This design comes from an exercise in tuning for a short achievable clock period and few clock cycles on the open sky130 flow, not from production work.
At most, simulation tests tie the RTL to the original design; equivalence was not proved.
The series may have gaps, and a smaller design here may also do less where the tests do not look.
No functional check of the RTL was part of runs 4 and 6.

Run 1, met1 routing:
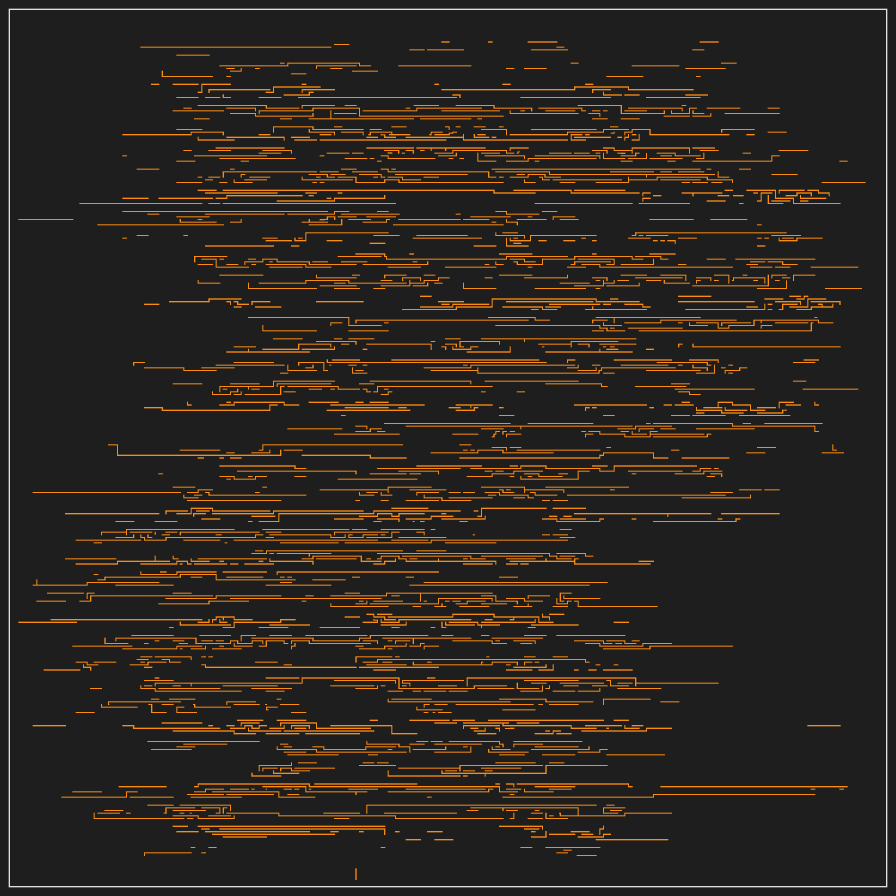
Run 1, signal wires on met2:
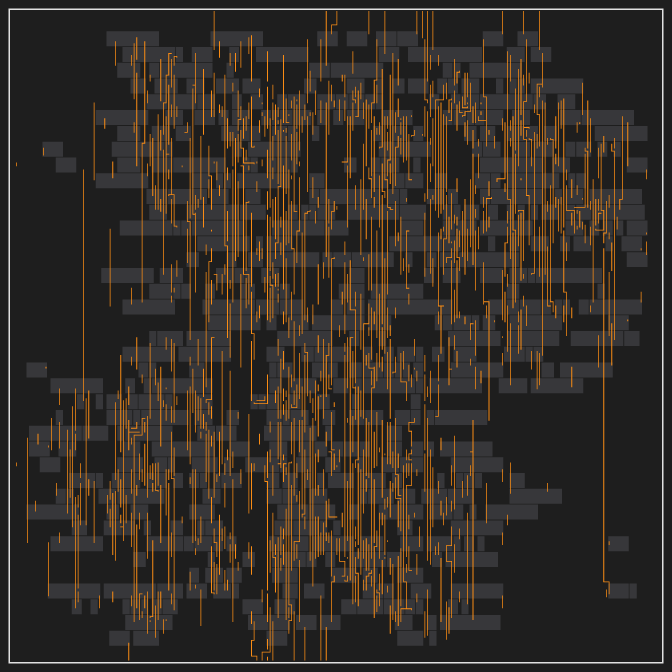
Run 1, M3 wires:
Bar = 20 µm.
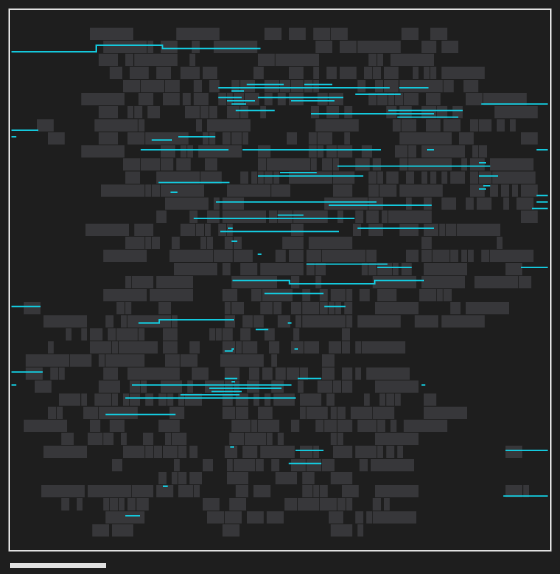
Run 1, worst path highlighted:
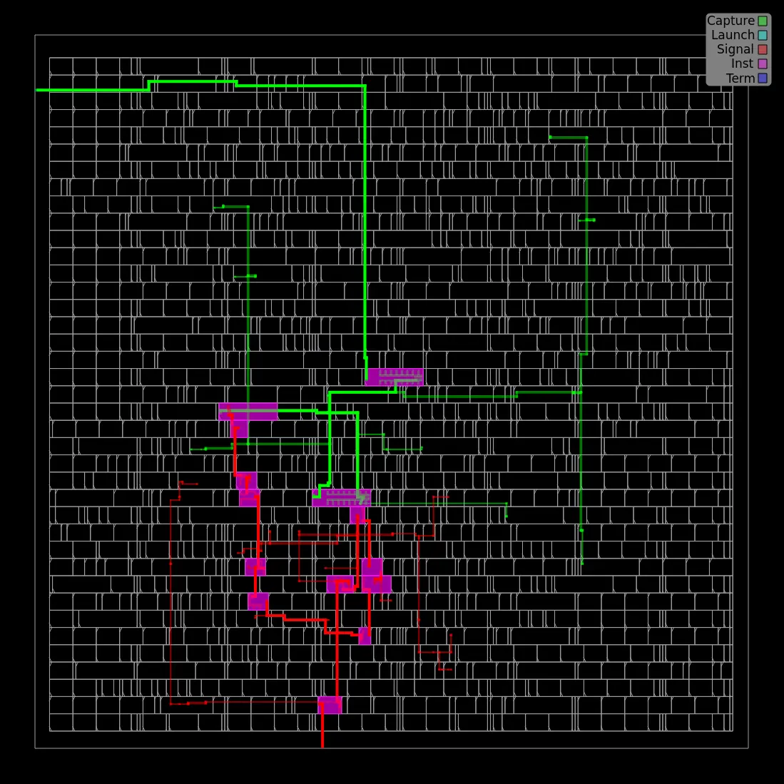
## config.mk

```make
export PLATFORM = sky130hd
export DESIGN_NAME = smm
export DESIGN_NICKNAME = smm
export VERILOG_FILES = /design/flow/design.v
export SDC_FILE = /design/flow/constraint.sdc
export NUM_CORES = 4
export LEC_CHECK = 0
export CAP_MARGIN = 20
export CORE_MARGIN = 2
export CORE_UTILIZATION = 40
export PLACE_DENSITY = 0.6
export SLEW_MARGIN = 20
```

## constraint.sdc

```tcl
create_clock -name core_clock -period 5.0 [get_ports {clk}]
set_input_delay 1.0000 -clock core_clock [delete_from_list [all_inputs] [get_ports {clk}]]
set_output_delay 1.0000 -clock core_clock [all_outputs]
set_load 0.01 [all_outputs]
```

## design.v

```verilog
module smm(input clk, reset,
           input [7:0] readdata,
           output we,
           output [15:0] address,
           output [7:0] writedata);
  reg s_op, s_hi, s_lo, s_ld, s_st;
  reg k_ld, k_st;           
  reg [15:0] A;             
  reg [15:0] P;             
  reg [7:0] H;              
  reg [7:0] AC, R;
  reg we_q;
  wire [7:0] op = readdata;
  wire valid = (op[7:4] == 4'h0);
  wire z = (AC == 8'h00);
  wire [15:0] A1 = A + 16'd1;
  wire [15:0] A3 = A + 16'd3;
  wire o_ld = valid & (op[3:0] == 4'h1);
  wire o_st = valid & (op[3:0] == 4'h2);
  wire o_jp = valid & (op[3:0] == 4'h5);
  wire o_jz = valid & (op[3:0] == 4'h6);
  wire o_jn = valid & (op[3:0] == 4'h7);
  wire three = o_ld | o_st | o_jp | (o_jz & z) | (o_jn & ~z);
  wire nt = (o_jz & ~z) | (o_jn & z);
  wire simple = valid & ~three & ~nt;
  reg [7:0] acs;
  always @(*)
    case (op[3:0])
      4'h4: acs = R;
      4'h8: acs = AC + R;
      4'h9: acs = AC - R;
      4'hA: acs = AC + 8'd1;
      4'hB: acs = 8'h00;
      4'hC: acs = AC & R;
      4'hD: acs = AC | R;
      4'hE: acs = AC ^ R;
      4'hF: acs = ~AC;
      default: acs = AC;
    endcase
  always @(posedge clk, posedge reset)
    if (reset) begin
      s_op <= 1'b1; s_hi <= 1'b0; s_lo <= 1'b0; s_ld <= 1'b0; s_st <= 1'b0;
      k_ld <= 1'b0; k_st <= 1'b0;
      A <= 16'h0000; P <= 16'h0000; H <= 8'h00;
      AC <= 8'h00; R <= 8'h00; we_q <= 1'b0;
    end else begin
      s_op <= (s_op & (simple | nt)) | (s_lo & ~k_ld & ~k_st) | s_ld | s_st;
      s_hi <= s_op & three;
      s_lo <= s_hi;
      s_ld <= s_lo & k_ld;
      s_st <= s_lo & k_st;
      we_q <= s_lo & k_st;
      if (s_op & three) begin
        k_ld <= o_ld;
        k_st <= o_st;
      end
      if (s_op & (simple | three)) A <= A1;
      else if (s_op & nt) A <= A3;
      else if (s_hi) A <= A1;
      else if (s_lo) A <= {H, readdata};
      else if (s_ld | s_st) A <= P;
      if (s_hi) H <= readdata;
      if (s_lo) P <= A1;
      if (s_op & simple) AC <= acs;
      else if (s_ld) AC <= readdata;
      if (s_op & simple & (op[3:0] == 4'h3)) R <= AC;
    end
  assign we = we_q;
  assign address = A;
  assign writedata = AC;
endmodule
```

## run.sh

```bash
#!/bin/bash
# synth_recipe.tcl (not shown) runs the flow's synth.tcl, then flattens the netlist and writes it again
# the make line also repeats each setting of config.mk as NAME=value (left out here)
make -C /OpenROAD-flow-scripts/flow DESIGN_CONFIG=/design/flow/config.mk WORK_HOME=/design/flow/orfs CLKGATE_MAP_FILE= SYNTH_SCRIPT=/design/flow/synth_recipe.tcl finish
```

==> flow_metrics.tcl, run 1 <==
set metrics [dict create \
    numPortBuffers 34 \
    hold_class "flop to flop" \
    totalWireLength_um 13350 \
    grt_max_degree 55 \
    finalWorstSetupSlack_ps 989.7 \
    path_clk_slew_ps 60 \
    ys_top_cells_by_area "dfrtp_1 (33%), ha_1 (6.9%), a21oi_1 (4.5%)" \
    grtUsageMet3_pct 4.374 \
    r2r-end "A[13]$_DFFE_PP0P_" \
    postSynth.asyncResetShare_pct 100.0 \
    clock_path_buffers 2 \
    postCtsSetupRepairBufs 0 \
    grt_pass1_vias 3988 \
    wl_met2_um 5852 \
    finalSetupViolations 0 \
    synth_top_area_cell "dfrtp_1" \
    min_from "k_ld$_DFFE_PP0P_" \
    r2r_slack_ps 1950 \
    grt_pass1_wl_um 22000 \
    critPathLaunch "readdata[0]" \
    ys.flop_type "dfrtp_1" \
    syn_area_mm2 0.004700 \
    wire_per_inst_um 18.96 \
    die_x_um 112.4 \
    cp-start-kind "input port" \
    post-route-min-period_ps 4010 \
    hpwl_um 9284 \
    drv_cap 0 \
    rr_startpoint "AC[5]$_DFFE_PP0P_" \
    coreArea_mm2 0.01142 \
    hold_end "s_ld$_DFF_PP0_" \
    vias 4176 \
    syn_avg_cell_area_um2 8.768 \
    grt.met1_usage_pct 33.56 \
    cp_data_required_time_ps 5230 \
    dieArea_mm2 0.01263 \
    fin_nets 593 \
    cp-end-kind "flop" \
    clk_latency_ps 340 \
    gr-total-overflow 0 \
    cp-endpoint "AC[5]$_DFFE_PP0P_" \
    antenna_found_initial 0 \
    crit_type "input port to flop" \
    layout_common_cells "dfrtp_1 (62), nor2_1 (42), a21oi_1 (42), nand2_1 (39), inv_1 (35)" \
    cts_root_buf "clkbuf_16" \
    synth_cell_types 63 \
    maxUsedRoutingLayer "met4" \
    cts_tree "built" \
    slew_violations 0 \
    finalHoldViolations 0 \
    postSynthCellCount 536 \
    wl_met1_um 6467 \
    ys_warn_count 1 \
    slew_headroom_pct 36.71 \
    seq_area_frac_synth_pct 33.57 \
    synthToLayoutAreaGrowth_pct 16.69 \
    whs_path_depth 1 \
    wl_met3_um 803 \
    reg2reg_depth 7 \
    h-tree-depth 3 \
    final_common_cell "dfrtp_1" \
    synth_edf_count 0 \
    ant_nets 0 \
    grt_use_total_pct 22.11 \
    finalCritPeriodShare_pct 80.21 \
    start_util_pct 41.16 \
    max_freq_ghz 0.2494 \
    diodes 0 \
    pin_count 35 \
    cp.arrival_ps 4240 \
    rows 39 \
    grt_use_met2_pct 31.65 \
    crit_fanout 13 \
    hold_buffers 0 \
    viasPerCell 5.932 \
    finClkSkew_ps 8.104 \
    dp_worst_setup_slack_ps 688.3 \
    initialDrtViolationCount 389 \
    drive_gt1_share_pct 10.34 \
    rsz0062_at_grt "false" \
    run_status "no timing/DRC/antenna violations" \
    clock-sinks 63 \
    synth_top_area_share_pct 33.01 \
    fill_cells 1113 \
    numCtsBuffers 9 \
    tightestPinTransition_ps 941.4 \
    gp_routability_congestion 0.8729 \
    drc 0 \
    ys_ff_latch 63 \
    busiest_layer "met1" \
    ctsResizeCount 0 \
    die_y_um 112.4 \
    drt-pass1-iter-count 5 \
]
Testbench counts for the RTL of run 1, summed over its fixed seeds: cycles 73,420.
-- 'met1 routing' (at the start) --
wire length on this layer: 6470 µm
longest straight run: 34.7 µm
share of all routed wire: 48%

-- 'signal wires on met2' (at the start) --
wire length on this layer: 5850 µm
longest straight run: 57.4 µm

-- 'M3 wires' (at the start) --
wire length on this layer: 803 µm
main direction: horizontal
nets with wire on the layer: 55
share of all routed wire: 6.0%

-- 'worst path highlighted' (at the start) --
final setup TNS: 0 ps
fin cells: 704

==> run 1: per-stage QoR <==
step	util [%]	instances	hold WS, ps	instance area, µm²
2_1_floorplan	-	536	443.4	4700
3_3_place_gp	45.11	688	473.6	5151
3_5_place_dp	45.11	688	484.5	5151
4_1_cts	48.03	704	496.7	5484
5_1_grt	48.03	704	522.5	5484
6_report	48.03	704	499.5	5484
==> run 1: synth_stat cells, drive strengths merged (4+ instances only) <==
cell type  number
o32ai           4
xnor2          14
nor2           42
mux4            4
buf             8
dfrtp          62
xor2           14
a22oi          10
a211oi          6
nand2          39
a31oi           5
mux2           16
a221oi          6
ha             26
nand4           7
mux2i          15
o31ai           4
o22ai           5
and3            4
or2             4
o221ai          4
o211ai          6
and2            9
nand3          19
o21ai          31
inv            36
a21oi          42
nor2b           5
nor3            9
clkbuf         27
nor4            8
==> run 1: layout make-up <==
class	count	area, µm²	area share (%)
clock buffers	12	256.5	4.677
flip-flops and latches	63	1578	28.77
multi-input cells	402	2844	51.86
repair buffers	44	415.4	7.575
clock inverters	4	76.32	1.392
well taps	143	178.9	3.263
inverters	36	135.1	2.464
==> run 1: cell families (layout without fill, tap and decap cells) <==
family | after synthesis | count (layout) | synth area share (%)
adders and majority gates | 27 | 27 | 7.348
and+or+nand+nor | 162 | 162 | 17.78
AOI/OAI and AO/OA | 150 | 150 | 21.22
xor gates and xnor gates | 28 | 28 | 5.218
DFF | 63 | 63 | 33.57
buffers and inverters | 71 | 96 | 5.910
muxes | 35 | 35 | 8.946
==> run 1: sequential cells by signal, indices dropped and copies added, names as in the netlist <==
register  cells
A            16
s_st          1
AC            8
P            16
s_ld          1
s_op          1
s_lo          1
k_st          1
R             8
k_ld          1
s_hi          1
H             8
==> run 1: worst max-delay path: stages <==
cell             delay [ps]
clkdlybuf4s50_1         730
nand4bb_1               530
and2_0                  290
a22o_1                  190
ha_1                    280
a21oi_1                 270
o2111ai_1               180
xor2_1                  170
a221oi_1                290
o32ai_1                 130
a21o_1                  170
==> run 2: changes to the inputs <==
--- a/config.mk
+++ b/config.mk
@@ -5,8 +5,11 @@
 export SDC_FILE = /design/flow/constraint.sdc
 export NUM_CORES = 4
 export LEC_CHECK = 0
+export ABC_CLOCK_PERIOD_IN_PS = 2000
 export CAP_MARGIN = 20
 export CORE_MARGIN = 2
 export CORE_UTILIZATION = 40
 export PLACE_DENSITY = 0.6
+export SETUP_SLACK_MARGIN = 3.0
 export SLEW_MARGIN = 20
+export TNS_END_PERCENT = 100
==> run 2 against run 1 <==
  * Critical path depth unchanged
  * Cell area increased by 24%
  * Non-clock buffer count is 91 higher
  * Still clean
  * Via count grew 13%
  * Clock skew is essentially flat
  * Sequential share of layout area shrank 5.1 points
  * Critical endpoint is now AC[4]$_DFFE_PP0P_
  * Routed wire length up 24%
  * Hold slack got worse by 18 ps
==> flow_metrics.tcl, run 2 <==
set metrics [dict create \
    path_clk_slew_ps 60 \
    die_x_um 112.4 \
    grt_use_total_pct 25.70 \
    finClkSkew_ps 8.209 \
    numPortBuffers 34 \
    cp_data_required_time_ps 5220 \
    crit_fanout 8 \
    rsz0062_at_grt "true" \
    diodes 0 \
    hpwl_um 9659 \
    seq_area_frac_synth_pct 33.57 \
    finalWorstSetupSlack_ps 1983 \
    finalSetupViolations 0 \
    cts_root_buf "clkbuf_16" \
    start_util_pct 41.16 \
    ys_warn_count 1 \
    run_status "no timing/DRC/antenna violations" \
    rows 39 \
    antenna_found_initial 0 \
    cp-start-kind "input port" \
    min_from "k_ld$_DFFE_PP0P_" \
    dieArea_mm2 0.01263 \
    synth_cell_types 63 \
    synth_top_area_cell "dfrtp_1" \
    ys_top_cells_by_area "dfrtp_1 (33%), ha_1 (6.9%), a21oi_1 (4.5%)" \
    hold_class "flop to flop" \
    h-tree-depth 3 \
    pin_count 35 \
    post-place-cells 687 \
    final_cells 797 \
    clk_latency_ps 340 \
    gp_routability_congestion 0.8780 \
    drive_gt1_share_pct 39.60 \
    clock_path_buffers 2 \
    grt_pass1_wl_um 25230 \
    stdcell_area_mm2 0.006782 \
    r2r_slack_ps 2210 \
    synthToLayoutAreaGrowth_pct 44.30 \
    wire_per_inst_um 20.79 \
    slew_headroom_pct 39.19 \
    rr_startpoint "R[0]$_DFFE_PP0P_" \
    drc 0 \
    clock-sinks 63 \
    drv_cap 0 \
    max_freq_ghz 0.3314 \
    final_common_cell "buf_4" \
    post-route-min-period_ps 3017 \
    ys_ff_latch 63 \
    finalCritPeriodShare_pct 60.35 \
    reg.largest.list "A: 16 flops, P: 16 flops" \
    grt_pass1_vias 4583 \
    cts_tree "built" \
    cp.arrival_ps 3240 \
    crit_type "input port to flop" \
    slew_violations 0 \
    cp-end-kind "flop" \
    synth.most_common_cell "dfrtp_1" \
    initialDrtViolationCount 437 \
    critPathLaunch "readdata[1]" \
    synth_top_area_share_pct 33.01 \
    syn_avg_cell_area_um2 8.768 \
    drt-pass1-iter-count 6 \
    viasPerCell 5.942 \
    postSynthCellCount 536 \
    fin_nets 686 \
    post_dp_cell_area_mm2 0.005224 \
    netlist_top_cells_count "dfrtp_1 (62), a21oi_1 (42), nor2_1 (42), nand2_1 (39), inv_1 (36)" \
    tightestPinTransition_ps 907.1 \
    layout_common_cells "buf_4 (67), dfrtp_1 (41), nand2_1 (37), nor2_1 (36), a21oi_1 (34)" \
    syn_area_mm2 0.004700 \
    grt_max_degree 55 \
    tns_ps 0 \
    ys.flop_type "dfrtp_1" \
    numCtsBuffers 9 \
    die_y_um 112.4 \
    ant_nets 0 \
    coreArea_mm2 0.01142 \
    finalHoldViolations 0 \
    postSynth.asyncResetShare_pct 100.0 \
    gr-total-overflow 0 \
    dp_worst_setup_slack_ps 981.2 \
    synth_edf_count 0 \
]
run 2: final cells by class:
cell class | count | area (µm²)
Clock buffer | 12 | 256.5
Clock inverter | 4 | 53.80
Fill cell | 1003 | 4637
Inverter | 36 | 146.4
Multi-Input combinational cell | 403 | 3226
Sequential cell | 63 | 1604
Tap cell | 143 | 178.9
Timing Repair Buffer | 135 | 1311
Timing Repair inverter | 1 | 5.005
run 2: repair_timing:
action                                  CTS  global route
hold buffers                              0             0
endpoints found under the hold margin     0             0
gates cloned                              2             2
setup buffers                            75            15
gates resized for setup                 217            52
endpoints found under the setup margin   97            85
pin swaps                                42            36
run 2: routing by layer:
metal  up-vias  GRT usage [%]  share of wire (%)  wire length [µm]
met5         -              0                  0                 0
met4         0          9.675                3.1               520
met3        51          4.536                6.6              1092
met2       186          38.59                 44              7296
met1      2310          37.15                 46              7664
li1       2189              -                  -                 -
run 2: metrics by stage:
step / hold WS, ps / util [%]
after global routing: 511.0 / 59.39
after CTS: 483.2 / 57.10
after floorplan: 443.4 / -
after global placement: 466.1 / 45.75
after detailed placement: 470.4 / 45.75
final: 481.5 / 59.39
run 2: cells by family after synthesis:
group | synth area share, %
AOI/OAI and AO/OA | 21.22
buffers and inverters | 5.910
and+or+nand+nor | 17.78
adders and majority gates | 7.348
muxes | 8.946
xor gates and xnor gates | 5.218
DFF | 33.57
run 2: worst paths after layout:
path / endpoint / cells after the start
min in group asynchronous: AC[6]$_DFFE_PP0P_ / 2
min: s_ld$_DFF_PP0_ / 1
min reg2reg: s_ld$_DFF_PP0_ / 1
max: AC[4]$_DFFE_PP0P_ / 11
max in group asynchronous: s_op$_DFF_PP1_ / 3
max reg2reg: AC[5]$_DFFE_PP0P_ / 11
run 2: critical path, cell delays in order:
cell,delay (ps)
buf_12,110
nand4bb_4,300
o211ai_1,260
o31ai_1,150
ha_2,420
o21a_1,150
o31a_1,180
a21oi_1,60
a221o_1,320
a211oi_2,200
a21oi_1,70
Run 2, met1 routing:
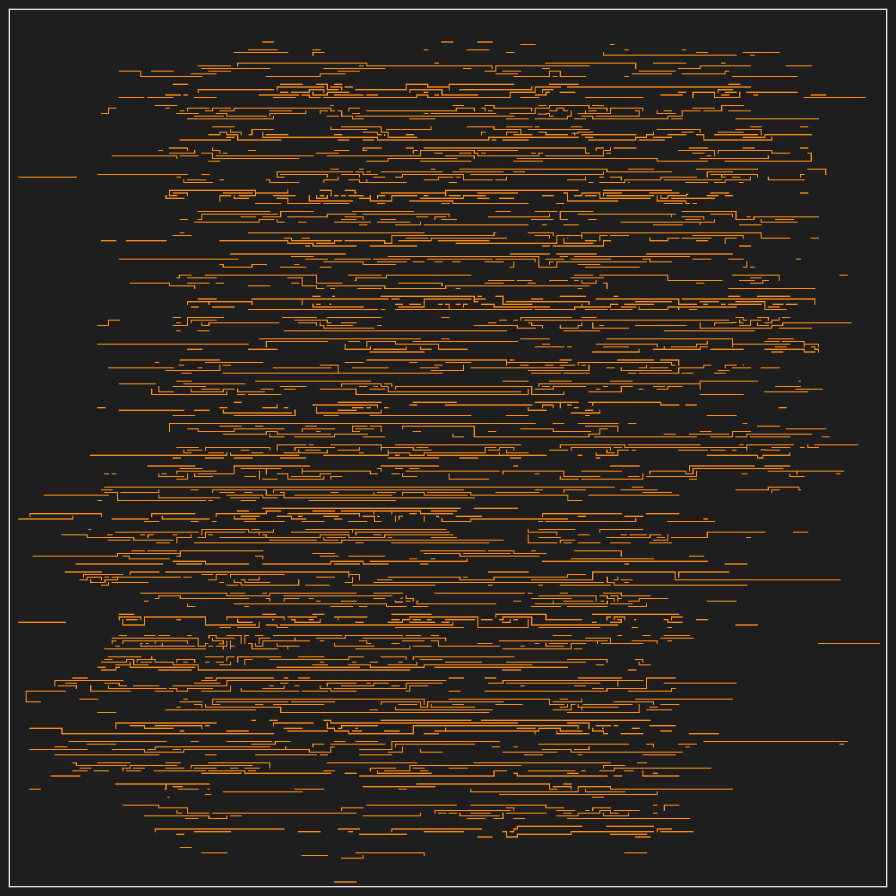
longest straight run: 65.3 µm
share of all routed wire: 46%
total wire length: 16570 µm
M1 GR Usage: 37.15%
Via Count: 4736

Run 2, routing congestion map:
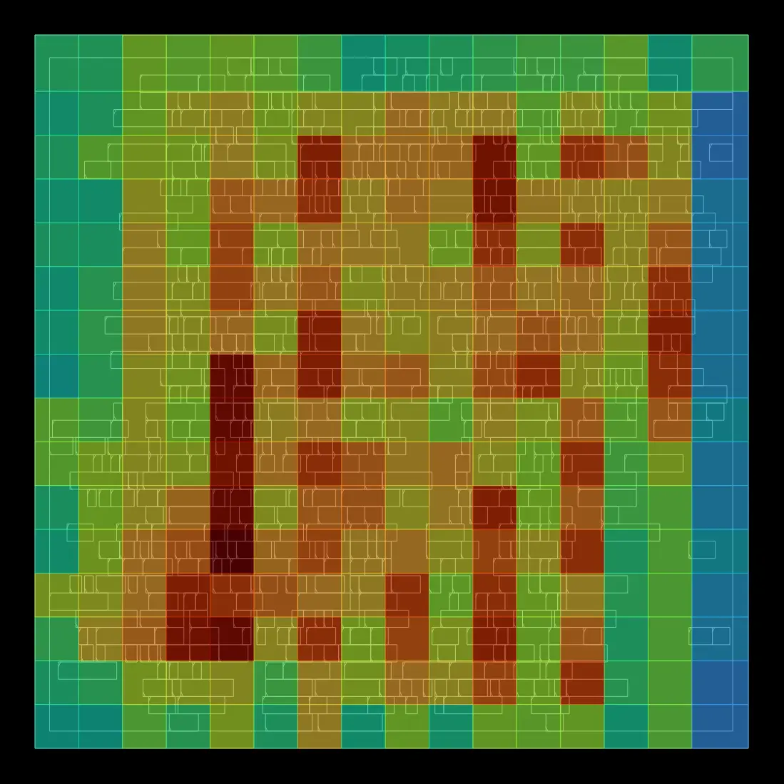
GRT Max-Usage Layer: met2
met3 Use GR: 4.536%

==> run 3: changes to the inputs <==
--- a/design.v
+++ b/design.v
@@ -23,18 +23,21 @@
   wire three = o_ld | o_st | o_jp | (o_jz & z) | (o_jn & ~z);
   wire nt = (o_jz & ~z) | (o_jn & z);
   wire simple = valid & ~three & ~nt;
+  wire [7:0] r_add, r_sub, r_inc, r_and, r_or, r_xor, r_not;
+  smm_alu alu(.ac(AC), .r(R), .add(r_add), .sub(r_sub), .inc(r_inc),
+              .and_(r_and), .or_(r_or), .xor_(r_xor), .not_(r_not));
   reg [7:0] acs;
   always @(*)
     case (op[3:0])
       4'h4: acs = R;
-      4'h8: acs = AC + R;
-      4'h9: acs = AC - R;
-      4'hA: acs = AC + 8'd1;
+      4'h8: acs = r_add;
+      4'h9: acs = r_sub;
+      4'hA: acs = r_inc;
       4'hB: acs = 8'h00;
-      4'hC: acs = AC & R;
-      4'hD: acs = AC | R;
-      4'hE: acs = AC ^ R;
-      4'hF: acs = ~AC;
+      4'hC: acs = r_and;
+      4'hD: acs = r_or;
+      4'hE: acs = r_xor;
+      4'hF: acs = r_not;
       default: acs = AC;
     endcase
   always @(posedge clk, posedge reset)
@@ -69,3 +72,13 @@
   assign address = A;
   assign writedata = AC;
 endmodule
+module smm_alu(input [7:0] ac, r,
+               output [7:0] add, sub, inc, and_, or_, xor_, not_);
+  assign add = ac + r;
+  assign sub = ac - r;
+  assign inc = ac + 8'd1;
+  assign and_ = ac & r;
+  assign or_ = ac | r;
+  assign xor_ = ac ^ r;
+  assign not_ = ~ac;
+endmodule
--- a/config.mk
+++ b/config.mk
@@ -12,4 +12,5 @@
 export PLACE_DENSITY = 0.6
 export SETUP_SLACK_MARGIN = 3.0
 export SLEW_MARGIN = 20
+export SYNTH_HIERARCHICAL = 1
 export TNS_END_PERCENT = 100
==> run 3 against run 2 <==
  * Non-clock buffer count grew 10
  * Clock skew is 0.91 ps lower
  * Global-route usage fell by 3.5 points
  * Count of clock-buffer cells in the layout up 1
  * First-iteration DRC count up 24%
  * Via count grew 9.2%
==> flow_metrics.tcl, run 3 <==
set metrics [dict create \
    synth.most_common_cell "dfrtp_1" \
    gr-total-overflow 0 \
    drc 0 \
    antenna_found_initial 0 \
    cpMaxStageDelayCell "dfrtp_2" \
    stdcell_area_mm2 0.007511 \
    initialDrtViolationCount 544 \
    run_status "no timing/DRC/antenna violations" \
    synthToLayoutAreaGrowth_pct 44.51 \
    ys_top_cells_by_area "dfrtp_1 (30%), ha_1 (6.5%), a21oi_1 (4.6%)" \
    wl_met1_um 7500 \
    crit_type "flop to flop" \
    ys.flop_type "dfrtp_1" \
    wl_met3_um 1192 \
    syn_area_mm2 0.005197 \
    cp.arrival_ps 3020 \
    cp-start-kind "flop" \
    r2r-end "AC[6]$_DFFE_PP0P_" \
    synth_edf_count 0 \
    grt_use_total_pct 22.21 \
    post_dp_cell_area_mm2 0.005751 \
    final_common_cell "buf_4" \
    drv_cap 0 \
    grtUsageMet3_pct 4.409 \
    slew_violations 0 \
    tightestPinTransition_ps 1362 \
    h-tree-depth 3 \
    viasPerCell 5.793 \
    hpwl_um 9785 \
    post-route-min-period_ps 2756 \
    tns_ps 0 \
    finalHoldViolations 0 \
    path_clk_slew_ps 50 \
    ys_warn_count 7 \
    critPathLaunch "AC[0]$_DFFE_PP0P_" \
    maxUsedRoutingLayer "met4" \
    rows 41 \
    die_x_um 118.0 \
    diodes 0 \
    die_y_um 118.0 \
    cp-end-kind "flop" \
    pin_count 35 \
    numCtsBuffers 9 \
    busiest_layer "met2" \
    grt.met1_usage_pct 30.49 \
    reg2reg_depth 16 \
    reg.largest.list "A: 16 flops, P: 16 flops" \
    start_util_pct 41.02 \
    ant_nets 0 \
    numPortBuffers 34 \
    postSynth.asyncResetShare_pct 100.0 \
]
Testbench counts for the RTL of run 3, summed over its fixed seeds: cycles 73,420.
==> run 3: changes by cell type in the layout (fill, tap and decap cells not counted), sizes merged, moves of 8 or more <==
cell	previous run	this run
xnor2	14	27
o21ai	31	40
a22oi	10	2
mux2i	15	23
nor2b	5	15
nor2	42	52
a21o	2	10
==> run 3: worst min-delay path by stage <==
| stage | end | cells past startpoint | slack, ps | startpoint |
|---|---|---|---|---|
| final | H[7]$_DFFE_PP0P_ | 1 | 510 | H[7]$_DFFE_PP0P_ |
| after detailed placement | P[1]$_DFFE_PP0P_ | 1 | 500 | P[1]$_DFFE_PP0P_ |
| after CTS | H[7]$_DFFE_PP0P_ | 1 | 510 | H[7]$_DFFE_PP0P_ |
| after global routing | H[3]$_DFFE_PP0P_ | 1 | 520 | H[3]$_DFFE_PP0P_ |
| after floorplan | s_lo$_DFF_PP0_ | 0 | 350 | s_hi$_DFF_PP0_ |
| after global placement | H[2]$_DFFE_PP0P_ | 1 | 500 | H[2]$_DFFE_PP0P_ |
==> run 3: logic make-up (layout without fill, tap and decap cells) <==
family	count (synthesis)	count (layout)	synth area share, %
buffers and inverters	87	201	6.981
xor gates and xnor gates	46	46	7.752
adders and majority gates	29	29	7.270
muxes	43	43	9.196
DFF	63	63	30.36
and+or+nand+nor	177	178	17.84
AOI/OAI and AO/OA	161	161	20.61
==> run 3: what timing repair did <==
action | CTS | global route
hold endpoints to repair | 0 | 0
resized for setup | 148 | 143
setup endpoints to repair | 102 | 86
gates cloned | 2 | 5
setup buffers | 55 | 44
pin swaps | 18 | 51
==> run 3: stage by stage <==
stage               instances  hold slack (ps)  setup WS (ps)
floorplan                 606            351.9           2412
detailed placement        772            499.9           1295
CTS                       844            514.0           2206
global placement          772            495.9           1344
finish                    893            512.8           2244
global route              893            524.8           2087
==> run 3: layout make-up <==
type	instances	area, µm²	area share, %
Tap cell	172	215.2	2.865
Clock inverter	2	10.01	0.1333
Inverter	40	161.4	2.149
Sequential cell	63	1608	21.41
Timing Repair Buffer	145	1446	19.26
Multi-Input combinational cell	457	3815	50.79
Timing Repair inverter	1	5.005	0.06663
Clock buffer	13	250.2	3.332
Run 3, worst path highlighted:
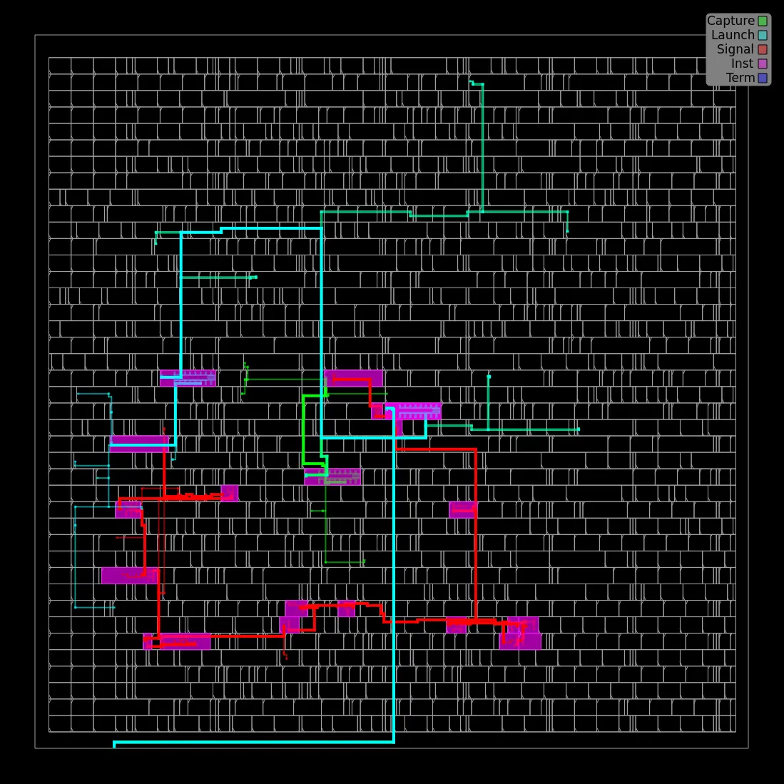
final core occ: 59.28%
fin cells: 893

Run 3, routing congestion map:
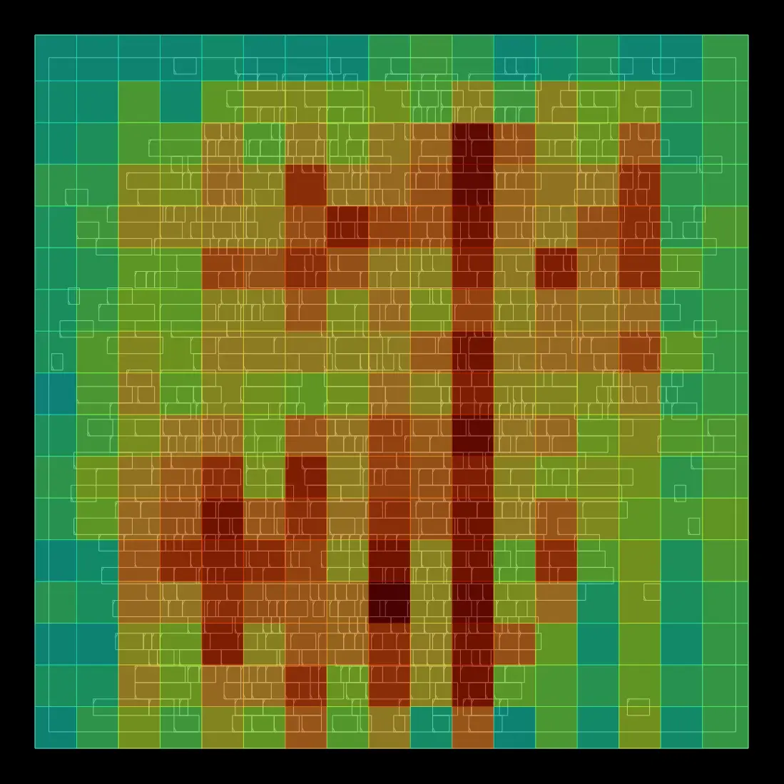
met2 Use GR: 35.54%
wire per inst: 19.46 µm

--- run 4 (changed files replaced; the others as in run 3) ---
==> design.v <==
module smm #(parameter N = 32, parameter LN = 5)
          (input clk, reset,
           input [7:0] readdata,
           output we,
           output [15:0] address,
           output [7:0] writedata);
  reg s_f, s_hi, s_lo, s_ld, s_st;
  reg k_ld, k_st;           
  reg [2:0] kj;             
  reg [15:0] PC;            
  reg [15:0] A;             
  reg [7:0] H;              
  reg [7:0] AC, R;
  reg we_q;
  reg hq;                   
  reg [2:0] kq;             
  reg [15:0] tq;            
  reg [N-1:0] cv;
  reg [15:0] ctag [0:N-1];
  reg [2:0] cop [0:N-1];
  reg [15:0] caddr [0:N-1];
  reg [LN-1:0] ptr;
  wire [7:0] op = readdata;
  wire valid = (op[7:4] == 4'h0);
  wire z = (AC == 8'h00);
  wire [15:0] PC1 = PC + 16'd1;
  wire [15:0] PC2 = PC + 16'd2;
  wire [15:0] PC3 = PC + 16'd3;
  wire o_ld = valid & (op[3:0] == 4'h1);
  wire o_st = valid & (op[3:0] == 4'h2);
  wire o_jp = valid & (op[3:0] == 4'h5);
  wire o_jz = valid & (op[3:0] == 4'h6);
  wire o_jn = valid & (op[3:0] == 4'h7);
  wire three = o_ld | o_st | o_jp | (o_jz & z) | (o_jn & ~z);
  wire nt = (o_jz & ~z) | (o_jn & z);
  wire simple = valid & ~three & ~nt;
  wire c_ld = (kq == 3'd1);
  wire c_st = (kq == 3'd2);
  wire c_tk = (kq == 3'd5) | ((kq == 3'd6) & z) | ((kq == 3'd7) & ~z);
  reg [7:0] acs;
  always @(*)
    case (op[3:0])
      4'h4: acs = R;
      4'h8: acs = AC + R;
      4'h9: acs = AC - R;
      4'hA: acs = AC + 8'd1;
      4'hB: acs = 8'h00;
      4'hC: acs = AC & R;
      4'hD: acs = AC | R;
      4'hE: acs = AC ^ R;
      4'hF: acs = ~AC;
      default: acs = AC;
    endcase
  wire [15:0] npc_hit = c_tk ? tq : PC3;
  wire [15:0] lpc = (s_f & hq) ? npc_hit : (s_f ? PC1 : PC3);
  wire [15:0] Am1 = A - 16'd1;
  wire [15:0] Am2 = A - 16'd2;
  reg [N-1:0] inv, m;
  integer i;
  always @(*)
    for (i = 0; i < N; i = i + 1) begin
      inv[i] = we_q & ((ctag[i] == A) | (ctag[i] == Am1) | (ctag[i] == Am2));
      m[i] = cv[i] & ~inv[i] & (ctag[i] == lpc);
    end
  reg [2:0] lop;
  reg [15:0] laddr;
  always @(*) begin
    lop = 3'd0; laddr = 16'h0000;
    for (i = 0; i < N; i = i + 1) begin
      lop = lop | ({3{m[i]}} & cop[i]);
      laddr = laddr | ({16{m[i]}} & caddr[i]);
    end
  end
  wire lhit = |m;
  wire lmem = lhit & ((lop == 3'd1) | (lop == 3'd2));
  wire use_l = (s_f & (hq | simple)) | s_ld | s_st;
  wire [15:0] npc = s_f ? (hq ? npc_hit : (nt ? PC3 : PC1)) : PC3;
  wire fill = s_lo;
  always @(posedge clk, posedge reset)
    if (reset) begin
      s_f <= 1'b1; s_hi <= 1'b0; s_lo <= 1'b0; s_ld <= 1'b0; s_st <= 1'b0;
      k_ld <= 1'b0; k_st <= 1'b0; kj <= 3'd0;
      PC <= 16'h0000; A <= 16'h0000; H <= 8'h00;
      AC <= 8'h00; R <= 8'h00; we_q <= 1'b0;
      hq <= 1'b0; kq <= 3'd0; tq <= 16'h0000;
      cv <= {N{1'b0}}; ptr <= {LN{1'b0}};
    end else begin
      s_f <= (s_f & (hq | simple | nt)) | (s_lo & ~k_ld & ~k_st) | s_ld | s_st;
      s_hi <= s_f & ~hq & three;
      s_lo <= s_hi;
      s_ld <= s_lo & k_ld;
      s_st <= s_lo & k_st;
      we_q <= (s_lo & k_st) | (use_l & lhit & (lop == 3'd2));
      if (s_f & ~hq & three) begin
        k_ld <= o_ld;
        k_st <= o_st;
        kj <= op[2:0];
      end
      if (use_l) begin
        hq <= lhit;
        kq <= lop;
        tq <= laddr;
        PC <= npc;
        A <= lmem ? laddr : npc;
      end else if (s_f & ~hq & nt) begin
        hq <= 1'b0;
        PC <= PC3;
        A <= PC3;
      end else if (s_f & ~hq & three) begin
        A <= PC1;
      end else if (s_hi) begin
        A <= PC2;
      end else if (s_lo) begin
        hq <= 1'b0;
        A <= {H, readdata};
        if (~k_ld & ~k_st) PC <= {H, readdata};
      end
      if (s_hi) H <= readdata;
      if (s_f & ~hq & simple) AC <= acs;
      else if (s_ld | (s_f & hq & c_ld)) AC <= readdata;
      if (s_f & ~hq & simple & (op[3:0] == 4'h3)) R <= AC;
      for (i = 0; i < N; i = i + 1)
        cv[i] <= (fill & (ptr == i)) | (cv[i] & ~inv[i]);
      if (fill) ptr <= ptr + 1'b1;
    end
  always @(posedge clk)
    if (fill) begin
      ctag[ptr] <= PC;
      cop[ptr] <= kj;
      caddr[ptr] <= {H, readdata};
    end
  assign we = we_q;
  assign address = A;
  assign writedata = AC;
endmodule
==> config.mk <==
export PLATFORM = sky130hd
export DESIGN_NAME = smm
export DESIGN_NICKNAME = smm
export VERILOG_FILES = /design/flow/design.v
export SDC_FILE = /design/flow/constraint.sdc
export NUM_CORES = 4
export LEC_CHECK = 0
export ABC_CLOCK_PERIOD_IN_PS = 2000
export CAP_MARGIN = 20
export CORE_MARGIN = 2
export CORE_UTILIZATION = 40
export PLACE_DENSITY = 0.6
export SETUP_SLACK_MARGIN = 3.0
export SLEW_MARGIN = 20
export TNS_END_PERCENT = 100
==> run 4 against run 3 <==
  * The layout now fails its checks (negative setup slack)
  * Fmax shrank 50%
  * Die area increased to 14 times the previous value
  * Non-clock buffer count grew 1514
  * Hold slack got worse by 2.4 ps
  * Critical path type unchanged
==> flow_metrics.tcl, run 4 <==
set metrics [dict create \
    synth_top_family_by_area "XOR/XNOR gates" \
    synth_top_area_share_pct 45.36 \
    multiInputGateArea_mm2 0.03900 \
    drive_gt1_share_pct 32.14 \
    final_common_cell "buf_4" \
    grt_use_total_pct 43.51 \
    ys_ff_latch 1244 \
    synth_xor_area_share_pct 20.55 \
    critPathLaunch "AC[4]$_DFFE_PP0P_" \
    viasPerCell 6.531 \
    synth_compound_area_share_pct 11.66 \
    die_y_um 434.5 \
    hold_class "flop to flop" \
    ys.flop_type "edfxtp_1" \
    gr-total-overflow 0 \
    clock-sinks 1244 \
    cp-start-kind "flop" \
    cp-end-kind "flop" \
    run_status "failed layout checks" \
    finalCritPeriodShare_pct 110.2 \
    cpMaxStageDelayCell "nor4_4" \
    drc 0 \
    wire_per_inst_um 39.90 \
    ys_warn_count 1 \
    synth_fa_ha_area_share_pct 0.6345 \
    h-tree-depth 4 \
    seq_area_frac_synth_pct 49.54 \
    drv_cap 0 \
    finalSetupViolations 24 \
    fill_cells 15740 \
    tightestPinTransition_ps 1199 \
    so.violations "negative setup slack" \
    grt_max_degree 50 \
    rr_startpoint "AC[4]$_DFFE_PP0P_" \
    numCtsBuffers 147 \
    postSynthCellCount 6595 \
    final_util_pct 54.62 \
    synth_edf_count 1120 \
    ant_nets 0 \
    cp_data_required_time_ps 5690 \
    cts_tree "built" \
    crit_type "flop to flop" \
    synth.most_common_cell "edfxtp_1" \
    hold_buffers 0 \
    finalHoldViolations 0 \
    post-route-min-period_ps 5510 \
    die_x_um 434.5 \
    path_cells "or4_4 -> o311a_4 -> buf_4 -> o21ai_4 -> o221ai_4 -> buf_12 -> buf_4 -> xor2_1 -> nor4_4 -> buf_4 -> buf_6 -> nand3_4 -> o32ai_4 -> nor4_4 -> nand4_4 -> xor2_4 -> nand2_8 -> buf_8 -> mux2_4 -> a221oi_4" \
    path_clk_slew_ps 60 \
    slew_violations 0 \
    finalWorstSetupSlack_ps -510.4 \
    start_util_pct 40.12 \
    synth_top_area_cell "edfxtp_1" \
]
run 4: path summary, 6_finish.rpt:
check                                         end  slack, ps  cells after the start
worst max-delay path             A[0]$_DFFE_PP0P_       -510                     20
worst min-delay path            kj[2]$_DFFE_PP0P_        510                      2
worst max register to register   A[0]$_DFFE_PP0P_       -510                     20
worst min register to register  kj[2]$_DFFE_PP0P_        510                      2
max in group asynchronous        A[9]$_DFFE_PP0P_       3260                      3
min in group asynchronous        A[1]$_DFFE_PP0P_        790                      2
run 4: cells by family after synthesis:
| logic type | count (synthesis) |
|---|---|
| xor+xnor | 1700 |
| buf+inv | 560 |
| fa+ha+maj | 37 |
| compound gates | 1208 |
| simple gates | 1767 |
| mux | 79 |
| flops | 1244 |
run 4: through the flow:
step / cells / hold slack [ps] / setup WS, ps / TNS (ps)
2_1_floorplan: 6595 / 351.9 / 305.7 / 0
3_3_place_gp: 10020 / 470.1 / -1571 / -24010
3_5_place_dp: 10020 / 493.4 / -1502 / -23090
4_1_cts: 10450 / 508.4 / -314.3 / -3085
5_1_grt: 10540 / 527.5 / -574.0 / -8430
6_report: 10560 / 510.4 / -510.4 / -6902
run 4: layer usage:
metal | global-route usage (%) | vias to the layer above | routed length (µm)
li1 | - | 27300 | -
met1 | 54.87 | 34410 | 152300
met2 | 63.75 | 5641 | 176700
met4 | 32.88 | 4 | 39750
met5 | 0 | - | 20
met3 | 11.61 | 1586 | 52430
run 4: repair_timing:
action / 4_1_cts / 5_1_grt
gates cloned: 13 / 3
hold endpoints to repair: 0 / 0
buffers inserted: 149 / 81
endpoints found under the setup margin: 1253 / 1214
pin swaps: 148 / 138
resized for setup: 598 / 305
run 4: worst max-delay path: cells and delay by family, from the launching register on:
| kind | cells | cell delay, ps |
|---|---|---|
| AO/OA/AOI/OAI | 5 | 1440 |
| multiplexers | 1 | 310 |
| flip-flops | 1 | 380 |
| buffers and inverters | 6 | 1080 |
| AND/OR/NAND/NOR | 6 | 1730 |
| XOR/XNOR | 2 | 400 |
run 4: layout make-up:
cell class | instances | share of cell area (%)
clock buffer | 179 | 3.863
inverter | 89 | 0.3420
tap | 2480 | 3.073
multi-input combinational | 4791 | 38.63
clock inverter | 91 | 0.9530
timing repair buffer | 1659 | 16.61
sequential | 1244 | 36.47
antenna | 23 | 0.05701
Run 4, signal wires on met2:
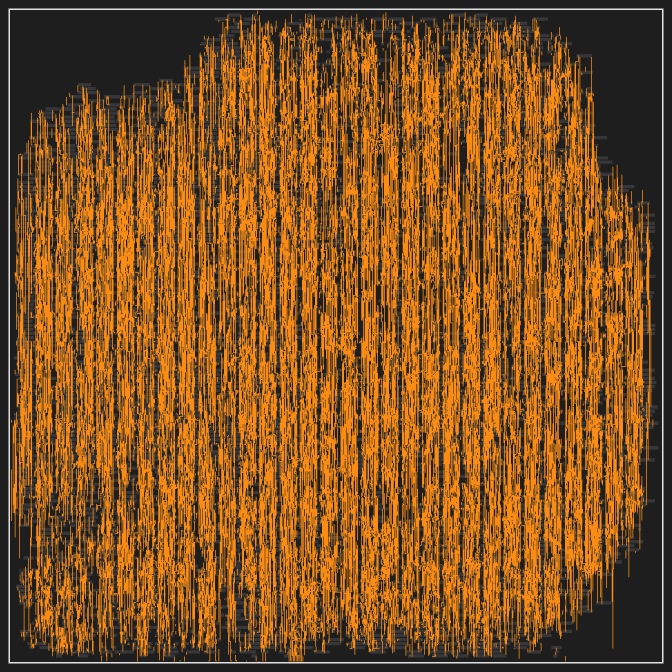
main direction: vertical
wire length on this layer: 177 mm
share of all routed wire: 42%
nets with wire on the layer: 6823
longest straight run: 158 µm

Run 4, M3 wires:
Bar = 100 µm.
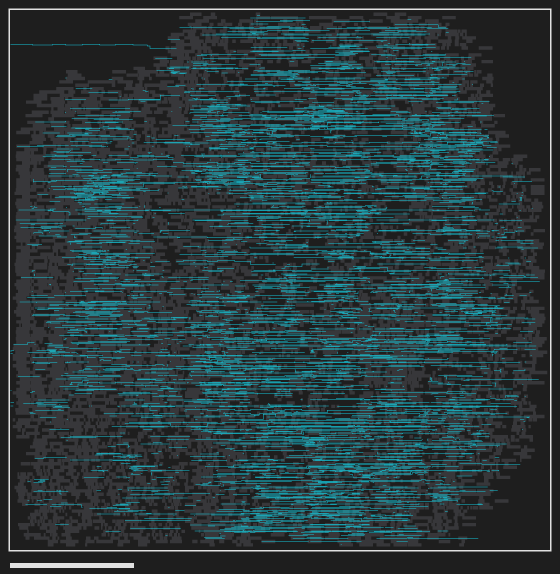
share of all routed wire: 12%
wire length on this layer: 52.4 mm
main direction: horizontal
nets with wire on the layer: 1388
longest straight run: 256 µm
total wire length: 421200 µm
met3 Use GR: 11.61%

## Run 5: files that changed since run 4, shown whole
==> design.v <==
module smm #(parameter N = 16, parameter LN = 4)
          (input clk, reset,
           input [7:0] readdata,
           output we,
           output [15:0] address,
           output [7:0] writedata);
  reg s_f, s_hi, s_lo, s_ld, s_st;
  reg k_ld, k_st;           
  reg [4:0] kj;             
  reg [15:0] PC;            
  reg [15:0] PC1, PC3;      
  reg [15:0] A;             
  reg [7:0] H;              
  reg [7:0] AC, R;
  reg zq;                   
  reg we_q;
  reg hq;                   
  reg [4:0] kq;             
  reg [15:0] tq;            
  reg [N-1:0] cv;
  reg [15:0] ctag [0:N-1];
  reg [21:0] cdat [0:N-1];  
  reg [LN-1:0] ptr;
  wire [7:0] op = readdata;
  wire valid = (op[7:4] == 4'h0);
  wire z = zq;
  wire o_ld = valid & (op[3:0] == 4'h1);
  wire o_st = valid & (op[3:0] == 4'h2);
  wire o_jp = valid & (op[3:0] == 4'h5);
  wire o_jz = valid & (op[3:0] == 4'h6);
  wire o_jn = valid & (op[3:0] == 4'h7);
  wire three = o_ld | o_st | o_jp | (o_jz & z) | (o_jn & ~z);
  wire nt = (o_jz & ~z) | (o_jn & z);
  wire simple = valid & ~three & ~nt;
  wire c_ld = kq[0];
  wire c_tk = kq[2] | (kq[3] & z) | (kq[4] & ~z);
  wire [7:0] r_add, r_sub, r_inc, r_and, r_or, r_xor, r_not;
  wire z_r, z_add, z_sub, z_inc, z_and, z_or, z_xor, z_not;
  smm_alu alu(.ac(AC), .r(R), .add(r_add), .sub(r_sub), .inc(r_inc),
              .and_(r_and), .or_(r_or), .xor_(r_xor), .not_(r_not),
              .z_r(z_r), .z_add(z_add), .z_sub(z_sub), .z_inc(z_inc),
              .z_and(z_and), .z_or(z_or), .z_xor(z_xor), .z_not(z_not));
  reg [7:0] acs;
  reg zs;
  always @(*)
    case (op[3:0])
      4'h4: begin acs = R;     zs = z_r;   end
      4'h8: begin acs = r_add; zs = z_add; end
      4'h9: begin acs = r_sub; zs = z_sub; end
      4'hA: begin acs = r_inc; zs = z_inc; end
      4'hB: begin acs = 8'h00; zs = 1'b1;  end
      4'hC: begin acs = r_and; zs = z_and; end
      4'hD: begin acs = r_or;  zs = z_or;  end
      4'hE: begin acs = r_xor; zs = z_xor; end
      4'hF: begin acs = r_not; zs = z_not; end
      default: begin acs = AC; zs = zq;    end
    endcase
  wire [16*N-1:0] tags;
  wire [22*N-1:0] dats;
  genvar g;
  generate
    for (g = 0; g < N; g = g + 1) begin : pk
      assign tags[16*g +: 16] = ctag[g];
      assign dats[22*g +: 22] = cdat[g];
    end
  endgenerate
  wire haz;
  smm_haz hz(.a(A), .b(PC3), .we(we_q), .haz(haz));
  wire h1, h3, ht;
  wire [21:0] d1, d3, dt;
  smm_look #(N) l1(.tags(tags), .v(cv), .dats(dats), .a(PC1), .kill(1'b0), .hit(h1), .d(d1));
  smm_look #(N) l3(.tags(tags), .v(cv), .dats(dats), .a(PC3), .kill(haz), .hit(h3), .d(d3));
  smm_look #(N) lt(.tags(tags), .v(cv), .dats(dats), .a(tq), .kill(1'b0), .hit(ht), .d(dt));
  wire [15:0] a1 = (h1 & d1[21]) ? d1[15:0] : PC1;
  wire [15:0] a3 = (h3 & d3[21]) ? d3[15:0] : PC3;
  wire [15:0] at = (ht & dt[21]) ? dt[15:0] : tq;
  wire sel_t = s_f & hq & c_tk;
  wire sel_1 = s_f & ~hq & ~nt;
  wire lhit = sel_t ? ht : (sel_1 ? h1 : h3);
  wire [21:0] ldat = sel_t ? dt : (sel_1 ? d1 : d3);
  wire [15:0] anext = sel_t ? at : (sel_1 ? a1 : a3);
  wire [15:0] npc = sel_t ? tq : (sel_1 ? PC1 : PC3);
  wire [15:0] Am1 = A - 16'd1;
  wire [15:0] Am2 = A - 16'd2;
  reg [N-1:0] inv;
  integer i;
  always @(*)
    for (i = 0; i < N; i = i + 1)
      inv[i] = we_q & ((ctag[i] == A) | (ctag[i] == Am1) | (ctag[i] == Am2));
  wire use_l = (s_f & (hq | simple | nt)) | s_ld | s_st;
  wire fill = s_lo;
  wire [15:0] jt = {H, readdata};
  always @(posedge clk, posedge reset)
    if (reset) begin
      s_f <= 1'b1; s_hi <= 1'b0; s_lo <= 1'b0; s_ld <= 1'b0; s_st <= 1'b0;
      k_ld <= 1'b0; k_st <= 1'b0; kj <= 5'd0;
      PC <= 16'h0000; PC1 <= 16'h0001; PC3 <= 16'h0003;
      A <= 16'h0000; H <= 8'h00;
      AC <= 8'h00; R <= 8'h00; zq <= 1'b1; we_q <= 1'b0;
      hq <= 1'b0; kq <= 5'd0; tq <= 16'h0000;
      cv <= {N{1'b0}}; ptr <= {LN{1'b0}};
    end else begin
      s_f <= (s_f & (hq | simple | nt)) | (s_lo & ~k_ld & ~k_st) | s_ld | s_st;
      s_hi <= s_f & ~hq & three;
      s_lo <= s_hi;
      s_ld <= s_lo & k_ld;
      s_st <= s_lo & k_st;
      we_q <= (s_lo & k_st) | (use_l & lhit & ldat[17]);
      if (s_f & ~hq & three) begin
        k_ld <= o_ld;
        k_st <= o_st;
        kj <= {o_jn, o_jz, o_jp, o_st, o_ld};
      end
      if (use_l) begin
        hq <= lhit;
        kq <= ldat[20:16];
        tq <= ldat[15:0];
        PC <= npc;
        PC1 <= sel_t ? tq + 16'd1 : (sel_1 ? PC + 16'd2 : PC + 16'd4);
        PC3 <= sel_t ? tq + 16'd3 : (sel_1 ? PC + 16'd4 : PC + 16'd6);
        A <= anext;
      end else if (s_f & ~hq & three) begin
        A <= PC1;
      end else if (s_hi) begin
        A <= PC + 16'd2;
      end else if (s_lo) begin
        hq <= 1'b0;
        A <= jt;
        if (~k_ld & ~k_st) begin
          PC <= jt;
          PC1 <= jt + 16'd1;
          PC3 <= jt + 16'd3;
        end
      end
      if (s_hi) H <= readdata;
      if (s_f & ~hq & simple) begin
        AC <= acs;
        zq <= zs;
      end else if (s_ld | (s_f & hq & c_ld)) begin
        AC <= readdata;
        zq <= (readdata == 8'h00);
      end
      if (s_f & ~hq & simple & (op[3:0] == 4'h3)) R <= AC;
      for (i = 0; i < N; i = i + 1)
        cv[i] <= (fill & (ptr == i)) | (cv[i] & ~inv[i]);
      if (fill) ptr <= ptr + 1'b1;
    end
  always @(posedge clk)
    if (fill) begin
      ctag[ptr] <= PC;
      cdat[ptr] <= {kj[1] | kj[0], kj, jt};
    end
  assign we = we_q;
  assign address = A;
  assign writedata = AC;
endmodule
module smm_alu(input [7:0] ac, r,
               output [7:0] add, sub, inc, and_, or_, xor_, not_,
               output z_r, z_add, z_sub, z_inc, z_and, z_or, z_xor, z_not);
  assign add = ac + r;
  assign sub = ac - r;
  assign inc = ac + 8'd1;
  assign and_ = ac & r;
  assign or_ = ac | r;
  assign xor_ = ac ^ r;
  assign not_ = ~ac;
  assign z_r = (r == 8'h00);
  assign z_add = ((ac ^ r) == {ac[6:0] | r[6:0], 1'b0});
  assign z_sub = (ac == r);
  assign z_inc = (ac == 8'hFF);
  assign z_and = ((ac & r) == 8'h00);
  assign z_or = ((ac | r) == 8'h00);
  assign z_xor = (ac == r);
  assign z_not = (ac == 8'hFF);
endmodule
module smm_haz(input [15:0] a, b, input we, output haz);
  wire [15:0] d = a - b;
  assign haz = we & (d[15:2] == 14'd0) & (d[1:0] != 2'd3);
endmodule
module smm_look #(parameter N = 16)
                (input [16*N-1:0] tags, input [N-1:0] v,
                 input [22*N-1:0] dats, input [15:0] a, input kill,
                 output hit, output reg [21:0] d);
  reg [N-1:0] m;
  integer i;
  always @(*) begin
    d = 22'd0;
    for (i = 0; i < N; i = i + 1) begin
      m[i] = v[i] & (tags[16*i +: 16] == a);
      d = d | ({22{m[i]}} & dats[22*i +: 22]);
    end
  end
  assign hit = (|m) & ~kill;
endmodule
==> config.mk <==
export PLATFORM = sky130hd
export DESIGN_NAME = smm
export DESIGN_NICKNAME = smm
export VERILOG_FILES = /design/flow/design.v
export SDC_FILE = /design/flow/constraint.sdc
export NUM_CORES = 4
export LEC_CHECK = 0
export ABC_CLOCK_PERIOD_IN_PS = 2000
export CAP_MARGIN = 20
export CORE_MARGIN = 2
export CORE_UTILIZATION = 40
export PLACE_DENSITY = 0.6
export SETUP_SLACK_MARGIN = 3.0
export SLEW_MARGIN = 20
export SYNTH_HIERARCHICAL = 1
export TNS_END_PERCENT = 100
==> run 5 against run 4 <==
  * Count of clock-buffer cells in the layout down 64
  * Via count is 7.5% lower
  * Largest cell class unchanged
  * Critical endpoint is now kq[2]$_DFFE_PP0N_
  * Sequential share of layout area shrank 8.4 points
  * Area after synthesis fell by 17%
  * The run now finishes clean
  * Global-route usage shrank 0.87 points
==> flow_metrics.tcl, run 5 <==
set metrics [dict create \
    cpMaxStageDelayCell "a2111oi_0" \
    fill_cells 13860 \
    finalSetupViolations 0 \
    syn_avg_cell_area_um2 8.819 \
    grtUsageMet3_pct 13.72 \
    maxUsedRoutingLayer "met5" \
    finalCritPeriodShare_pct 78.13 \
    die_x_um 395.5 \
    netlist_top_cells_count "xor2_1 (886), inv_1 (880), nor3_1 (879), xnor2_1 (622), edfxtp_1 (608)" \
    cp-start-kind "flop" \
    pin_count 35 \
    ys.flop_type "edfxtp_1" \
    crit_family "compound AO/OA/AOI/OAI gates" \
    ff_latch_area_mm2 0.02189 \
    drt-pass1-iter-count 11 \
    slew_headroom_pct 23.82 \
    grt_use_total_pct 42.63 \
    clock_path_buffers 3 \
    synthToLayoutAreaGrowth_pct 27.19 \
    hold_class "flop to flop" \
    start_util_pct 40.31 \
    drc 0 \
    gp_routability_congestion 1.049 \
    synth_top_area_cell "edfxtp_1" \
    clk_latency_ps 750 \
    largest_reg_flops 352 \
    grt_pass1_vias 59480 \
    tightestPinTransition_ps 1143 \
    synth_cell_types 105 \
    ys_ff_latch 748 \
    wl_met3_um 48320 \
    postSynth.asyncResetShare_pct 18.72 \
    coreArea_mm2 0.1521 \
    max_stage_delay_ps 840 \
    layout_common_cells "xor2_1 (883), nor3_1 (861), inv_1 (850), buf_4 (655), xnor2_1 (610)" \
    max_freq_ghz 0.2560 \
    wl_met1_um 122200 \
    ys_top_cells_by_area "edfxtp_1 (30%), xor2_1 (13%), xnor2_1 (8.9%)" \
    grt.met1_usage_pct 52.37 \
    hold_buffers 0 \
    cp.arrival_ps 4460 \
    run_status "no timing/DRC/antenna violations" \
    numCtsBuffers 90 \
    syn_area_mm2 0.06130 \
    reg.largest.list "cdat: 352 flops, ctag: 256 flops" \
    viasPerCell 6.618 \
    fin_nets 7595 \
]
Testbench counts for the RTL of run 5, summed over its fixed seeds: cycles 46,254.
[run 5: changes by cell type in the layout (fill, tap and decap cells not counted), sizes merged, moves of 192 or more]
cell     delta
a2111oi   +265
a22oi     -192
xnor2     -232
nor3      +711
edfxtp    -512
inv       +787
buf       -652
[run 5: Yosys stat by module (local to each module, per instance), a selection]
module / flops+latches / cell area [µm²] / cells
smm: 748 / 38890 / 3368
smm_alu: 0 / 1201 / 158
smm_haz: 0 / 979.7 / 140
[run 5: path summary, 6_finish.rpt]
check | cells past startpoint | from | endpoint | slack (ps)
max | 10 | tq[9]$_DFFE_PP0N_ | kq[2]$_DFFE_PP0N_ | 1090
min | 2 | kq[0]$_DFFE_PP0N_ | kq[0]$_DFFE_PP0N_ | 480
max reg2reg | 10 | tq[9]$_DFFE_PP0N_ | kq[2]$_DFFE_PP0N_ | 1090
min reg2reg | 2 | kq[0]$_DFFE_PP0N_ | kq[0]$_DFFE_PP0N_ | 480
max in group asynchronous | 3 | reset | tq[6]$_DFFE_PP0N_ | 3090
min in group asynchronous | 3 | reset | PC1[6]$_DFFE_PP0P_ | 890
[run 5: through the flow]
step	utilization (%)	hold slack, ps	area, µm²	worst slack (ps)
finish	51.26	482.0	77960	1094
global route	51.26	500.5	77950	1011
CTS	49.91	491.2	75910	1167
detailed placement	43.90	474.4	66760	492.0
global placement	43.87	471.8	66710	363.7
floorplan	-	393.6	62440	1779
[run 5: cell families (layout without fill, tap and decap cells)]
kind of cell | Yosys count | after routing | share of synthesized area [%]
other cells | 1 | 11 | 0.006118
flops | 748 | 748 | 35.51
compound gates | 925 | 930 | 11.12
simple gates | 2230 | 2232 | 19.00
buf+inv | 1410 | 2052 | 10.16
mux | 56 | 56 | 0.9716
xor+xnor | 1519 | 1519 | 21.93
fa+ha+maj | 62 | 62 | 1.298
[run 5: cell type report]
class | count | share of cell area, %
inverter | 881 | 4.304
clock inverter | 54 | 0.8265
timing repair buffer | 1002 | 13.45
multi-input combinational | 4801 | 46.89
antenna | 9 | 0.02889
tap | 2030 | 3.258
sequential | 748 | 28.07
clock buffer | 115 | 3.168
[run 5: worst reg2reg max path: cells and delay by family (launching register included)]
family,cells,cell delay [ps]
AOI/OAI and AO/OA,3,1580
xor gates and xnor gates,1,270
buffers and inverters,2,590
DFF,1,640
and+or+nand+nor,4,660
Run 5, worst path highlighted:
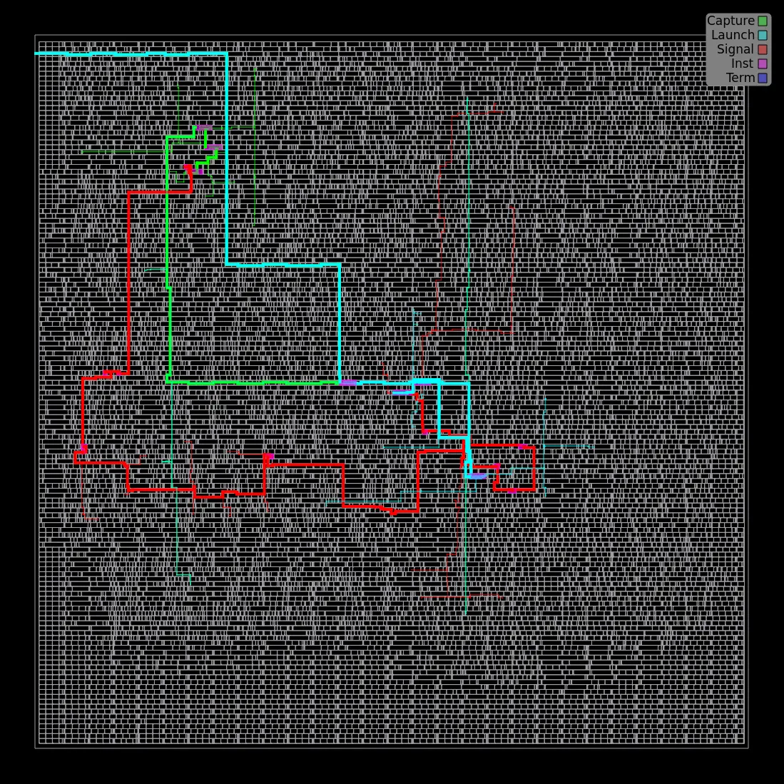
final core occ: 51.26%
fin cells: 9640
Tmin final: 3906 ps
setup ws final: 1094 ps

Run 5, M3 wires:
Bar = 100 µm.
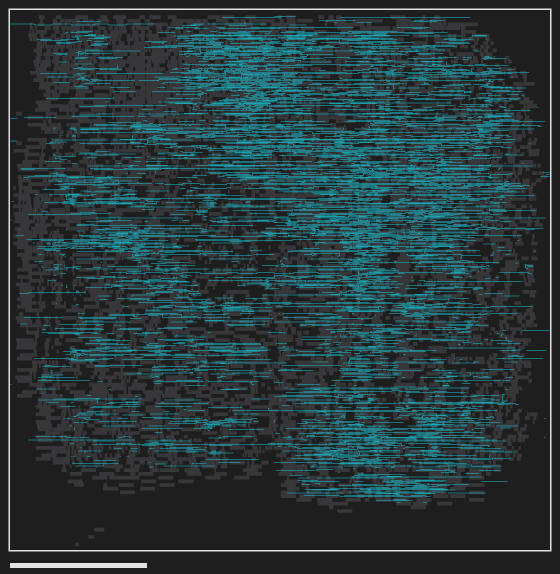
main direction: horizontal
share of all routed wire: 14%
wire length on this layer: 48.3 mm
longest straight run: 208 µm

==> run 6: a larger rewrite; changed files in full <==
==> design.v <==
module smm #(parameter N = 16, parameter LN = 4)
          (input clk, reset,
           input [7:0] readdata,
           output we,
           output [15:0] address,
           output [7:0] writedata);
  reg s_f, s_hi, s_lo, s_ld, s_st;
  reg k_ld, k_st;           
  reg [4:0] kj;             
  reg [15:0] PC;            
  reg [15:0] A;             
  reg [7:0] H;              
  reg [7:0] AC, R;
  reg zq;                   
  reg we_q;
  reg hq;                   
  reg [4:0] kq;             
  reg [15:0] tq;            
  reg hzq;                  
  reg [N-1:0] E;            
  reg [N-1:0] cv;
  reg [15:0] ctag [0:N-1];
  reg [22:0] cdat [0:N-1];  
  reg [LN-1:0] ptr;
  reg [N-1:0] R1, R3;       
  reg [N*N-1:0] ST;         
  function [15:0] add16(input [15:0] a, b, input cin);
    reg [15:0] g, p, pp;
    integer k, s;
    begin
      g = a & b;
      p = a ^ b;
      pp = p;
      g[0] = g[0] | (p[0] & cin);
      for (s = 1; s < 16; s = s * 2)
        for (k = 15; k >= s; k = k - 1) begin
          g[k] = g[k] | (pp[k] & g[k-s]);
          pp[k] = pp[k] & pp[k-s];
        end
      add16 = p ^ {g[14:0], cin};
    end
  endfunction
  wire [7:0] op = readdata;
  wire valid = (op[7:4] == 4'h0);
  wire z = zq;
  wire o_ld = valid & (op[3:0] == 4'h1);
  wire o_st = valid & (op[3:0] == 4'h2);
  wire o_jp = valid & (op[3:0] == 4'h5);
  wire o_jz = valid & (op[3:0] == 4'h6);
  wire o_jn = valid & (op[3:0] == 4'h7);
  wire three = o_ld | o_st | o_jp | (o_jz & z) | (o_jn & ~z);
  wire nt = (o_jz & ~z) | (o_jn & z);
  wire simple = valid & ~three & ~nt;
  wire c_ld = kq[0];
  wire c_tk = kq[2] | (kq[3] & z) | (kq[4] & ~z);
  wire [7:0] r_add, r_sub, r_inc, r_and, r_or, r_xor, r_not;
  wire z_r, z_add, z_sub, z_inc, z_and, z_or, z_xor, z_not;
  smm_alu alu(.ac(AC), .r(R), .add(r_add), .sub(r_sub), .inc(r_inc),
              .and_(r_and), .or_(r_or), .xor_(r_xor), .not_(r_not),
              .z_r(z_r), .z_add(z_add), .z_sub(z_sub), .z_inc(z_inc),
              .z_and(z_and), .z_or(z_or), .z_xor(z_xor), .z_not(z_not));
  reg [7:0] acs;
  reg zs;
  always @(*)
    case (op[3:0])
      4'h4: begin acs = R;     zs = z_r;   end
      4'h8: begin acs = r_add; zs = z_add; end
      4'h9: begin acs = r_sub; zs = z_sub; end
      4'hA: begin acs = r_inc; zs = z_inc; end
      4'hB: begin acs = 8'h00; zs = 1'b1;  end
      4'hC: begin acs = r_and; zs = z_and; end
      4'hD: begin acs = r_or;  zs = z_or;  end
      4'hE: begin acs = r_xor; zs = z_xor; end
      4'hF: begin acs = r_not; zs = z_not; end
      default: begin acs = AC; zs = zq;    end
    endcase
  wire [16*N-1:0] tags;
  wire [16*N-1:0] addrs;
  wire [23*N-1:0] dats;
  genvar g;
  generate
    for (g = 0; g < N; g = g + 1) begin : pk
      assign tags[16*g +: 16] = ctag[g];
      assign addrs[16*g +: 16] = cdat[g][15:0];
      assign dats[23*g +: 23] = cdat[g];
    end
  endgenerate
  wire [15:0] PC1 = add16(PC, 16'd1, 1'b0);
  wire [15:0] PC3 = add16(PC, 16'd3, 1'b0);
  wire haz = we_q & hzq;
  wire [N-1:0] rt;
  smm_row #(N) rowt(.e(E), .st(ST), .row(rt));
  wire h1, h3, ht;
  wire [22:0] d1, d3, dt;
  wire [N-1:0] m1 = R1 & cv;
  wire [N-1:0] m3 = R3 & cv & {N{~haz}};
  wire [N-1:0] mt = rt & cv;
  smm_sel #(N) l1(.m(m1), .dats(dats), .hit(h1), .d(d1));
  smm_sel #(N) l3(.m(m3), .dats(dats), .hit(h3), .d(d3));
  smm_sel #(N) lt(.m(mt), .dats(dats), .hit(ht), .d(dt));
  wire [15:0] a1 = (h1 & d1[21]) ? d1[15:0] : PC1;
  wire [15:0] a3 = (h3 & d3[21]) ? d3[15:0] : PC3;
  wire [15:0] at = (ht & dt[21]) ? dt[15:0] : tq;
  wire sel_t = s_f & hq & c_tk;
  wire sel_1 = s_f & ~hq & ~nt;
  wire lhit = sel_t ? ht : (sel_1 ? h1 : h3);
  wire [22:0] ldat = sel_t ? dt : (sel_1 ? d1 : d3);
  wire [N-1:0] lm = sel_t ? mt : (sel_1 ? m1 : m3);
  wire [15:0] anext = sel_t ? at : (sel_1 ? a1 : a3);
  wire [15:0] npc = sel_t ? tq : (sel_1 ? PC1 : PC3);
  wire [N-1:0] q_t1, q_t3, q_p2, q_p3, q_p4, q_p6;
  smm_cmp #(N) ct1(.tags(tags), .a(add16(tq, 16'd1, 1'b0)), .m(q_t1));
  smm_cmp #(N) ct3(.tags(tags), .a(add16(tq, 16'd3, 1'b0)), .m(q_t3));
  smm_cmp #(N) cp2(.tags(tags), .a(add16(PC, 16'd2, 1'b0)), .m(q_p2));
  smm_cmp #(N) cp3(.tags(tags), .a(PC3), .m(q_p3));
  smm_cmp #(N) cp4(.tags(tags), .a(add16(PC, 16'd4, 1'b0)), .m(q_p4));
  smm_cmp #(N) cp6(.tags(tags), .a(add16(PC, 16'd6, 1'b0)), .m(q_p6));
  wire r_1 = s_f & ~hq & simple;
  wire r_w = (s_f & ~hq & three) | s_hi | s_lo;
  wire [N-1:0] fmask = s_lo ? ~({{(N-1){1'b0}}, 1'b1} << ptr) : {N{1'b1}};
  wire [N-1:0] r1n = (sel_t ? q_t1 : (r_1 ? q_p2 : q_p4)) & fmask;
  wire [N-1:0] r3n = (sel_t ? q_t3 : (r_1 ? q_p4 : (r_w ? q_p3 : q_p6))) & fmask;
  wire [15:0] jt = {H, readdata};
  wire [N-1:0] col, rown;
  smm_cmp #(N) cc(.tags(addrs), .a(PC), .m(col));
  smm_cmp #(N) cr(.tags(tags), .a(jt), .m(rown));
  wire self = (jt == PC);
  wire [15:0] jd = add16(jt, ~PC, 1'b1);
  wire hzf = k_st & (jd[15:3] == 13'd0) & ((jd[2:0] == 3'd3) | (jd[2:0] == 3'd4) | (jd[2:0] == 3'd5));
  wire [15:0] Am1 = add16(A, 16'hFFFF, 1'b0);
  wire [15:0] Am2 = add16(A, 16'hFFFE, 1'b0);
  reg [N-1:0] inv;
  integer i, j;
  always @(*)
    for (i = 0; i < N; i = i + 1)
      inv[i] = we_q & ((ctag[i] == A) | (ctag[i] == Am1) | (ctag[i] == Am2));
  wire use_l = (s_f & (hq | simple | nt)) | s_ld | s_st;
  wire fill = s_lo;
  always @(posedge clk, posedge reset)
    if (reset) begin
      s_f <= 1'b1; s_hi <= 1'b0; s_lo <= 1'b0; s_ld <= 1'b0; s_st <= 1'b0;
      k_ld <= 1'b0; k_st <= 1'b0; kj <= 5'd0;
      PC <= 16'h0000; A <= 16'h0000; H <= 8'h00;
      AC <= 8'h00; R <= 8'h00; zq <= 1'b1; we_q <= 1'b0;
      hq <= 1'b0; kq <= 5'd0; tq <= 16'h0000; E <= {N{1'b0}}; hzq <= 1'b0;
      cv <= {N{1'b0}}; ptr <= {LN{1'b0}};
      R1 <= {N{1'b0}}; R3 <= {N{1'b0}};
    end else begin
      s_f <= (s_f & (hq | simple | nt)) | (s_lo & ~k_ld & ~k_st) | s_ld | s_st;
      s_hi <= s_f & ~hq & three;
      s_lo <= s_hi;
      s_ld <= s_lo & k_ld;
      s_st <= s_lo & k_st;
      we_q <= (s_lo & k_st) | (use_l & lhit & ldat[17]);
      if (s_f & ~hq & three) begin
        k_ld <= o_ld;
        k_st <= o_st;
        kj <= {o_jn, o_jz, o_jp, o_st, o_ld};
      end
      if (s_lo & ~k_ld & ~k_st) begin
        R1 <= {N{1'b0}};
        R3 <= {N{1'b0}};
      end else begin
        R1 <= r1n;
        R3 <= r3n;
      end
      if (use_l) begin
        hq <= lhit;
        kq <= ldat[20:16];
        tq <= ldat[15:0];
        hzq <= ldat[22];
        E <= lm;
        PC <= npc;
        A <= anext;
      end else if (s_f & ~hq & three) begin
        A <= PC1;
      end else if (s_hi) begin
        A <= add16(PC, 16'd2, 1'b0);
      end else if (s_lo) begin
        hq <= 1'b0;
        hzq <= hzf;
        A <= jt;
        if (~k_ld & ~k_st) PC <= jt;
      end
      if (s_hi) H <= readdata;
      if (s_f & ~hq & simple) begin
        AC <= acs;
        zq <= zs;
      end else if (s_ld | (s_f & hq & c_ld)) begin
        AC <= readdata;
        zq <= (readdata == 8'h00);
      end
      if (s_f & ~hq & simple & (op[3:0] == 4'h3)) R <= AC;
      for (i = 0; i < N; i = i + 1)
        cv[i] <= (fill & (ptr == i)) | (cv[i] & ~inv[i]);
      if (fill) ptr <= ptr + 1'b1;
    end
  always @(posedge clk)
    if (fill) begin
      ctag[ptr] <= PC;
      cdat[ptr] <= {hzf, kj[1] | kj[0], kj, jt};
      for (i = 0; i < N; i = i + 1)
        for (j = 0; j < N; j = j + 1)
          if (i == ptr && j == ptr) ST[N*i+j] <= self;
          else if (i == ptr) ST[N*i+j] <= rown[j];
          else if (j == ptr) ST[N*i+j] <= col[i];
    end
  assign we = we_q;
  assign address = A;
  assign writedata = AC;
endmodule
module smm_alu(input [7:0] ac, r,
               output [7:0] add, sub, inc, and_, or_, xor_, not_,
               output z_r, z_add, z_sub, z_inc, z_and, z_or, z_xor, z_not);
  function [7:0] add8(input [7:0] a, b, input cin);
    reg [7:0] g, p, pp;
    integer k, s;
    begin
      g = a & b;
      p = a ^ b;
      pp = p;
      g[0] = g[0] | (p[0] & cin);
      for (s = 1; s < 8; s = s * 2)
        for (k = 7; k >= s; k = k - 1) begin
          g[k] = g[k] | (pp[k] & g[k-s]);
          pp[k] = pp[k] & pp[k-s];
        end
      add8 = p ^ {g[6:0], cin};
    end
  endfunction
  assign add = add8(ac, r, 1'b0);
  assign sub = add8(ac, ~r, 1'b1);
  assign inc = add8(ac, 8'd0, 1'b1);
  assign and_ = ac & r;
  assign or_ = ac | r;
  assign xor_ = ac ^ r;
  assign not_ = ~ac;
  assign z_r = (r == 8'h00);
  assign z_add = ((ac ^ r) == {ac[6:0] | r[6:0], 1'b0});
  assign z_sub = (ac == r);
  assign z_inc = (ac == 8'hFF);
  assign z_and = ((ac & r) == 8'h00);
  assign z_or = ((ac | r) == 8'h00);
  assign z_xor = (ac == r);
  assign z_not = (ac == 8'hFF);
endmodule
module smm_cmp #(parameter N = 16)
               (input [16*N-1:0] tags, input [15:0] a, output [N-1:0] m);
  genvar g;
  generate
    for (g = 0; g < N; g = g + 1) begin : c
      assign m[g] = (tags[16*g +: 16] == a);
    end
  endgenerate
endmodule
module smm_row #(parameter N = 16)
               (input [N-1:0] e, input [N*N-1:0] st, output reg [N-1:0] row);
  integer i;
  always @(*) begin
    row = {N{1'b0}};
    for (i = 0; i < N; i = i + 1)
      row = row | ({N{e[i]}} & st[N*i +: N]);
  end
endmodule
module smm_sel #(parameter N = 16)
               (input [N-1:0] m, input [23*N-1:0] dats,
                output hit, output reg [22:0] d);
  integer i;
  assign hit = |m;
  always @(*) begin
    d = 23'd0;
    for (i = 0; i < N; i = i + 1)
      d = d | ({23{m[i]}} & dats[23*i +: 23]);
  end
endmodule
==> config.mk <==
export PLATFORM = sky130hd
export DESIGN_NAME = smm
export DESIGN_NICKNAME = smm
export VERILOG_FILES = /design/flow/design.v
export SDC_FILE = /design/flow/constraint.sdc
export NUM_CORES = 4
export LEC_CHECK = 0
export CAP_MARGIN = 20
export CORE_MARGIN = 2
export CORE_UTILIZATION = 40
export PLACE_DENSITY = 0.6
export SETUP_SLACK_MARGIN = 3.0
export SLEW_MARGIN = 20
export SYNTH_HIERARCHICAL = 1
export TNS_END_PERCENT = 100
==> run 6 against run 5 <==
  * Critical endpoint is now R3[1]$_DFF_PP0_
  * First-iteration DRC count increased by 72%
  * Setup slack worse by 4.5 ps
  * Cell area is 53% higher
==> flow_metrics.tcl, run 6 <==
set metrics [dict create \
    crit_type "flop to flop" \
    synth.most_common_cell "xnor2_1" \
    largest-register "cdat" \
    grt_max_degree 56 \
    viasPerCell 7.350 \
    wire_per_inst_um 46.31 \
    numPortBuffers 34 \
    r2r_slack_ps 1090 \
    finalSetupViolations 0 \
    cp_data_required_time_ps 5750 \
    coreArea_mm2 0.2140 \
    finClkSkew_ps 89.75 \
    rr_startpoint "PC[8]$_DFFE_PP0P_" \
    hold_buffers 0 \
    seq_area_frac_synth_pct 35.38 \
    initialDrtViolationCount 18550 \
    gr-total-overflow 0 \
    rows 170 \
    clock-sinks 1038 \
    postSynth.asyncResetShare_pct 15.22 \
    rsz0062_at_grt "true" \
    clk_latency_ps 870 \
    ys_ff_latch 1038 \
    syn_avg_cell_area_um2 10.14 \
    reg2reg_depth 14 \
    hpwl_um 340700 \
    drc 0 \
    synthToLayoutAreaGrowth_pct 38.79 \
    ys.flop_type "edfxtp_1" \
    tightestPinTransition_ps 1352 \
    cts_root_buf "clkbuf_16" \
    run_status "no timing/DRC/antenna violations" \
    finalHoldViolations 0 \
    ys_top_cells_by_area "edfxtp_1 (31%), xnor2_1 (26%), nand4_1 (4.9%)" \
    grt_pass1_wl_um 744200 \
    final_cells 12590 \
    postCtsSetupRepairBufs 729 \
    reg.largest.list "cdat: 368 flops, ST: 256 flops, ctag: 256 flops" \
    crit_fanout 4 \
    max_freq_ghz 0.2557 \
    h-tree-depth 3 \
    cp.arrival_ps 4660 \
    drt-pass1-iter-count 17 \
    layout_common_cells "xnor2_1 (2335), buf_4 (913), edfxtp_1 (880), nand4_1 (667), nand2_1 (382)" \
    ff_latch_area_mm2 0.03056 \
    hold_end "cdat[7][5]$_DFFE_PP_" \
    ctsResizeCount 1797 \
    post-place-cells 11160 \
    whs_path_depth 1 \
    cts_tree "built" \
    clock_path_buffers 3 \
    multiInputGateArea_mm2 0.05843 \
    postSynthCellCount 8469 \
    synth_cell_types 97 \
    post_dp_cell_area_mm2 0.09128 \
    final_common_cell "xnor2_1" \
    grt_use_total_pct 50.22 \
    hold_class "input port to flop" \
    finalWorstSetupSlack_ps 1089 \
    pin_count 35 \
    gp_routability_congestion 1.086 \
    numCtsBuffers 120 \
    post-route-min-period_ps 3911 \
    drv_cap 0 \
    dieArea_mm2 0.2184 \
    finalCritPeriodShare_pct 78.22 \
    ys_warn_count 10 \
    r2r-end "R3[1]$_DFF_PP0_" \
    fin_nets 9657 \
    grt_pass1_vias 82350 \
    min_from "readdata[5]" \
    die_y_um 467.4 \
    netlist_top_cells_count "xnor2_1 (2529), edfxtp_1 (880), nand4_1 (667), nand2_1 (483), a221oi_1 (346)" \
    largest_reg_flops 368 \
    fill_cells 17820 \
    tns_ps 0 \
    start_util_pct 40.13 \
    slew_headroom_pct 9.703 \
    die_x_um 467.4 \
    cp-start-kind "flop" \
    drive_gt1_share_pct 33.82 \
    cp-endpoint "R3[1]$_DFF_PP0_" \
    synth_edf_count 880 \
    critPathLaunch "PC[8]$_DFFE_PP0P_" \
    dp_worst_setup_slack_ps 562.7 \
    path_clk_slew_ps 70 \
    stdcell_area_mm2 0.1192 \
    cp-end-kind "flop" \
    ant_nets 0 \
    synth_top_area_cell "edfxtp_1" \
    antenna_found_initial 57 \
    syn_area_mm2 0.08588 \
    synth_top_area_share_pct 30.77 \
    slew_violations 0 \
]
-- run 6: cell types whose count changed after synthesis, sizes merged, moves of 80 or more --
| cell | previous run | this run |
|---|---|---|
| edfxtp | 608 | 880 |
| a2111oi | 292 | 13 |
| nand2 | 375 | 485 |
| nor3 | 882 | 69 |
| xnor2 | 624 | 2529 |
| a31o | 7 | 144 |
| buf | 307 | 444 |
| a21oi | 117 | 204 |
| inv | 881 | 114 |
| nand4 | 233 | 667 |
| clkbuf | 222 | 302 |
| a221oi | 18 | 349 |
| a22o | 10 | 345 |
| xor2 | 886 | 291 |
-- run 6: per-stage QoR --
step | hold slack [ps] | util, %
3_5_place_dp | 470.9 | 42.66
6_report | 450.8 | 55.70
3_3_place_gp | 465.2 | 42.62
4_1_cts | 437.1 | 52.56
2_1_floorplan | 407.3 | -
5_1_grt | 401.6 | 55.66
-- run 6: critical path, stage by stage, from the launching register on --
cell and delay (ps):
dfrtp_4 450, buf_12 120, inv_6 30, or4_4 580, nor4_4 270, xnor2_2 210
inv_2 90, buf_12 150, xnor2_4 120, nand4_1 790, nor4_2 410, mux2i_1 150
o21ai_1 160, nand2_1 90, a21oi_2 190
-- run 6: area by class of cell --
cell class / instances / area share (%)
Clock inverter: 83 / 0.8471
Clock buffer: 142 / 2.726
Multi-Input combinational cell: 6575 / 49.02
Tap cell: 2838 / 2.979
Inverter: 119 / 0.6487
Antenna cell: 66 / 0.1386
Timing Repair Buffer: 1731 / 18.00
Timing Repair inverter: 1 / 0.005249
Sequential cell: 1038 / 25.64
-- run 6: layer usage --
metal  vias to the layer above  GRT usage [%]  routed length (µm)
met4                        48          44.34               70710
met3                      3590          27.46              102900
met2                     10320          66.57              218300
met1                     44990          57.21              190000
li1                      33610              -                   -
met5                         -          3.821                1224
-- run 6: cell families after synthesis --
logic type	synth area share [%]
compound gates	14.18
fa+ha+maj	0.9150
xor+xnor	28.77
buf+inv	6.498
mux	1.330
flops	35.38
simple gates	12.93
Run 6, signal wires on met2:
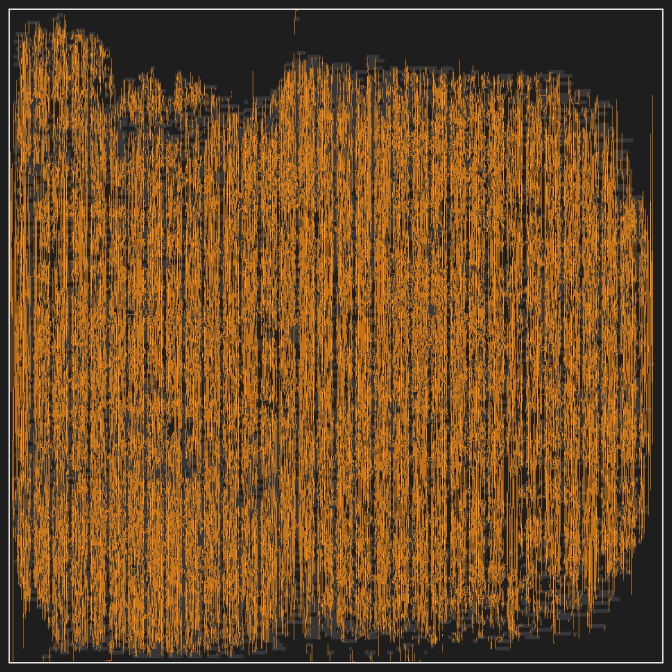
longest straight run: 255 µm
wire length on this layer: 218 mm
nets with wire on the layer: 8320
total wire length: 583200 µm
met2 Use GR: 66.57%
Via Count: 92.56k

Run 6, signal wires on met4:
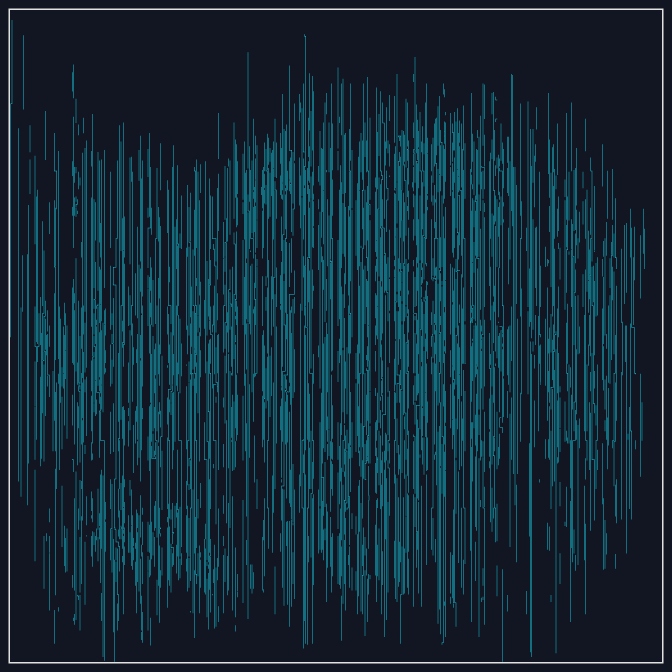
wire length on this layer: 70.7 mm
nets with wire on the layer: 940
main direction: vertical
share of all routed wire: 12%

==> run 7: a larger rewrite; changed files in full <==
==> design.v <==
module smm #(parameter N = 12, parameter LN = 4)
          (input clk, reset,
           input [7:0] readdata,
           output we,
           output [15:0] address,
           output [7:0] writedata);
  reg s_f, s_hi, s_lo, s_ld, s_st;
  reg k_ld, k_st;           
  reg [4:0] kj;             
  reg [15:0] PC;            
  reg [15:0] A;             
  reg [7:0] H;              
  reg [7:0] AC, R;
  reg zq;                   
  reg we_q;
  reg hq;                   
  reg [4:0] kq;             
  reg [15:0] tq;            
  reg hzq;                  
  reg [N-1:0] RT;           
  reg [N-1:0] cv;
  reg [15:0] ctag [0:N-1];
  reg [22:0] cdat [0:N-1];  
  reg [LN-1:0] ptr;
  reg [N-1:0] R1, R3;       
  reg [N*N-1:0] ST;         
  reg [N*N-1:0] SI;         
  reg [N-1:0] INV;          
  reg [15:0] PC1, PC3;      
  function [15:0] add16(input [15:0] a, b, input cin);
    reg [15:0] g, p, pp;
    integer k, s;
    begin
      g = a & b;
      p = a ^ b;
      pp = p;
      g[0] = g[0] | (p[0] & cin);
      for (s = 1; s < 16; s = s * 2)
        for (k = 15; k >= s; k = k - 1) begin
          g[k] = g[k] | (pp[k] & g[k-s]);
          pp[k] = pp[k] & pp[k-s];
        end
      add16 = p ^ {g[14:0], cin};
    end
  endfunction
  wire [7:0] op = readdata;
  wire valid = (op[7:4] == 4'h0);
  wire z = zq;
  wire o_ld = valid & (op[3:0] == 4'h1);
  wire o_st = valid & (op[3:0] == 4'h2);
  wire o_jp = valid & (op[3:0] == 4'h5);
  wire o_jz = valid & (op[3:0] == 4'h6);
  wire o_jn = valid & (op[3:0] == 4'h7);
  wire three = o_ld | o_st | o_jp | (o_jz & z) | (o_jn & ~z);
  wire nt = (o_jz & ~z) | (o_jn & z);
  wire simple = valid & ~three & ~nt;
  wire c_ld = kq[0];
  wire c_tk = kq[2] | (kq[3] & z) | (kq[4] & ~z);
  wire [7:0] r_add, r_sub, r_inc, r_and, r_or, r_xor, r_not;
  wire z_r, z_add, z_sub, z_inc, z_and, z_or, z_xor, z_not;
  smm_alu alu(.ac(AC), .r(R), .add(r_add), .sub(r_sub), .inc(r_inc),
              .and_(r_and), .or_(r_or), .xor_(r_xor), .not_(r_not),
              .z_r(z_r), .z_add(z_add), .z_sub(z_sub), .z_inc(z_inc),
              .z_and(z_and), .z_or(z_or), .z_xor(z_xor), .z_not(z_not));
  reg [7:0] acs;
  reg zs;
  always @(*)
    case (op[3:0])
      4'h4: begin acs = R;     zs = z_r;   end
      4'h8: begin acs = r_add; zs = z_add; end
      4'h9: begin acs = r_sub; zs = z_sub; end
      4'hA: begin acs = r_inc; zs = z_inc; end
      4'hB: begin acs = 8'h00; zs = 1'b1;  end
      4'hC: begin acs = r_and; zs = z_and; end
      4'hD: begin acs = r_or;  zs = z_or;  end
      4'hE: begin acs = r_xor; zs = z_xor; end
      4'hF: begin acs = r_not; zs = z_not; end
      default: begin acs = AC; zs = zq;    end
    endcase
  wire [16*N-1:0] tags;
  wire [16*N-1:0] addrs;
  wire [23*N-1:0] dats;
  genvar g;
  generate
    for (g = 0; g < N; g = g + 1) begin : pk
      assign tags[16*g +: 16] = ctag[g];
      assign addrs[16*g +: 16] = cdat[g][15:0];
      assign dats[23*g +: 23] = cdat[g];
    end
  endgenerate
  wire haz = we_q & hzq;
  wire h1, h3r, ht;
  wire [22:0] d1, d3, dt;
  smm_sel #(N) l1(.m(R1), .dats(dats), .hit(h1), .d(d1));
  smm_sel #(N) l3(.m(R3), .dats(dats), .hit(h3r), .d(d3));
  smm_sel #(N) lt(.m(RT), .dats(dats), .hit(ht), .d(dt));
  wire h3 = h3r & ~haz;
  wire [N-1:0] t1, t3, tt;
  smm_row #(N) rw1(.e(R1), .st(ST), .row(t1));
  smm_row #(N) rw3(.e(R3), .st(ST), .row(t3));
  smm_row #(N) rwt(.e(RT), .st(ST), .row(tt));
  wire [N-1:0] i1, i3, it;
  smm_row #(N) ri1(.e(R1), .st(SI), .row(i1));
  smm_row #(N) ri3(.e(R3), .st(SI), .row(i3));
  smm_row #(N) rit(.e(RT), .st(SI), .row(it));
  wire [15:0] a1 = (h1 & d1[21]) ? d1[15:0] : PC1;
  wire [15:0] a3 = (h3 & d3[21]) ? d3[15:0] : PC3;
  wire [15:0] at = (ht & dt[21]) ? dt[15:0] : tq;
  wire sel_t = s_f & hq & c_tk;
  wire sel_1 = s_f & ~hq & ~nt;
  wire lhit = sel_t ? ht : (sel_1 ? h1 : h3);
  wire [22:0] ldat = sel_t ? dt : (sel_1 ? d1 : d3);
  wire [N-1:0] rtn = sel_t ? tt : (sel_1 ? t1 : t3);
  wire [N-1:0] invc = sel_t ? it : (sel_1 ? i1 : i3);
  wire [15:0] anext = sel_t ? at : (sel_1 ? a1 : a3);
  wire [15:0] npc = sel_t ? tq : (sel_1 ? PC1 : PC3);
  wire [N-1:0] q_t1, q_t3, q_p2, q_p3, q_p4, q_p6;
  smm_cmp #(N) ct1(.tags(tags), .a(add16(tq, 16'd1, 1'b0)), .m(q_t1));
  smm_cmp #(N) ct3(.tags(tags), .a(add16(tq, 16'd3, 1'b0)), .m(q_t3));
  smm_cmp #(N) cp2(.tags(tags), .a(add16(PC, 16'd2, 1'b0)), .m(q_p2));
  smm_cmp #(N) cp3(.tags(tags), .a(PC3), .m(q_p3));
  smm_cmp #(N) cp4(.tags(tags), .a(PC4), .m(q_p4));
  smm_cmp #(N) cp6(.tags(tags), .a(add16(PC, 16'd6, 1'b0)), .m(q_p6));
  wire r_1 = s_f & ~hq & simple;
  wire r_w = (s_f & ~hq & three) | s_hi | s_lo;
  wire [N-1:0] fmask = s_lo ? ~({{(N-1){1'b0}}, 1'b1} << ptr) : {N{1'b1}};
  wire [N-1:0] r1n = (sel_t ? q_t1 : (r_1 ? q_p2 : q_p4)) & fmask;
  wire [N-1:0] r3n = (sel_t ? q_t3 : (r_1 ? q_p4 : (r_w ? q_p3 : q_p6))) & fmask;
  wire use_l = (s_f & (hq | simple | nt)) | s_ld | s_st;
  wire fill = s_lo;
  wire [15:0] jt = {H, readdata};
  wire [7:0] H1 = H + 8'd1;
  wire [8:0] jl1 = {1'b0, readdata} + 9'd1;
  wire [8:0] jl3 = {1'b0, readdata} + 9'd3;
  wire [15:0] jt1 = {jl1[8] ? H1 : H, jl1[7:0]};
  wire [15:0] jt3 = {jl3[8] ? H1 : H, jl3[7:0]};
  wire [N-1:0] col, rown;
  smm_cmp #(N) cc(.tags(addrs), .a(PC), .m(col));
  smm_cmp #(N) cr(.tags(tags), .a(jt), .m(rown));
  wire self = (jt == PC);
  wire [15:0] PC2 = add16(PC, 16'd2, 1'b0);
  wire [15:0] PC4 = add16(PC, 16'd4, 1'b0);
  wire [15:0] PC5 = add16(PC, 16'd5, 1'b0);
  wire hzf = k_st & ((jt == PC3) | (jt == PC4) | (jt == PC5));
  wire [N-1:0] q_j1, q_j3;
  smm_jcmp #(N, 1) cj1(.tags(tags), .h(H), .l(readdata), .m(q_j1));
  smm_jcmp #(N, 3) cj3(.tags(tags), .h(H), .l(readdata), .m(q_j3));
  wire [N-1:0] wrow, c0, c1, c2;
  smm_wcmp #(N) cw(.tags(tags), .h(H), .l(readdata), .m(wrow));
  smm_cmp #(N) cc0(.tags(addrs), .a(PC), .m(c0));
  smm_cmp #(N) cc1(.tags(addrs), .a(PC1), .m(c1));
  smm_cmp #(N) cc2(.tags(addrs), .a(PC2), .m(c2));
  wire [N-1:0] wcol = c0 | c1 | c2;
  wire wself = (jt == PC) | (jt == PC1) | (jt == PC2);
  reg [N-1:0] cvn;
  integer i, j;
  always @(*)
    for (i = 0; i < N; i = i + 1)
      cvn[i] = (fill & (ptr == i)) | (cv[i] & ~(we_q & INV[i]));
  wire [N-1:0] pmask = {{(N-1){1'b0}}, 1'b1} << ptr;
  wire [N-1:0] invs = (wrow & ~pmask) | (wself ? pmask : {N{1'b0}});
  always @(posedge clk, posedge reset)
    if (reset) begin
      s_f <= 1'b1; s_hi <= 1'b0; s_lo <= 1'b0; s_ld <= 1'b0; s_st <= 1'b0;
      k_ld <= 1'b0; k_st <= 1'b0; kj <= 5'd0;
      PC <= 16'h0000; A <= 16'h0000; H <= 8'h00;
      AC <= 8'h00; R <= 8'h00; zq <= 1'b1; we_q <= 1'b0;
      hq <= 1'b0; kq <= 5'd0; tq <= 16'h0000; RT <= {N{1'b0}}; hzq <= 1'b0;
      cv <= {N{1'b0}}; ptr <= {LN{1'b0}};
      R1 <= {N{1'b0}}; R3 <= {N{1'b0}}; INV <= {N{1'b0}};
      PC1 <= 16'h0001; PC3 <= 16'h0003;
    end else begin
      s_f <= (s_f & (hq | simple | nt)) | (s_lo & ~k_ld & ~k_st) | s_ld | s_st;
      s_hi <= s_f & ~hq & three;
      s_lo <= s_hi;
      s_ld <= s_lo & k_ld;
      s_st <= s_lo & k_st;
      we_q <= (s_lo & k_st) | (use_l & lhit & ldat[17]);
      if (s_f & ~hq & three) begin
        k_ld <= o_ld;
        k_st <= o_st;
        kj <= {o_jn, o_jz, o_jp, o_st, o_ld};
      end
      if (s_lo & ~k_ld & ~k_st) begin
        R1 <= q_j1 & fmask & cvn;
        R3 <= q_j3 & fmask & cvn;
      end else begin
        R1 <= r1n & cvn;
        R3 <= r3n & cvn;
      end
      if (use_l) begin
        hq <= lhit;
        kq <= ldat[20:16];
        tq <= ldat[15:0];
        hzq <= ldat[22];
        RT <= rtn & fmask & cvn;
        PC <= npc;
        PC1 <= sel_t ? add16(tq, 16'd1, 1'b0) : (sel_1 ? PC2 : PC3 + 16'd1);
        PC3 <= sel_t ? add16(tq, 16'd3, 1'b0) : (sel_1 ? PC4 : add16(PC, 16'd6, 1'b0));
        INV <= invc;
        A <= anext;
      end else if (s_f & ~hq & three) begin
        A <= PC1;
      end else if (s_hi) begin
        A <= PC2;
      end else if (s_lo) begin
        hq <= 1'b0;
        hzq <= hzf;
        A <= jt;
        INV <= invs;
        if (~k_ld & ~k_st) begin
          PC <= jt;
          PC1 <= jt1;
          PC3 <= jt3;
        end
      end
      if (s_hi) H <= readdata;
      if (s_f & ~hq & simple) begin
        AC <= acs;
        zq <= zs;
      end else if (s_ld | (s_f & hq & c_ld)) begin
        AC <= readdata;
        zq <= (readdata == 8'h00);
      end
      if (s_f & ~hq & simple & (op[3:0] == 4'h3)) R <= AC;
      cv <= cvn;
      if (fill) ptr <= (ptr == N - 1) ? {LN{1'b0}} : ptr + 1'b1;
    end
  always @(posedge clk)
    if (fill) begin
      ctag[ptr] <= PC;
      cdat[ptr] <= {hzf, kj[1] | kj[0], kj, jt};
      for (i = 0; i < N; i = i + 1)
        for (j = 0; j < N; j = j + 1)
          if (i == ptr && j == ptr) ST[N*i+j] <= self;
          else if (i == ptr) ST[N*i+j] <= rown[j];
          else if (j == ptr) ST[N*i+j] <= col[i];
      for (i = 0; i < N; i = i + 1)
        for (j = 0; j < N; j = j + 1)
          if (i == ptr && j == ptr) SI[N*i+j] <= wself;
          else if (i == ptr) SI[N*i+j] <= wrow[j];
          else if (j == ptr) SI[N*i+j] <= wcol[i];
    end
  assign we = we_q;
  assign address = A;
  assign writedata = AC;
endmodule
module smm_alu(input [7:0] ac, r,
               output [7:0] add, sub, inc, and_, or_, xor_, not_,
               output z_r, z_add, z_sub, z_inc, z_and, z_or, z_xor, z_not);
  function [7:0] add8(input [7:0] a, b, input cin);
    reg [7:0] g, p, pp;
    integer k, s;
    begin
      g = a & b;
      p = a ^ b;
      pp = p;
      g[0] = g[0] | (p[0] & cin);
      for (s = 1; s < 8; s = s * 2)
        for (k = 7; k >= s; k = k - 1) begin
          g[k] = g[k] | (pp[k] & g[k-s]);
          pp[k] = pp[k] & pp[k-s];
        end
      add8 = p ^ {g[6:0], cin};
    end
  endfunction
  assign add = add8(ac, r, 1'b0);
  assign sub = add8(ac, ~r, 1'b1);
  assign inc = add8(ac, 8'd0, 1'b1);
  assign and_ = ac & r;
  assign or_ = ac | r;
  assign xor_ = ac ^ r;
  assign not_ = ~ac;
  assign z_r = (r == 8'h00);
  assign z_add = ((ac ^ r) == {ac[6:0] | r[6:0], 1'b0});
  assign z_sub = (ac == r);
  assign z_inc = (ac == 8'hFF);
  assign z_and = ((ac & r) == 8'h00);
  assign z_or = ((ac | r) == 8'h00);
  assign z_xor = (ac == r);
  assign z_not = (ac == 8'hFF);
endmodule
module smm_wcmp #(parameter N = 16)
                (input [16*N-1:0] tags, input [7:0] h, l, output [N-1:0] m);
  genvar g;
  generate
    for (g = 0; g < N; g = g + 1) begin : c
      wire [7:0] tl = tags[16*g +: 8];
      wire [7:0] th = tags[16*g+8 +: 8];
      wire [7:0] tl1 = tl + 8'd1;
      wire [7:0] tl2 = tl + 8'd2;
      wire hs = (h == th);
      wire hp = (h == th + 8'd1);
      wire m0 = (l == tl) & hs;
      wire m1 = (l == tl1) & ((l == 8'd0) ? hp : hs);
      wire m2 = (l == tl2) & ((l <= 8'd1) ? hp : hs);
      assign m[g] = m0 | m1 | m2;
    end
  endgenerate
endmodule
module smm_jcmp #(parameter N = 16, parameter K = 1)
                (input [16*N-1:0] tags, input [7:0] h, l, output [N-1:0] m);
  localparam [7:0] LIM = 256 - K;
  wire [7:0] h1 = h + 8'd1;
  genvar g;
  generate
    for (g = 0; g < N; g = g + 1) begin : c
      wire [7:0] tl = tags[16*g +: 8];
      wire [7:0] th = tags[16*g+8 +: 8];
      wire [7:0] tlk = tl - K;
      wire hs = (th == h);
      wire hp = (th == h1);
      assign m[g] = (l == tlk) & ((l >= LIM) ? hp : hs);
    end
  endgenerate
endmodule
module smm_cmp #(parameter N = 16)
               (input [16*N-1:0] tags, input [15:0] a, output [N-1:0] m);
  genvar g;
  generate
    for (g = 0; g < N; g = g + 1) begin : c
      assign m[g] = (tags[16*g +: 16] == a);
    end
  endgenerate
endmodule
module smm_row #(parameter N = 16)
               (input [N-1:0] e, input [N*N-1:0] st, output reg [N-1:0] row);
  integer i;
  always @(*) begin
    row = {N{1'b0}};
    for (i = 0; i < N; i = i + 1)
      row = row | ({N{e[i]}} & st[N*i +: N]);
  end
endmodule
module smm_sel #(parameter N = 16)
               (input [N-1:0] m, input [23*N-1:0] dats,
                output hit, output reg [22:0] d);
  integer i;
  assign hit = |m;
  always @(*) begin
    d = 23'd0;
    for (i = 0; i < N; i = i + 1)
      d = d | ({23{m[i]}} & dats[23*i +: 23]);
  end
endmodule
==> config.mk <==
export PLATFORM = sky130hd
export DESIGN_NAME = smm
export DESIGN_NICKNAME = smm
export VERILOG_FILES = /design/flow/design.v
export SDC_FILE = /design/flow/constraint.sdc
export NUM_CORES = 4
export LEC_CHECK = 0
export CAP_MARGIN = 20
export CORE_MARGIN = 2
export CORE_UTILIZATION = 50
export PLACE_DENSITY = 0.65
export SETUP_SLACK_MARGIN = 2.0
export SLEW_MARGIN = 20
export SYNTH_HIERARCHICAL = 1
export TNS_END_PERCENT = 100
==> run 7 against run 6 <==
  * Count of clock-buffer cells in the layout down 5
  * Hold slack better by 20 ps
  * Highest routed layer unchanged
  * First-iteration DRC count up 26%
  * Clock skew down 8.2 ps
  * Global-route usage up 8.1 points
==> flow_metrics.tcl, run 7 <==
set metrics [dict create \
    run_status "no timing/DRC/antenna violations" \
    cp-end-kind "flop" \
    synth_cell_types 116 \
    gp_routability_congestion 1.176 \
    post-route-min-period_ps 3604 \
    path_clk_slew_ps 70 \
    drc 0 \
    dieArea_mm2 0.1943 \
    fin_nets 11140 \
    postSynthCellCount 10310 \
    max_stage_delay_ps 400 \
    coreArea_mm2 0.1898 \
    grt.met1_usage_pct 63.86 \
    cp_data_required_time_ps 5760 \
    drt-pass1-iter-count 16 \
    syn_avg_cell_area_um2 9.253 \
    ys_warn_count 10 \
    drive_gt1_share_pct 23.67 \
    cpMaxStageDelayCell "dfrtp_2" \
    wl_met3_um 119000 \
    grt_use_total_pct 58.37 \
    final_common_cell "xnor2_1" \
    grt_pass1_vias 97460 \
    largest_reg_flops 276 \
    slew_headroom_pct 8.485 \
    die_x_um 440.8 \
    maxUsedRoutingLayer "met5" \
    hpwl_um 357000 \
    finalHoldViolations 0 \
    seq_area_frac_synth_pct 28.69 \
    tns_ps 0 \
    hold_buffers 0 \
    grt_max_degree 91 \
    die_y_um 440.8 \
    crit_family "buffers and inverters" \
    crit_type "flop to flop" \
    cp_num_buf_inv 8 \
    largest-register "cdat" \
    wire_per_inst_um 43.57 \
    crit_fanout 6 \
    grt_use_met2_pct 75.16 \
    postSynth.asyncResetShare_pct 19.75 \
    path_cells "clkinvlp_4 -> buf_6 -> buf_6 -> nor4_2 -> buf_4 -> buf_6 -> buf_6 -> xor2_4 -> buf_12 -> buf_4 -> xnor2_1 -> nand4_1 -> nor4_2 -> nor2_1 -> a211oi_2 -> a21oi_2 -> nor2_1" \
]
Testbench counts for the RTL of run 7, summed over its fixed seeds: cycles 46,810.
-- run 7: changes by cell type in the layout (fill, tap and decap cells not counted), moves of 133 or more --
| cell | change |
|---|---|
| nand2_1 | +321 |
| nand3_1 | +266 |
| xnor2_1 | +185 |
| nor2_1 | +154 |
| a21oi_1 | +142 |
| o21ai_0 | +133 |
-- run 7: worst paths after layout --
kind	from	slack (ps)	endpoint	depth (start not counted)
min	cv[3]$_DFF_PP0_	470	cv[3]$_DFF_PP0_	2
min reg2reg	cv[3]$_DFF_PP0_	470	cv[3]$_DFF_PP0_	2
max	tq[0]$_DFFE_PP0N_	1400	R1[9]$_DFF_PP0_	17
max in group asynchronous	reset	3300	R3[4]$_DFF_PP0_	4
min in group asynchronous	reset	480	tq[15]$_DFFE_PP0N_	2
max reg2reg	tq[0]$_DFFE_PP0N_	1400	R1[9]$_DFF_PP0_	17
-- run 7: timing repair --
action                                  CTS  global route
pin swaps                               320           210
cloned                                   26            10
buffers inserted                        519           166
gates resized for setup                 892           415
endpoints found under the setup margin  839           568
-- run 7: modules after synthesis, one instance, submodules excluded, a selection --
| module | cell area, µm² | times used |
|---|---|---|
| smm_alu | 1126 | 1 |
| smm | 41060 | 1 |
-- run 7: logic make-up after synthesis --
| kind of cell | count (synthesis) | synth area share, % |
|---|---|---|
| XOR/XNOR | 3104 | 28.75 |
| multiplexers | 83 | 0.9065 |
| adder cells (fa/ha/maj) | 112 | 1.482 |
| flip-flops | 942 | 28.69 |
| AO/OA/AOI/OAI | 2167 | 17.66 |
| buffers and inverters | 917 | 5.666 |
| AND/OR/NAND/NOR | 2983 | 16.85 |
-- run 7: per-stage QoR --
stage / instance area, µm² / instances / hold WS (ps)
finish: 118000 / 13710 / 471.0
global route: 117900 / 13650 / 490.9
CTS: 114400 / 13460 / 472.6
detailed placement: 100600 / 12690 / 458.5
global placement: 100600 / 12690 / 452.6
floorplan: 96220 / 10310 / 351.9
-- run 7: area by class of cell --
class	count	area [µm²]	share of cell area (%)
tap	2511	3142	2.662
sequential	942	27540	23.33
clock buffer	137	3040	2.576
inverter	136	614.3	0.5204
timing repair buffer	1376	14880	12.61
antenna	80	200.2	0.1696
multi-input combinational	8451	67680	57.34
clock inverter	81	943.4	0.7992
Run 7, signal wires on met4:
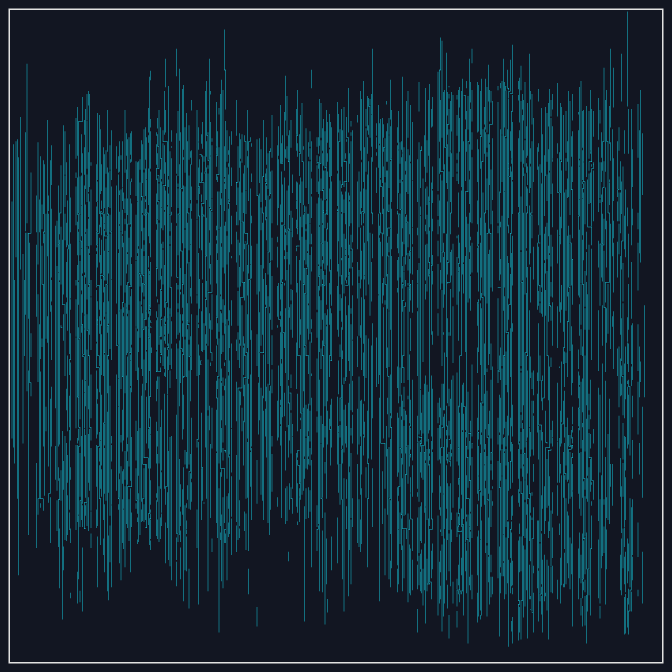
main direction: vertical
wire length on this layer: 77.5 mm
longest straight run: 282 µm
share of all routed wire: 13%
nets with wire on the layer: 1074
total wire length: 597500 µm
Via Count: 109.1k

Run 7, M3 wires:
Bar = 100 µm.
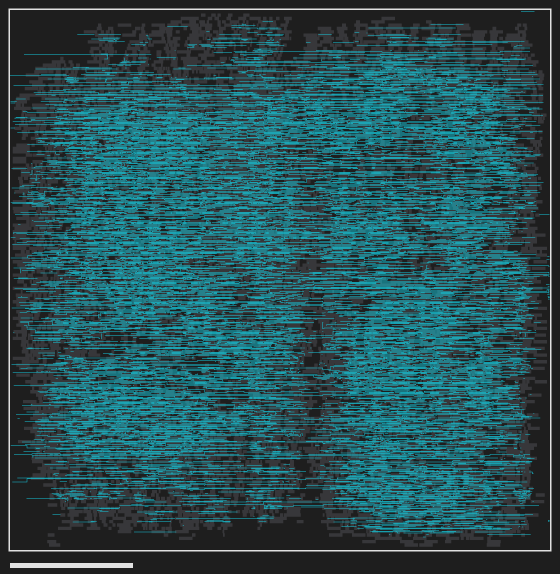
wire length on this layer: 119 mm
main direction: horizontal
longest straight run: 296 µm
nets with wire on the layer: 2242
met3 Use GR: 38.65%

==> run 8: changes to the inputs <==
--- a/design.v
+++ b/design.v
@@ -115,12 +115,12 @@
   wire [15:0] anext = sel_t ? at : (sel_1 ? a1 : a3);
   wire [15:0] npc = sel_t ? tq : (sel_1 ? PC1 : PC3);
   wire [N-1:0] q_t1, q_t3, q_p2, q_p3, q_p4, q_p6;
-  smm_cmp #(N) ct1(.tags(tags), .a(add16(tq, 16'd1, 1'b0)), .m(q_t1));
-  smm_cmp #(N) ct3(.tags(tags), .a(add16(tq, 16'd3, 1'b0)), .m(q_t3));
-  smm_cmp #(N) cp2(.tags(tags), .a(add16(PC, 16'd2, 1'b0)), .m(q_p2));
+  smm_jcmp #(N, 1) ct1(.tags(tags), .h(tq[15:8]), .l(tq[7:0]), .m(q_t1));
+  smm_jcmp #(N, 3) ct3(.tags(tags), .h(tq[15:8]), .l(tq[7:0]), .m(q_t3));
+  smm_jcmp #(N, 2) cp2(.tags(tags), .h(PC[15:8]), .l(PC[7:0]), .m(q_p2));
   smm_cmp #(N) cp3(.tags(tags), .a(PC3), .m(q_p3));
-  smm_cmp #(N) cp4(.tags(tags), .a(PC4), .m(q_p4));
-  smm_cmp #(N) cp6(.tags(tags), .a(add16(PC, 16'd6, 1'b0)), .m(q_p6));
+  smm_jcmp #(N, 4) cp4(.tags(tags), .h(PC[15:8]), .l(PC[7:0]), .m(q_p4));
+  smm_jcmp #(N, 6) cp6(.tags(tags), .h(PC[15:8]), .l(PC[7:0]), .m(q_p6));
   wire r_1 = s_f & ~hq & simple;
   wire r_w = (s_f & ~hq & three) | s_hi | s_lo;
   wire [N-1:0] fmask = s_lo ? ~({{(N-1){1'b0}}, 1'b1} << ptr) : {N{1'b1}};
@@ -149,7 +149,7 @@
   smm_wcmp #(N) cw(.tags(tags), .h(H), .l(readdata), .m(wrow));
   smm_cmp #(N) cc0(.tags(addrs), .a(PC), .m(c0));
   smm_cmp #(N) cc1(.tags(addrs), .a(PC1), .m(c1));
-  smm_cmp #(N) cc2(.tags(addrs), .a(PC2), .m(c2));
+  smm_jcmp #(N, 2) cc2(.tags(addrs), .h(PC[15:8]), .l(PC[7:0]), .m(c2));
   wire [N-1:0] wcol = c0 | c1 | c2;
   wire wself = (jt == PC) | (jt == PC1) | (jt == PC2);
   reg [N-1:0] cvn;
==> run 8 against run 7 <==
  * Still clean on timing, DRC and antenna
  * Setup slack better by 98 ps
  * First-iteration DRC count up 22%
  * Clock skew down 14 ps
  * Sequential share of layout area down 3.6 points
==> flow_metrics.tcl, run 8 <==
set metrics [dict create \
    vias 133700 \
    final_common_cell "xnor2_1" \
    r2r-end "SI[24]$_DFFE_PP_" \
    drc 0 \
    run_status "no timing/DRC/antenna violations" \
    tightestPinTransition_ps 1323 \
    numCtsBuffers 117 \
    drv_cap 0 \
    clock-sinks 942 \
    ant_nets 0 \
    die_x_um 470.6 \
    gp_routability_congestion 1.147 \
    synthToLayoutAreaGrowth_pct 28.24 \
    post-route-min-period_ps 3506 \
    layout_common_cells "xnor2_1 (2087), buf_4 (1295), xor2_1 (1009), nand2_1 (900), edfxtp_1 (756)" \
    synth_edf_count 756 \
    antenna_found_initial 66 \
    pin_count 35 \
    max_freq_ghz 0.2852 \
    maxUsedRoutingLayer "met5" \
    h-tree-depth 3 \
    postSynth.asyncResetShare_pct 19.75 \
    largest-register "cdat" \
    whs_path_depth 2 \
    numPortBuffers 34 \
    coreArea_mm2 0.2167 \
    wl_met1_um 235800 \
    reg2reg_depth 11 \
    dieArea_mm2 0.2215 \
    final_cells 16630 \
    hold_end "cv[2]$_DFF_PP0_" \
    largest_reg_flops 276 \
    ys_warn_count 10 \
    drt-pass1-iter-count 17 \
    slew_headroom_pct 11.80 \
    wire_per_inst_um 45.75 \
    netlist_top_cells_count "xnor2_1 (2137), xor2_1 (1052), nand2_1 (1000), edfxtp_1 (756), nor2_1 (508)" \
    wl_met2_um 269000 \
    finalSetupViolations 0 \
    wl_met3_um 150100 \
    rows 171 \
    reg.largest.list "cdat: 276 flops, ctag: 192 flops" \
    seq_area_frac_synth_pct 25.13 \
    gr-total-overflow 0 \
    synth_cell_types 122 \
    clk_latency_ps 920 \
    cts_tree "built" \
    die_y_um 470.6 \
    hold_ws_ps 484.0 \
    crit_fanout 11 \
    rsz0062_at_grt "true" \
    rr_startpoint "H[4]$_DFFE_PP0P_" \
    start_util_pct 50.23 \
    finalCritPeriodShare_pct 70.12 \
    grt_pass1_wl_um 989000 \
    cp-start-kind "input port" \
    grt_use_total_pct 64.02 \
    post_dp_cell_area_mm2 0.1154 \
    tns_ps 0 \
    min_from "cv[2]$_DFF_PP0_" \
    synth_top_area_share_pct 20.85 \
    grt_max_degree 123 \
    stdcell_area_mm2 0.1396 \
]
Testbench counts for the RTL of run 8, summed over its fixed seeds: cycles 46,810.
## run 8: layer usage
| metal | GRT usage (%) | up-vias |
|---|---|---|
| met1 | 70.24 | 63220 |
| met3 | 41.33 | 6227 |
| met2 | 81.42 | 15560 |
| li1 | - | 48610 |
| met4 | 59.86 | 90 |
| met5 | 7.701 | - |
## run 8: cell type report
type                       count  area (µm²)  share of cell area, %
multi-input combinational  10260       81350                  58.27
sequential                   942       27610                  19.77
timing repair buffer        1973       21260                  15.23
tap                         2854        3571                  2.558
clock buffer                 145        3164                  2.267
inverter                     307        1269                 0.9088
clock inverter                78        1201                 0.8604
antenna                       74       185.2                 0.1326
## run 8: what timing repair did
item,4_1_cts,5_1_grt
hold buffers,0,0
setup endpoints to repair,739,571
resized for setup,999,748
pin swaps,304,312
gates cloned,32,31
setup buffers,722,329
## run 8: worst max-delay path by stage
stage | cells after the start | slack [ps] | from | endpoint
4_1_cts | 12 | 1610 | readdata[2] | SI[140]$_DFFE_PP_
6_report | 13 | 1490 | readdata[6] | SI[24]$_DFFE_PP_
3_3_place_gp | 11 | -180 | readdata[6] | SI[128]$_DFFE_PP_
2_1_floorplan | 11 | 1450 | readdata[6] | SI[107]$_DFFE_PP_
5_1_grt | 17 | 1550 | H[3]$_DFFE_PP0P_ | R3[4]$_DFF_PP0_
3_5_place_dp | 11 | -200 | readdata[6] | SI[140]$_DFFE_PP_
## run 8: per-module statistics from Yosys (local to each module, per instance), a selection
| module | flops+latches | area, µm² | cells |
|---|---|---|---|
| smm | 942 | 40950 | 3386 |
| smm_alu | 0 | 1126 | 159 |
## run 8: cell families (layout without fill, tap and decap cells)
group	Yosys count	in the layout	synth area share, %
simple gates	3745	3748	18.73
xor+xnor	3257	3257	26.91
compound gates	2952	2954	20.31
buf+inv	1194	2503	5.675
flops	942	942	25.13
fa+ha+maj	191	191	2.204
mux	108	108	1.027
other cells	0	74	0
## run 8: worst max-delay path, stage by stage
cell and delay, ps:
buf_16 190, or4_4 460, or4_4 470, nor2_8 250
buf_12 160, buf_8 130, o2111ai_2 130, nor3_2 240
a211oi_2 130, o21ai_4 570, buf_6 240, o21ai_1 80
o22ai_1 160
Run 8, M3 wires:
Bar = 100 µm.
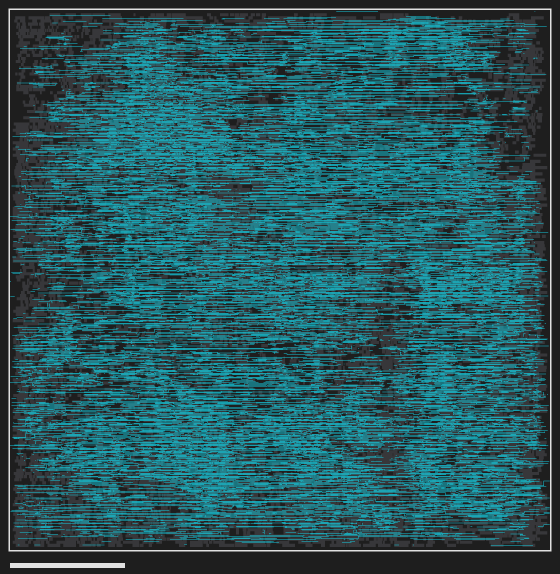
main direction: horizontal
longest straight run: 242 µm

Run 8, signal wires on met2:
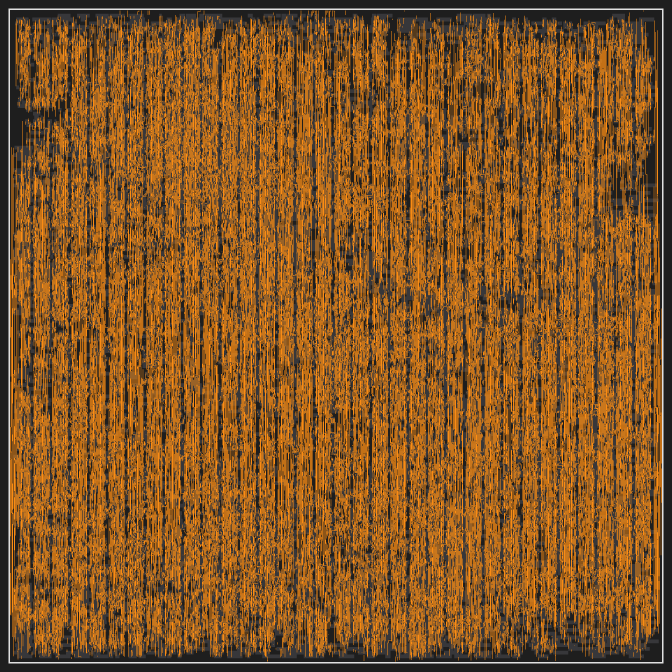
nets with wire on the layer: 11809
share of all routed wire: 35%
longest straight run: 175 µm
main direction: vertical

==> run 9: changes to the inputs <==
--- a/config.mk
+++ b/config.mk
@@ -7,8 +7,8 @@
 export LEC_CHECK = 0
 export CAP_MARGIN = 20
 export CORE_MARGIN = 2
-export CORE_UTILIZATION = 50
-export PLACE_DENSITY = 0.65
+export CORE_UTILIZATION = 45
+export PLACE_DENSITY = 0.6
 export SETUP_SLACK_MARGIN = 2.0
 export SLEW_MARGIN = 20
 export SYNTH_HIERARCHICAL = 1
==> run 9 against run 8 <==
  * Critical path depth shrank 2
  * Cell area grew 0.31%
  * Register-to-register slack gained 20 ps
  * Area after synthesis is the same
  * First-iteration DRC count shrank 14%
==> flow_metrics.tcl, run 9 <==
set metrics [dict create \
    run_status "no timing/DRC/antenna violations" \
    tns_ps 0 \
    h-tree-depth 3 \
    grt_pass1_wl_um 988900 \
    finalWorstSetupSlack_ps 1548 \
    crit_family "simple AND/OR/NAND/NOR gates" \
    synth_xor_area_share_pct 26.91 \
    cp.arrival_ps 4220 \
    slew_violations 0 \
    drive_gt1_share_pct 25.44 \
    die_y_um 495.9 \
    multiInputGateArea_mm2 0.08200 \
    synth_fa_ha_area_share_pct 2.204 \
    fin_nets 13820 \
    ys.flop_type "edfxtp_1" \
    slew_headroom_pct 7.923 \
    finalCritPeriodShare_pct 69.04 \
    synthSimpleGateAreaFrac_pct 18.73 \
    synth_top_area_share_pct 20.85 \
    drc 0 \
    start_util_pct 45.26 \
    max_freq_ghz 0.2897 \
    path_clk_slew_ps 60 \
    path_cells "buf_12 -> buf_4 -> buf_4 -> nand4_1 -> nor4_4 -> xnor2_4 -> xor2_1 -> nand3_1 -> nor4_1 -> a21oi_1 -> nor2_1" \
    grt_max_degree 110 \
    largest-register "cdat" \
    cp-start-kind "flop" \
    max_stage_delay_ps 450 \
    path_common_cell "buf_4" \
    antenna_found_initial 69 \
    cpMaxStageDelayCell "nor4_1" \
    gp_routability_congestion 1.132 \
    largest_reg_flops 276 \
    postCtsSetupRepairBufs 751 \
    syn_avg_cell_area_um2 8.787 \
    hold_buffers 0 \
    ys_top_cells_by_area "edfxtp_1 (21%), xnor2_1 (17%), xor2_1 (8.5%)" \
    finClkSkew_ps 117.9 \
    ctsResizeCount 1108 \
    gr-total-overflow 0 \
    synth_edf_count 756 \
    layout_common_cells "xnor2_1 (2083), buf_4 (1322), xor2_1 (992), nand2_1 (888), edfxtp_1 (756)" \
    cp_num_buf_inv 3 \
    synthToLayoutAreaGrowth_pct 28.64 \
    clk_latency_ps 920 \
    seq_area_frac_synth_pct 25.13 \
    synth_top_family_by_area "XOR/XNOR gates" \
    final_common_cell "xnor2_1" \
    hpwl_um 488300 \
    ant_nets 0 \
    synth.most_common_cell "xnor2_1" \
    cp_data_required_time_ps 5770 \
    clock_path_buffers 3 \
    rsz0062_at_grt "true" \
    numPortBuffers 34 \
    crit_type "flop to flop" \
    cp-end-kind "flop" \
    dp_worst_setup_slack_ps 111.1 \
    grt_pass1_vias 115500 \
    coreArea_mm2 0.2405 \
    stdcell_area_mm2 0.1400 \
    finalHoldViolations 0 \
    ys_warn_count 10 \
    ys_ff_latch 942 \
    viasPerCell 7.559 \
]
## run 9: cell count changes in the layout (fill, tap and decap cells not counted), moves of 11 or more
cell	previous run	this run
buf_12	256	271
xnor2_2	34	45
nor4_2	97	108
xor2_2	34	54
nand2_1	900	888
bufinv_16	25	13
buf_4	1295	1322
a221oi_1	350	338
clkbuf_16	141	127
xor2_1	1009	992
bufbuf_16	17	6
diode_2	74	51
## run 9: layer usage
metal	part of all wire (%)	wire length [µm]	global-route usage (%)
met3	17	128200	28.92
met5	0.12	910	0.4826
met1	33	247500	66.32
met2	38	285500	78.01
met4	13	95740	55.15
## run 9: modules after synthesis, one instance, submodules excluded, excerpt
module / area [µm²] / times used / flip-flops and latches / cells inside
smm_alu: 1126 / 1 / 0 / 159
smm: 40950 / 1 / 942 / 3386
## run 9: worst paths after layout
check | startpoint | endpoint | slack [ps] | cells past startpoint
min in group asynchronous | reset | R3[10]$_DFF_PP0_ | 600 | 2
worst max-delay path | H[4]$_DFFE_PP0P_ | R1[7]$_DFF_PP0_ | 1550 | 11
worst max register to register | H[4]$_DFFE_PP0P_ | R1[7]$_DFF_PP0_ | 1550 | 11
max in group asynchronous | reset | H[3]$_DFFE_PP0P_ | 3140 | 3
worst min-delay path | cv[7]$_DFF_PP0_ | cv[7]$_DFF_PP0_ | 470 | 2
worst min register to register | cv[7]$_DFF_PP0_ | cv[7]$_DFF_PP0_ | 470 | 2
## run 9: metrics by stage
step | std cells | utilization (%) | hold slack, ps
2_1_floorplan | 12390 | - | 351.9
4_1_cts | 16600 | 55.51 | 474.1
3_5_place_dp | 15600 | 48.29 | 459.7
5_1_grt | 16910 | 58.17 | 498.7
6_report | 16960 | 58.22 | 473.5
3_3_place_gp | 15600 | 48.28 | 449.0
## run 9: cell type report
class	count	area share (%)
multi-input combinational	10260	58.55
antenna	51	0.09113
timing repair buffer	1988	14.93
clock inverter	69	0.6361
inverter	307	0.8890
clock buffer	153	2.338
sequential	942	19.71
tap	3185	2.846
## run 9: kinds of logic after synthesis
group	after synthesis
xor+xnor	3257
fa+ha+maj	191
buf+inv	1194
compound gates	2952
mux	108
flops	942
simple gates	3745
Run 9, signal wires on met2:
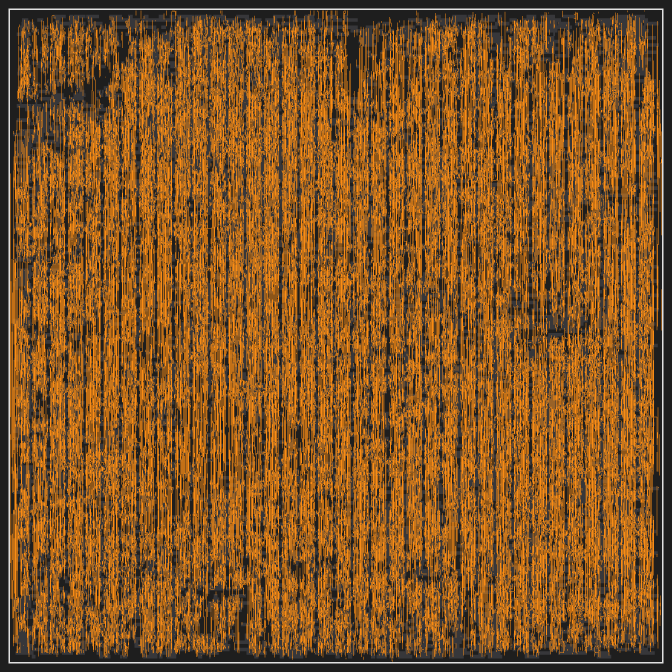
longest straight run: 251 µm
share of all routed wire: 38%
main direction: vertical

Run 9, met1 routing:
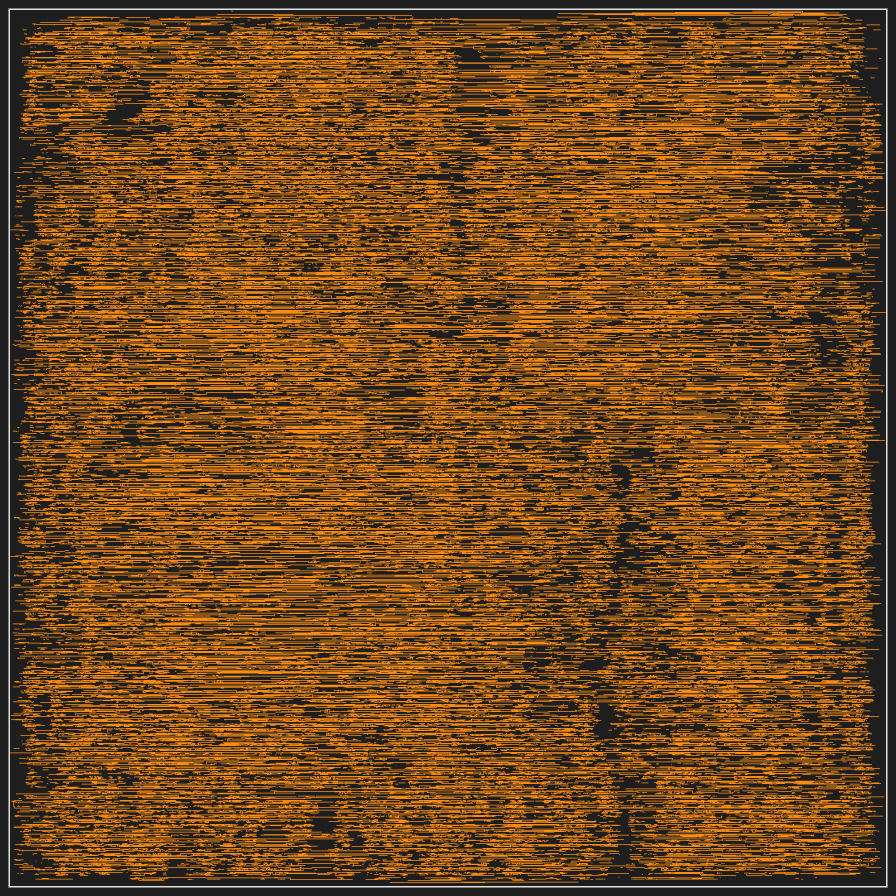
nets with wire on the layer: 13045
longest straight run: 144 µm
share of all routed wire: 33%
main direction: horizontal
total wire length: 757800 µm
Via Count: 128.2k
M1 GR Usage: 66.32%

## port drivers added, routing unchanged
Ports are ideal in the flow. The routed layouts listed here were re-timed in OpenROAD. Step 1: set_driving_cell puts a clkbuf_16 on clk and a buf_2 on each other input, an assumption about the parent block. Step 2 times the ports against the registers' clock, not the clock port: input delays grow and output delays shrink by t, the midpoint of the rising clock arrivals with the driver on. a / b / c = ideal / step 1 / step 2; a / b = the first two.
run | t, ns | setup slack, ns | hold WS [ns] | latest minus earliest clock arrival (ns) | worst data-port slew with drivers (ns)
run 1 | 0.372 | 0.990 / 1.004 / 0.632 | 0.500 / 0.500 / 0.500 | 0.008 / 0.009 | 0.03
run 2 | 0.378 | 1.983 / 1.976 / 1.598 | 0.482 / 0.482 / 0.482 | 0.009 / 0.009 | 0.06
run 3 | 0.377 | 2.244 / 2.244 / 2.181 | 0.513 / 0.513 / 0.513 | 0.007 / 0.007 | 0.05
run 4 | 0.918 | -0.510 / -0.510 / -0.510 | 0.510 / 0.510 / 0.510 | 0.059 / 0.059 | 0.12
run 5 | 0.813 | 1.094 / 1.094 / 1.094 | 0.482 / 0.482 / 0.482 | 0.061 / 0.062 | 0.08
run 6 | 0.930 | 1.089 / 1.089 / 0.985 | 0.451 / 0.410 / 0.490 | 0.090 / 0.090 | 0.27
run 7 | 0.990 | 1.396 / 1.396 / 0.622 | 0.471 / 0.386 / 0.471 | 0.086 / 0.086 | 0.13
run 8 | 1.010 | 1.494 / 1.384 / 0.374 | 0.484 / 0.475 / 0.484 | 0.073 / 0.073 | 0.38
run 9 | 0.984 | 1.548 / 1.548 / 0.594 | 0.474 / 0.474 / 0.474 | 0.118 / 0.118 | 0.29
For run 8, which loses most, drivers alone change the setup slack by -0.110 ns; drivers and shift together by -1.120 ns.
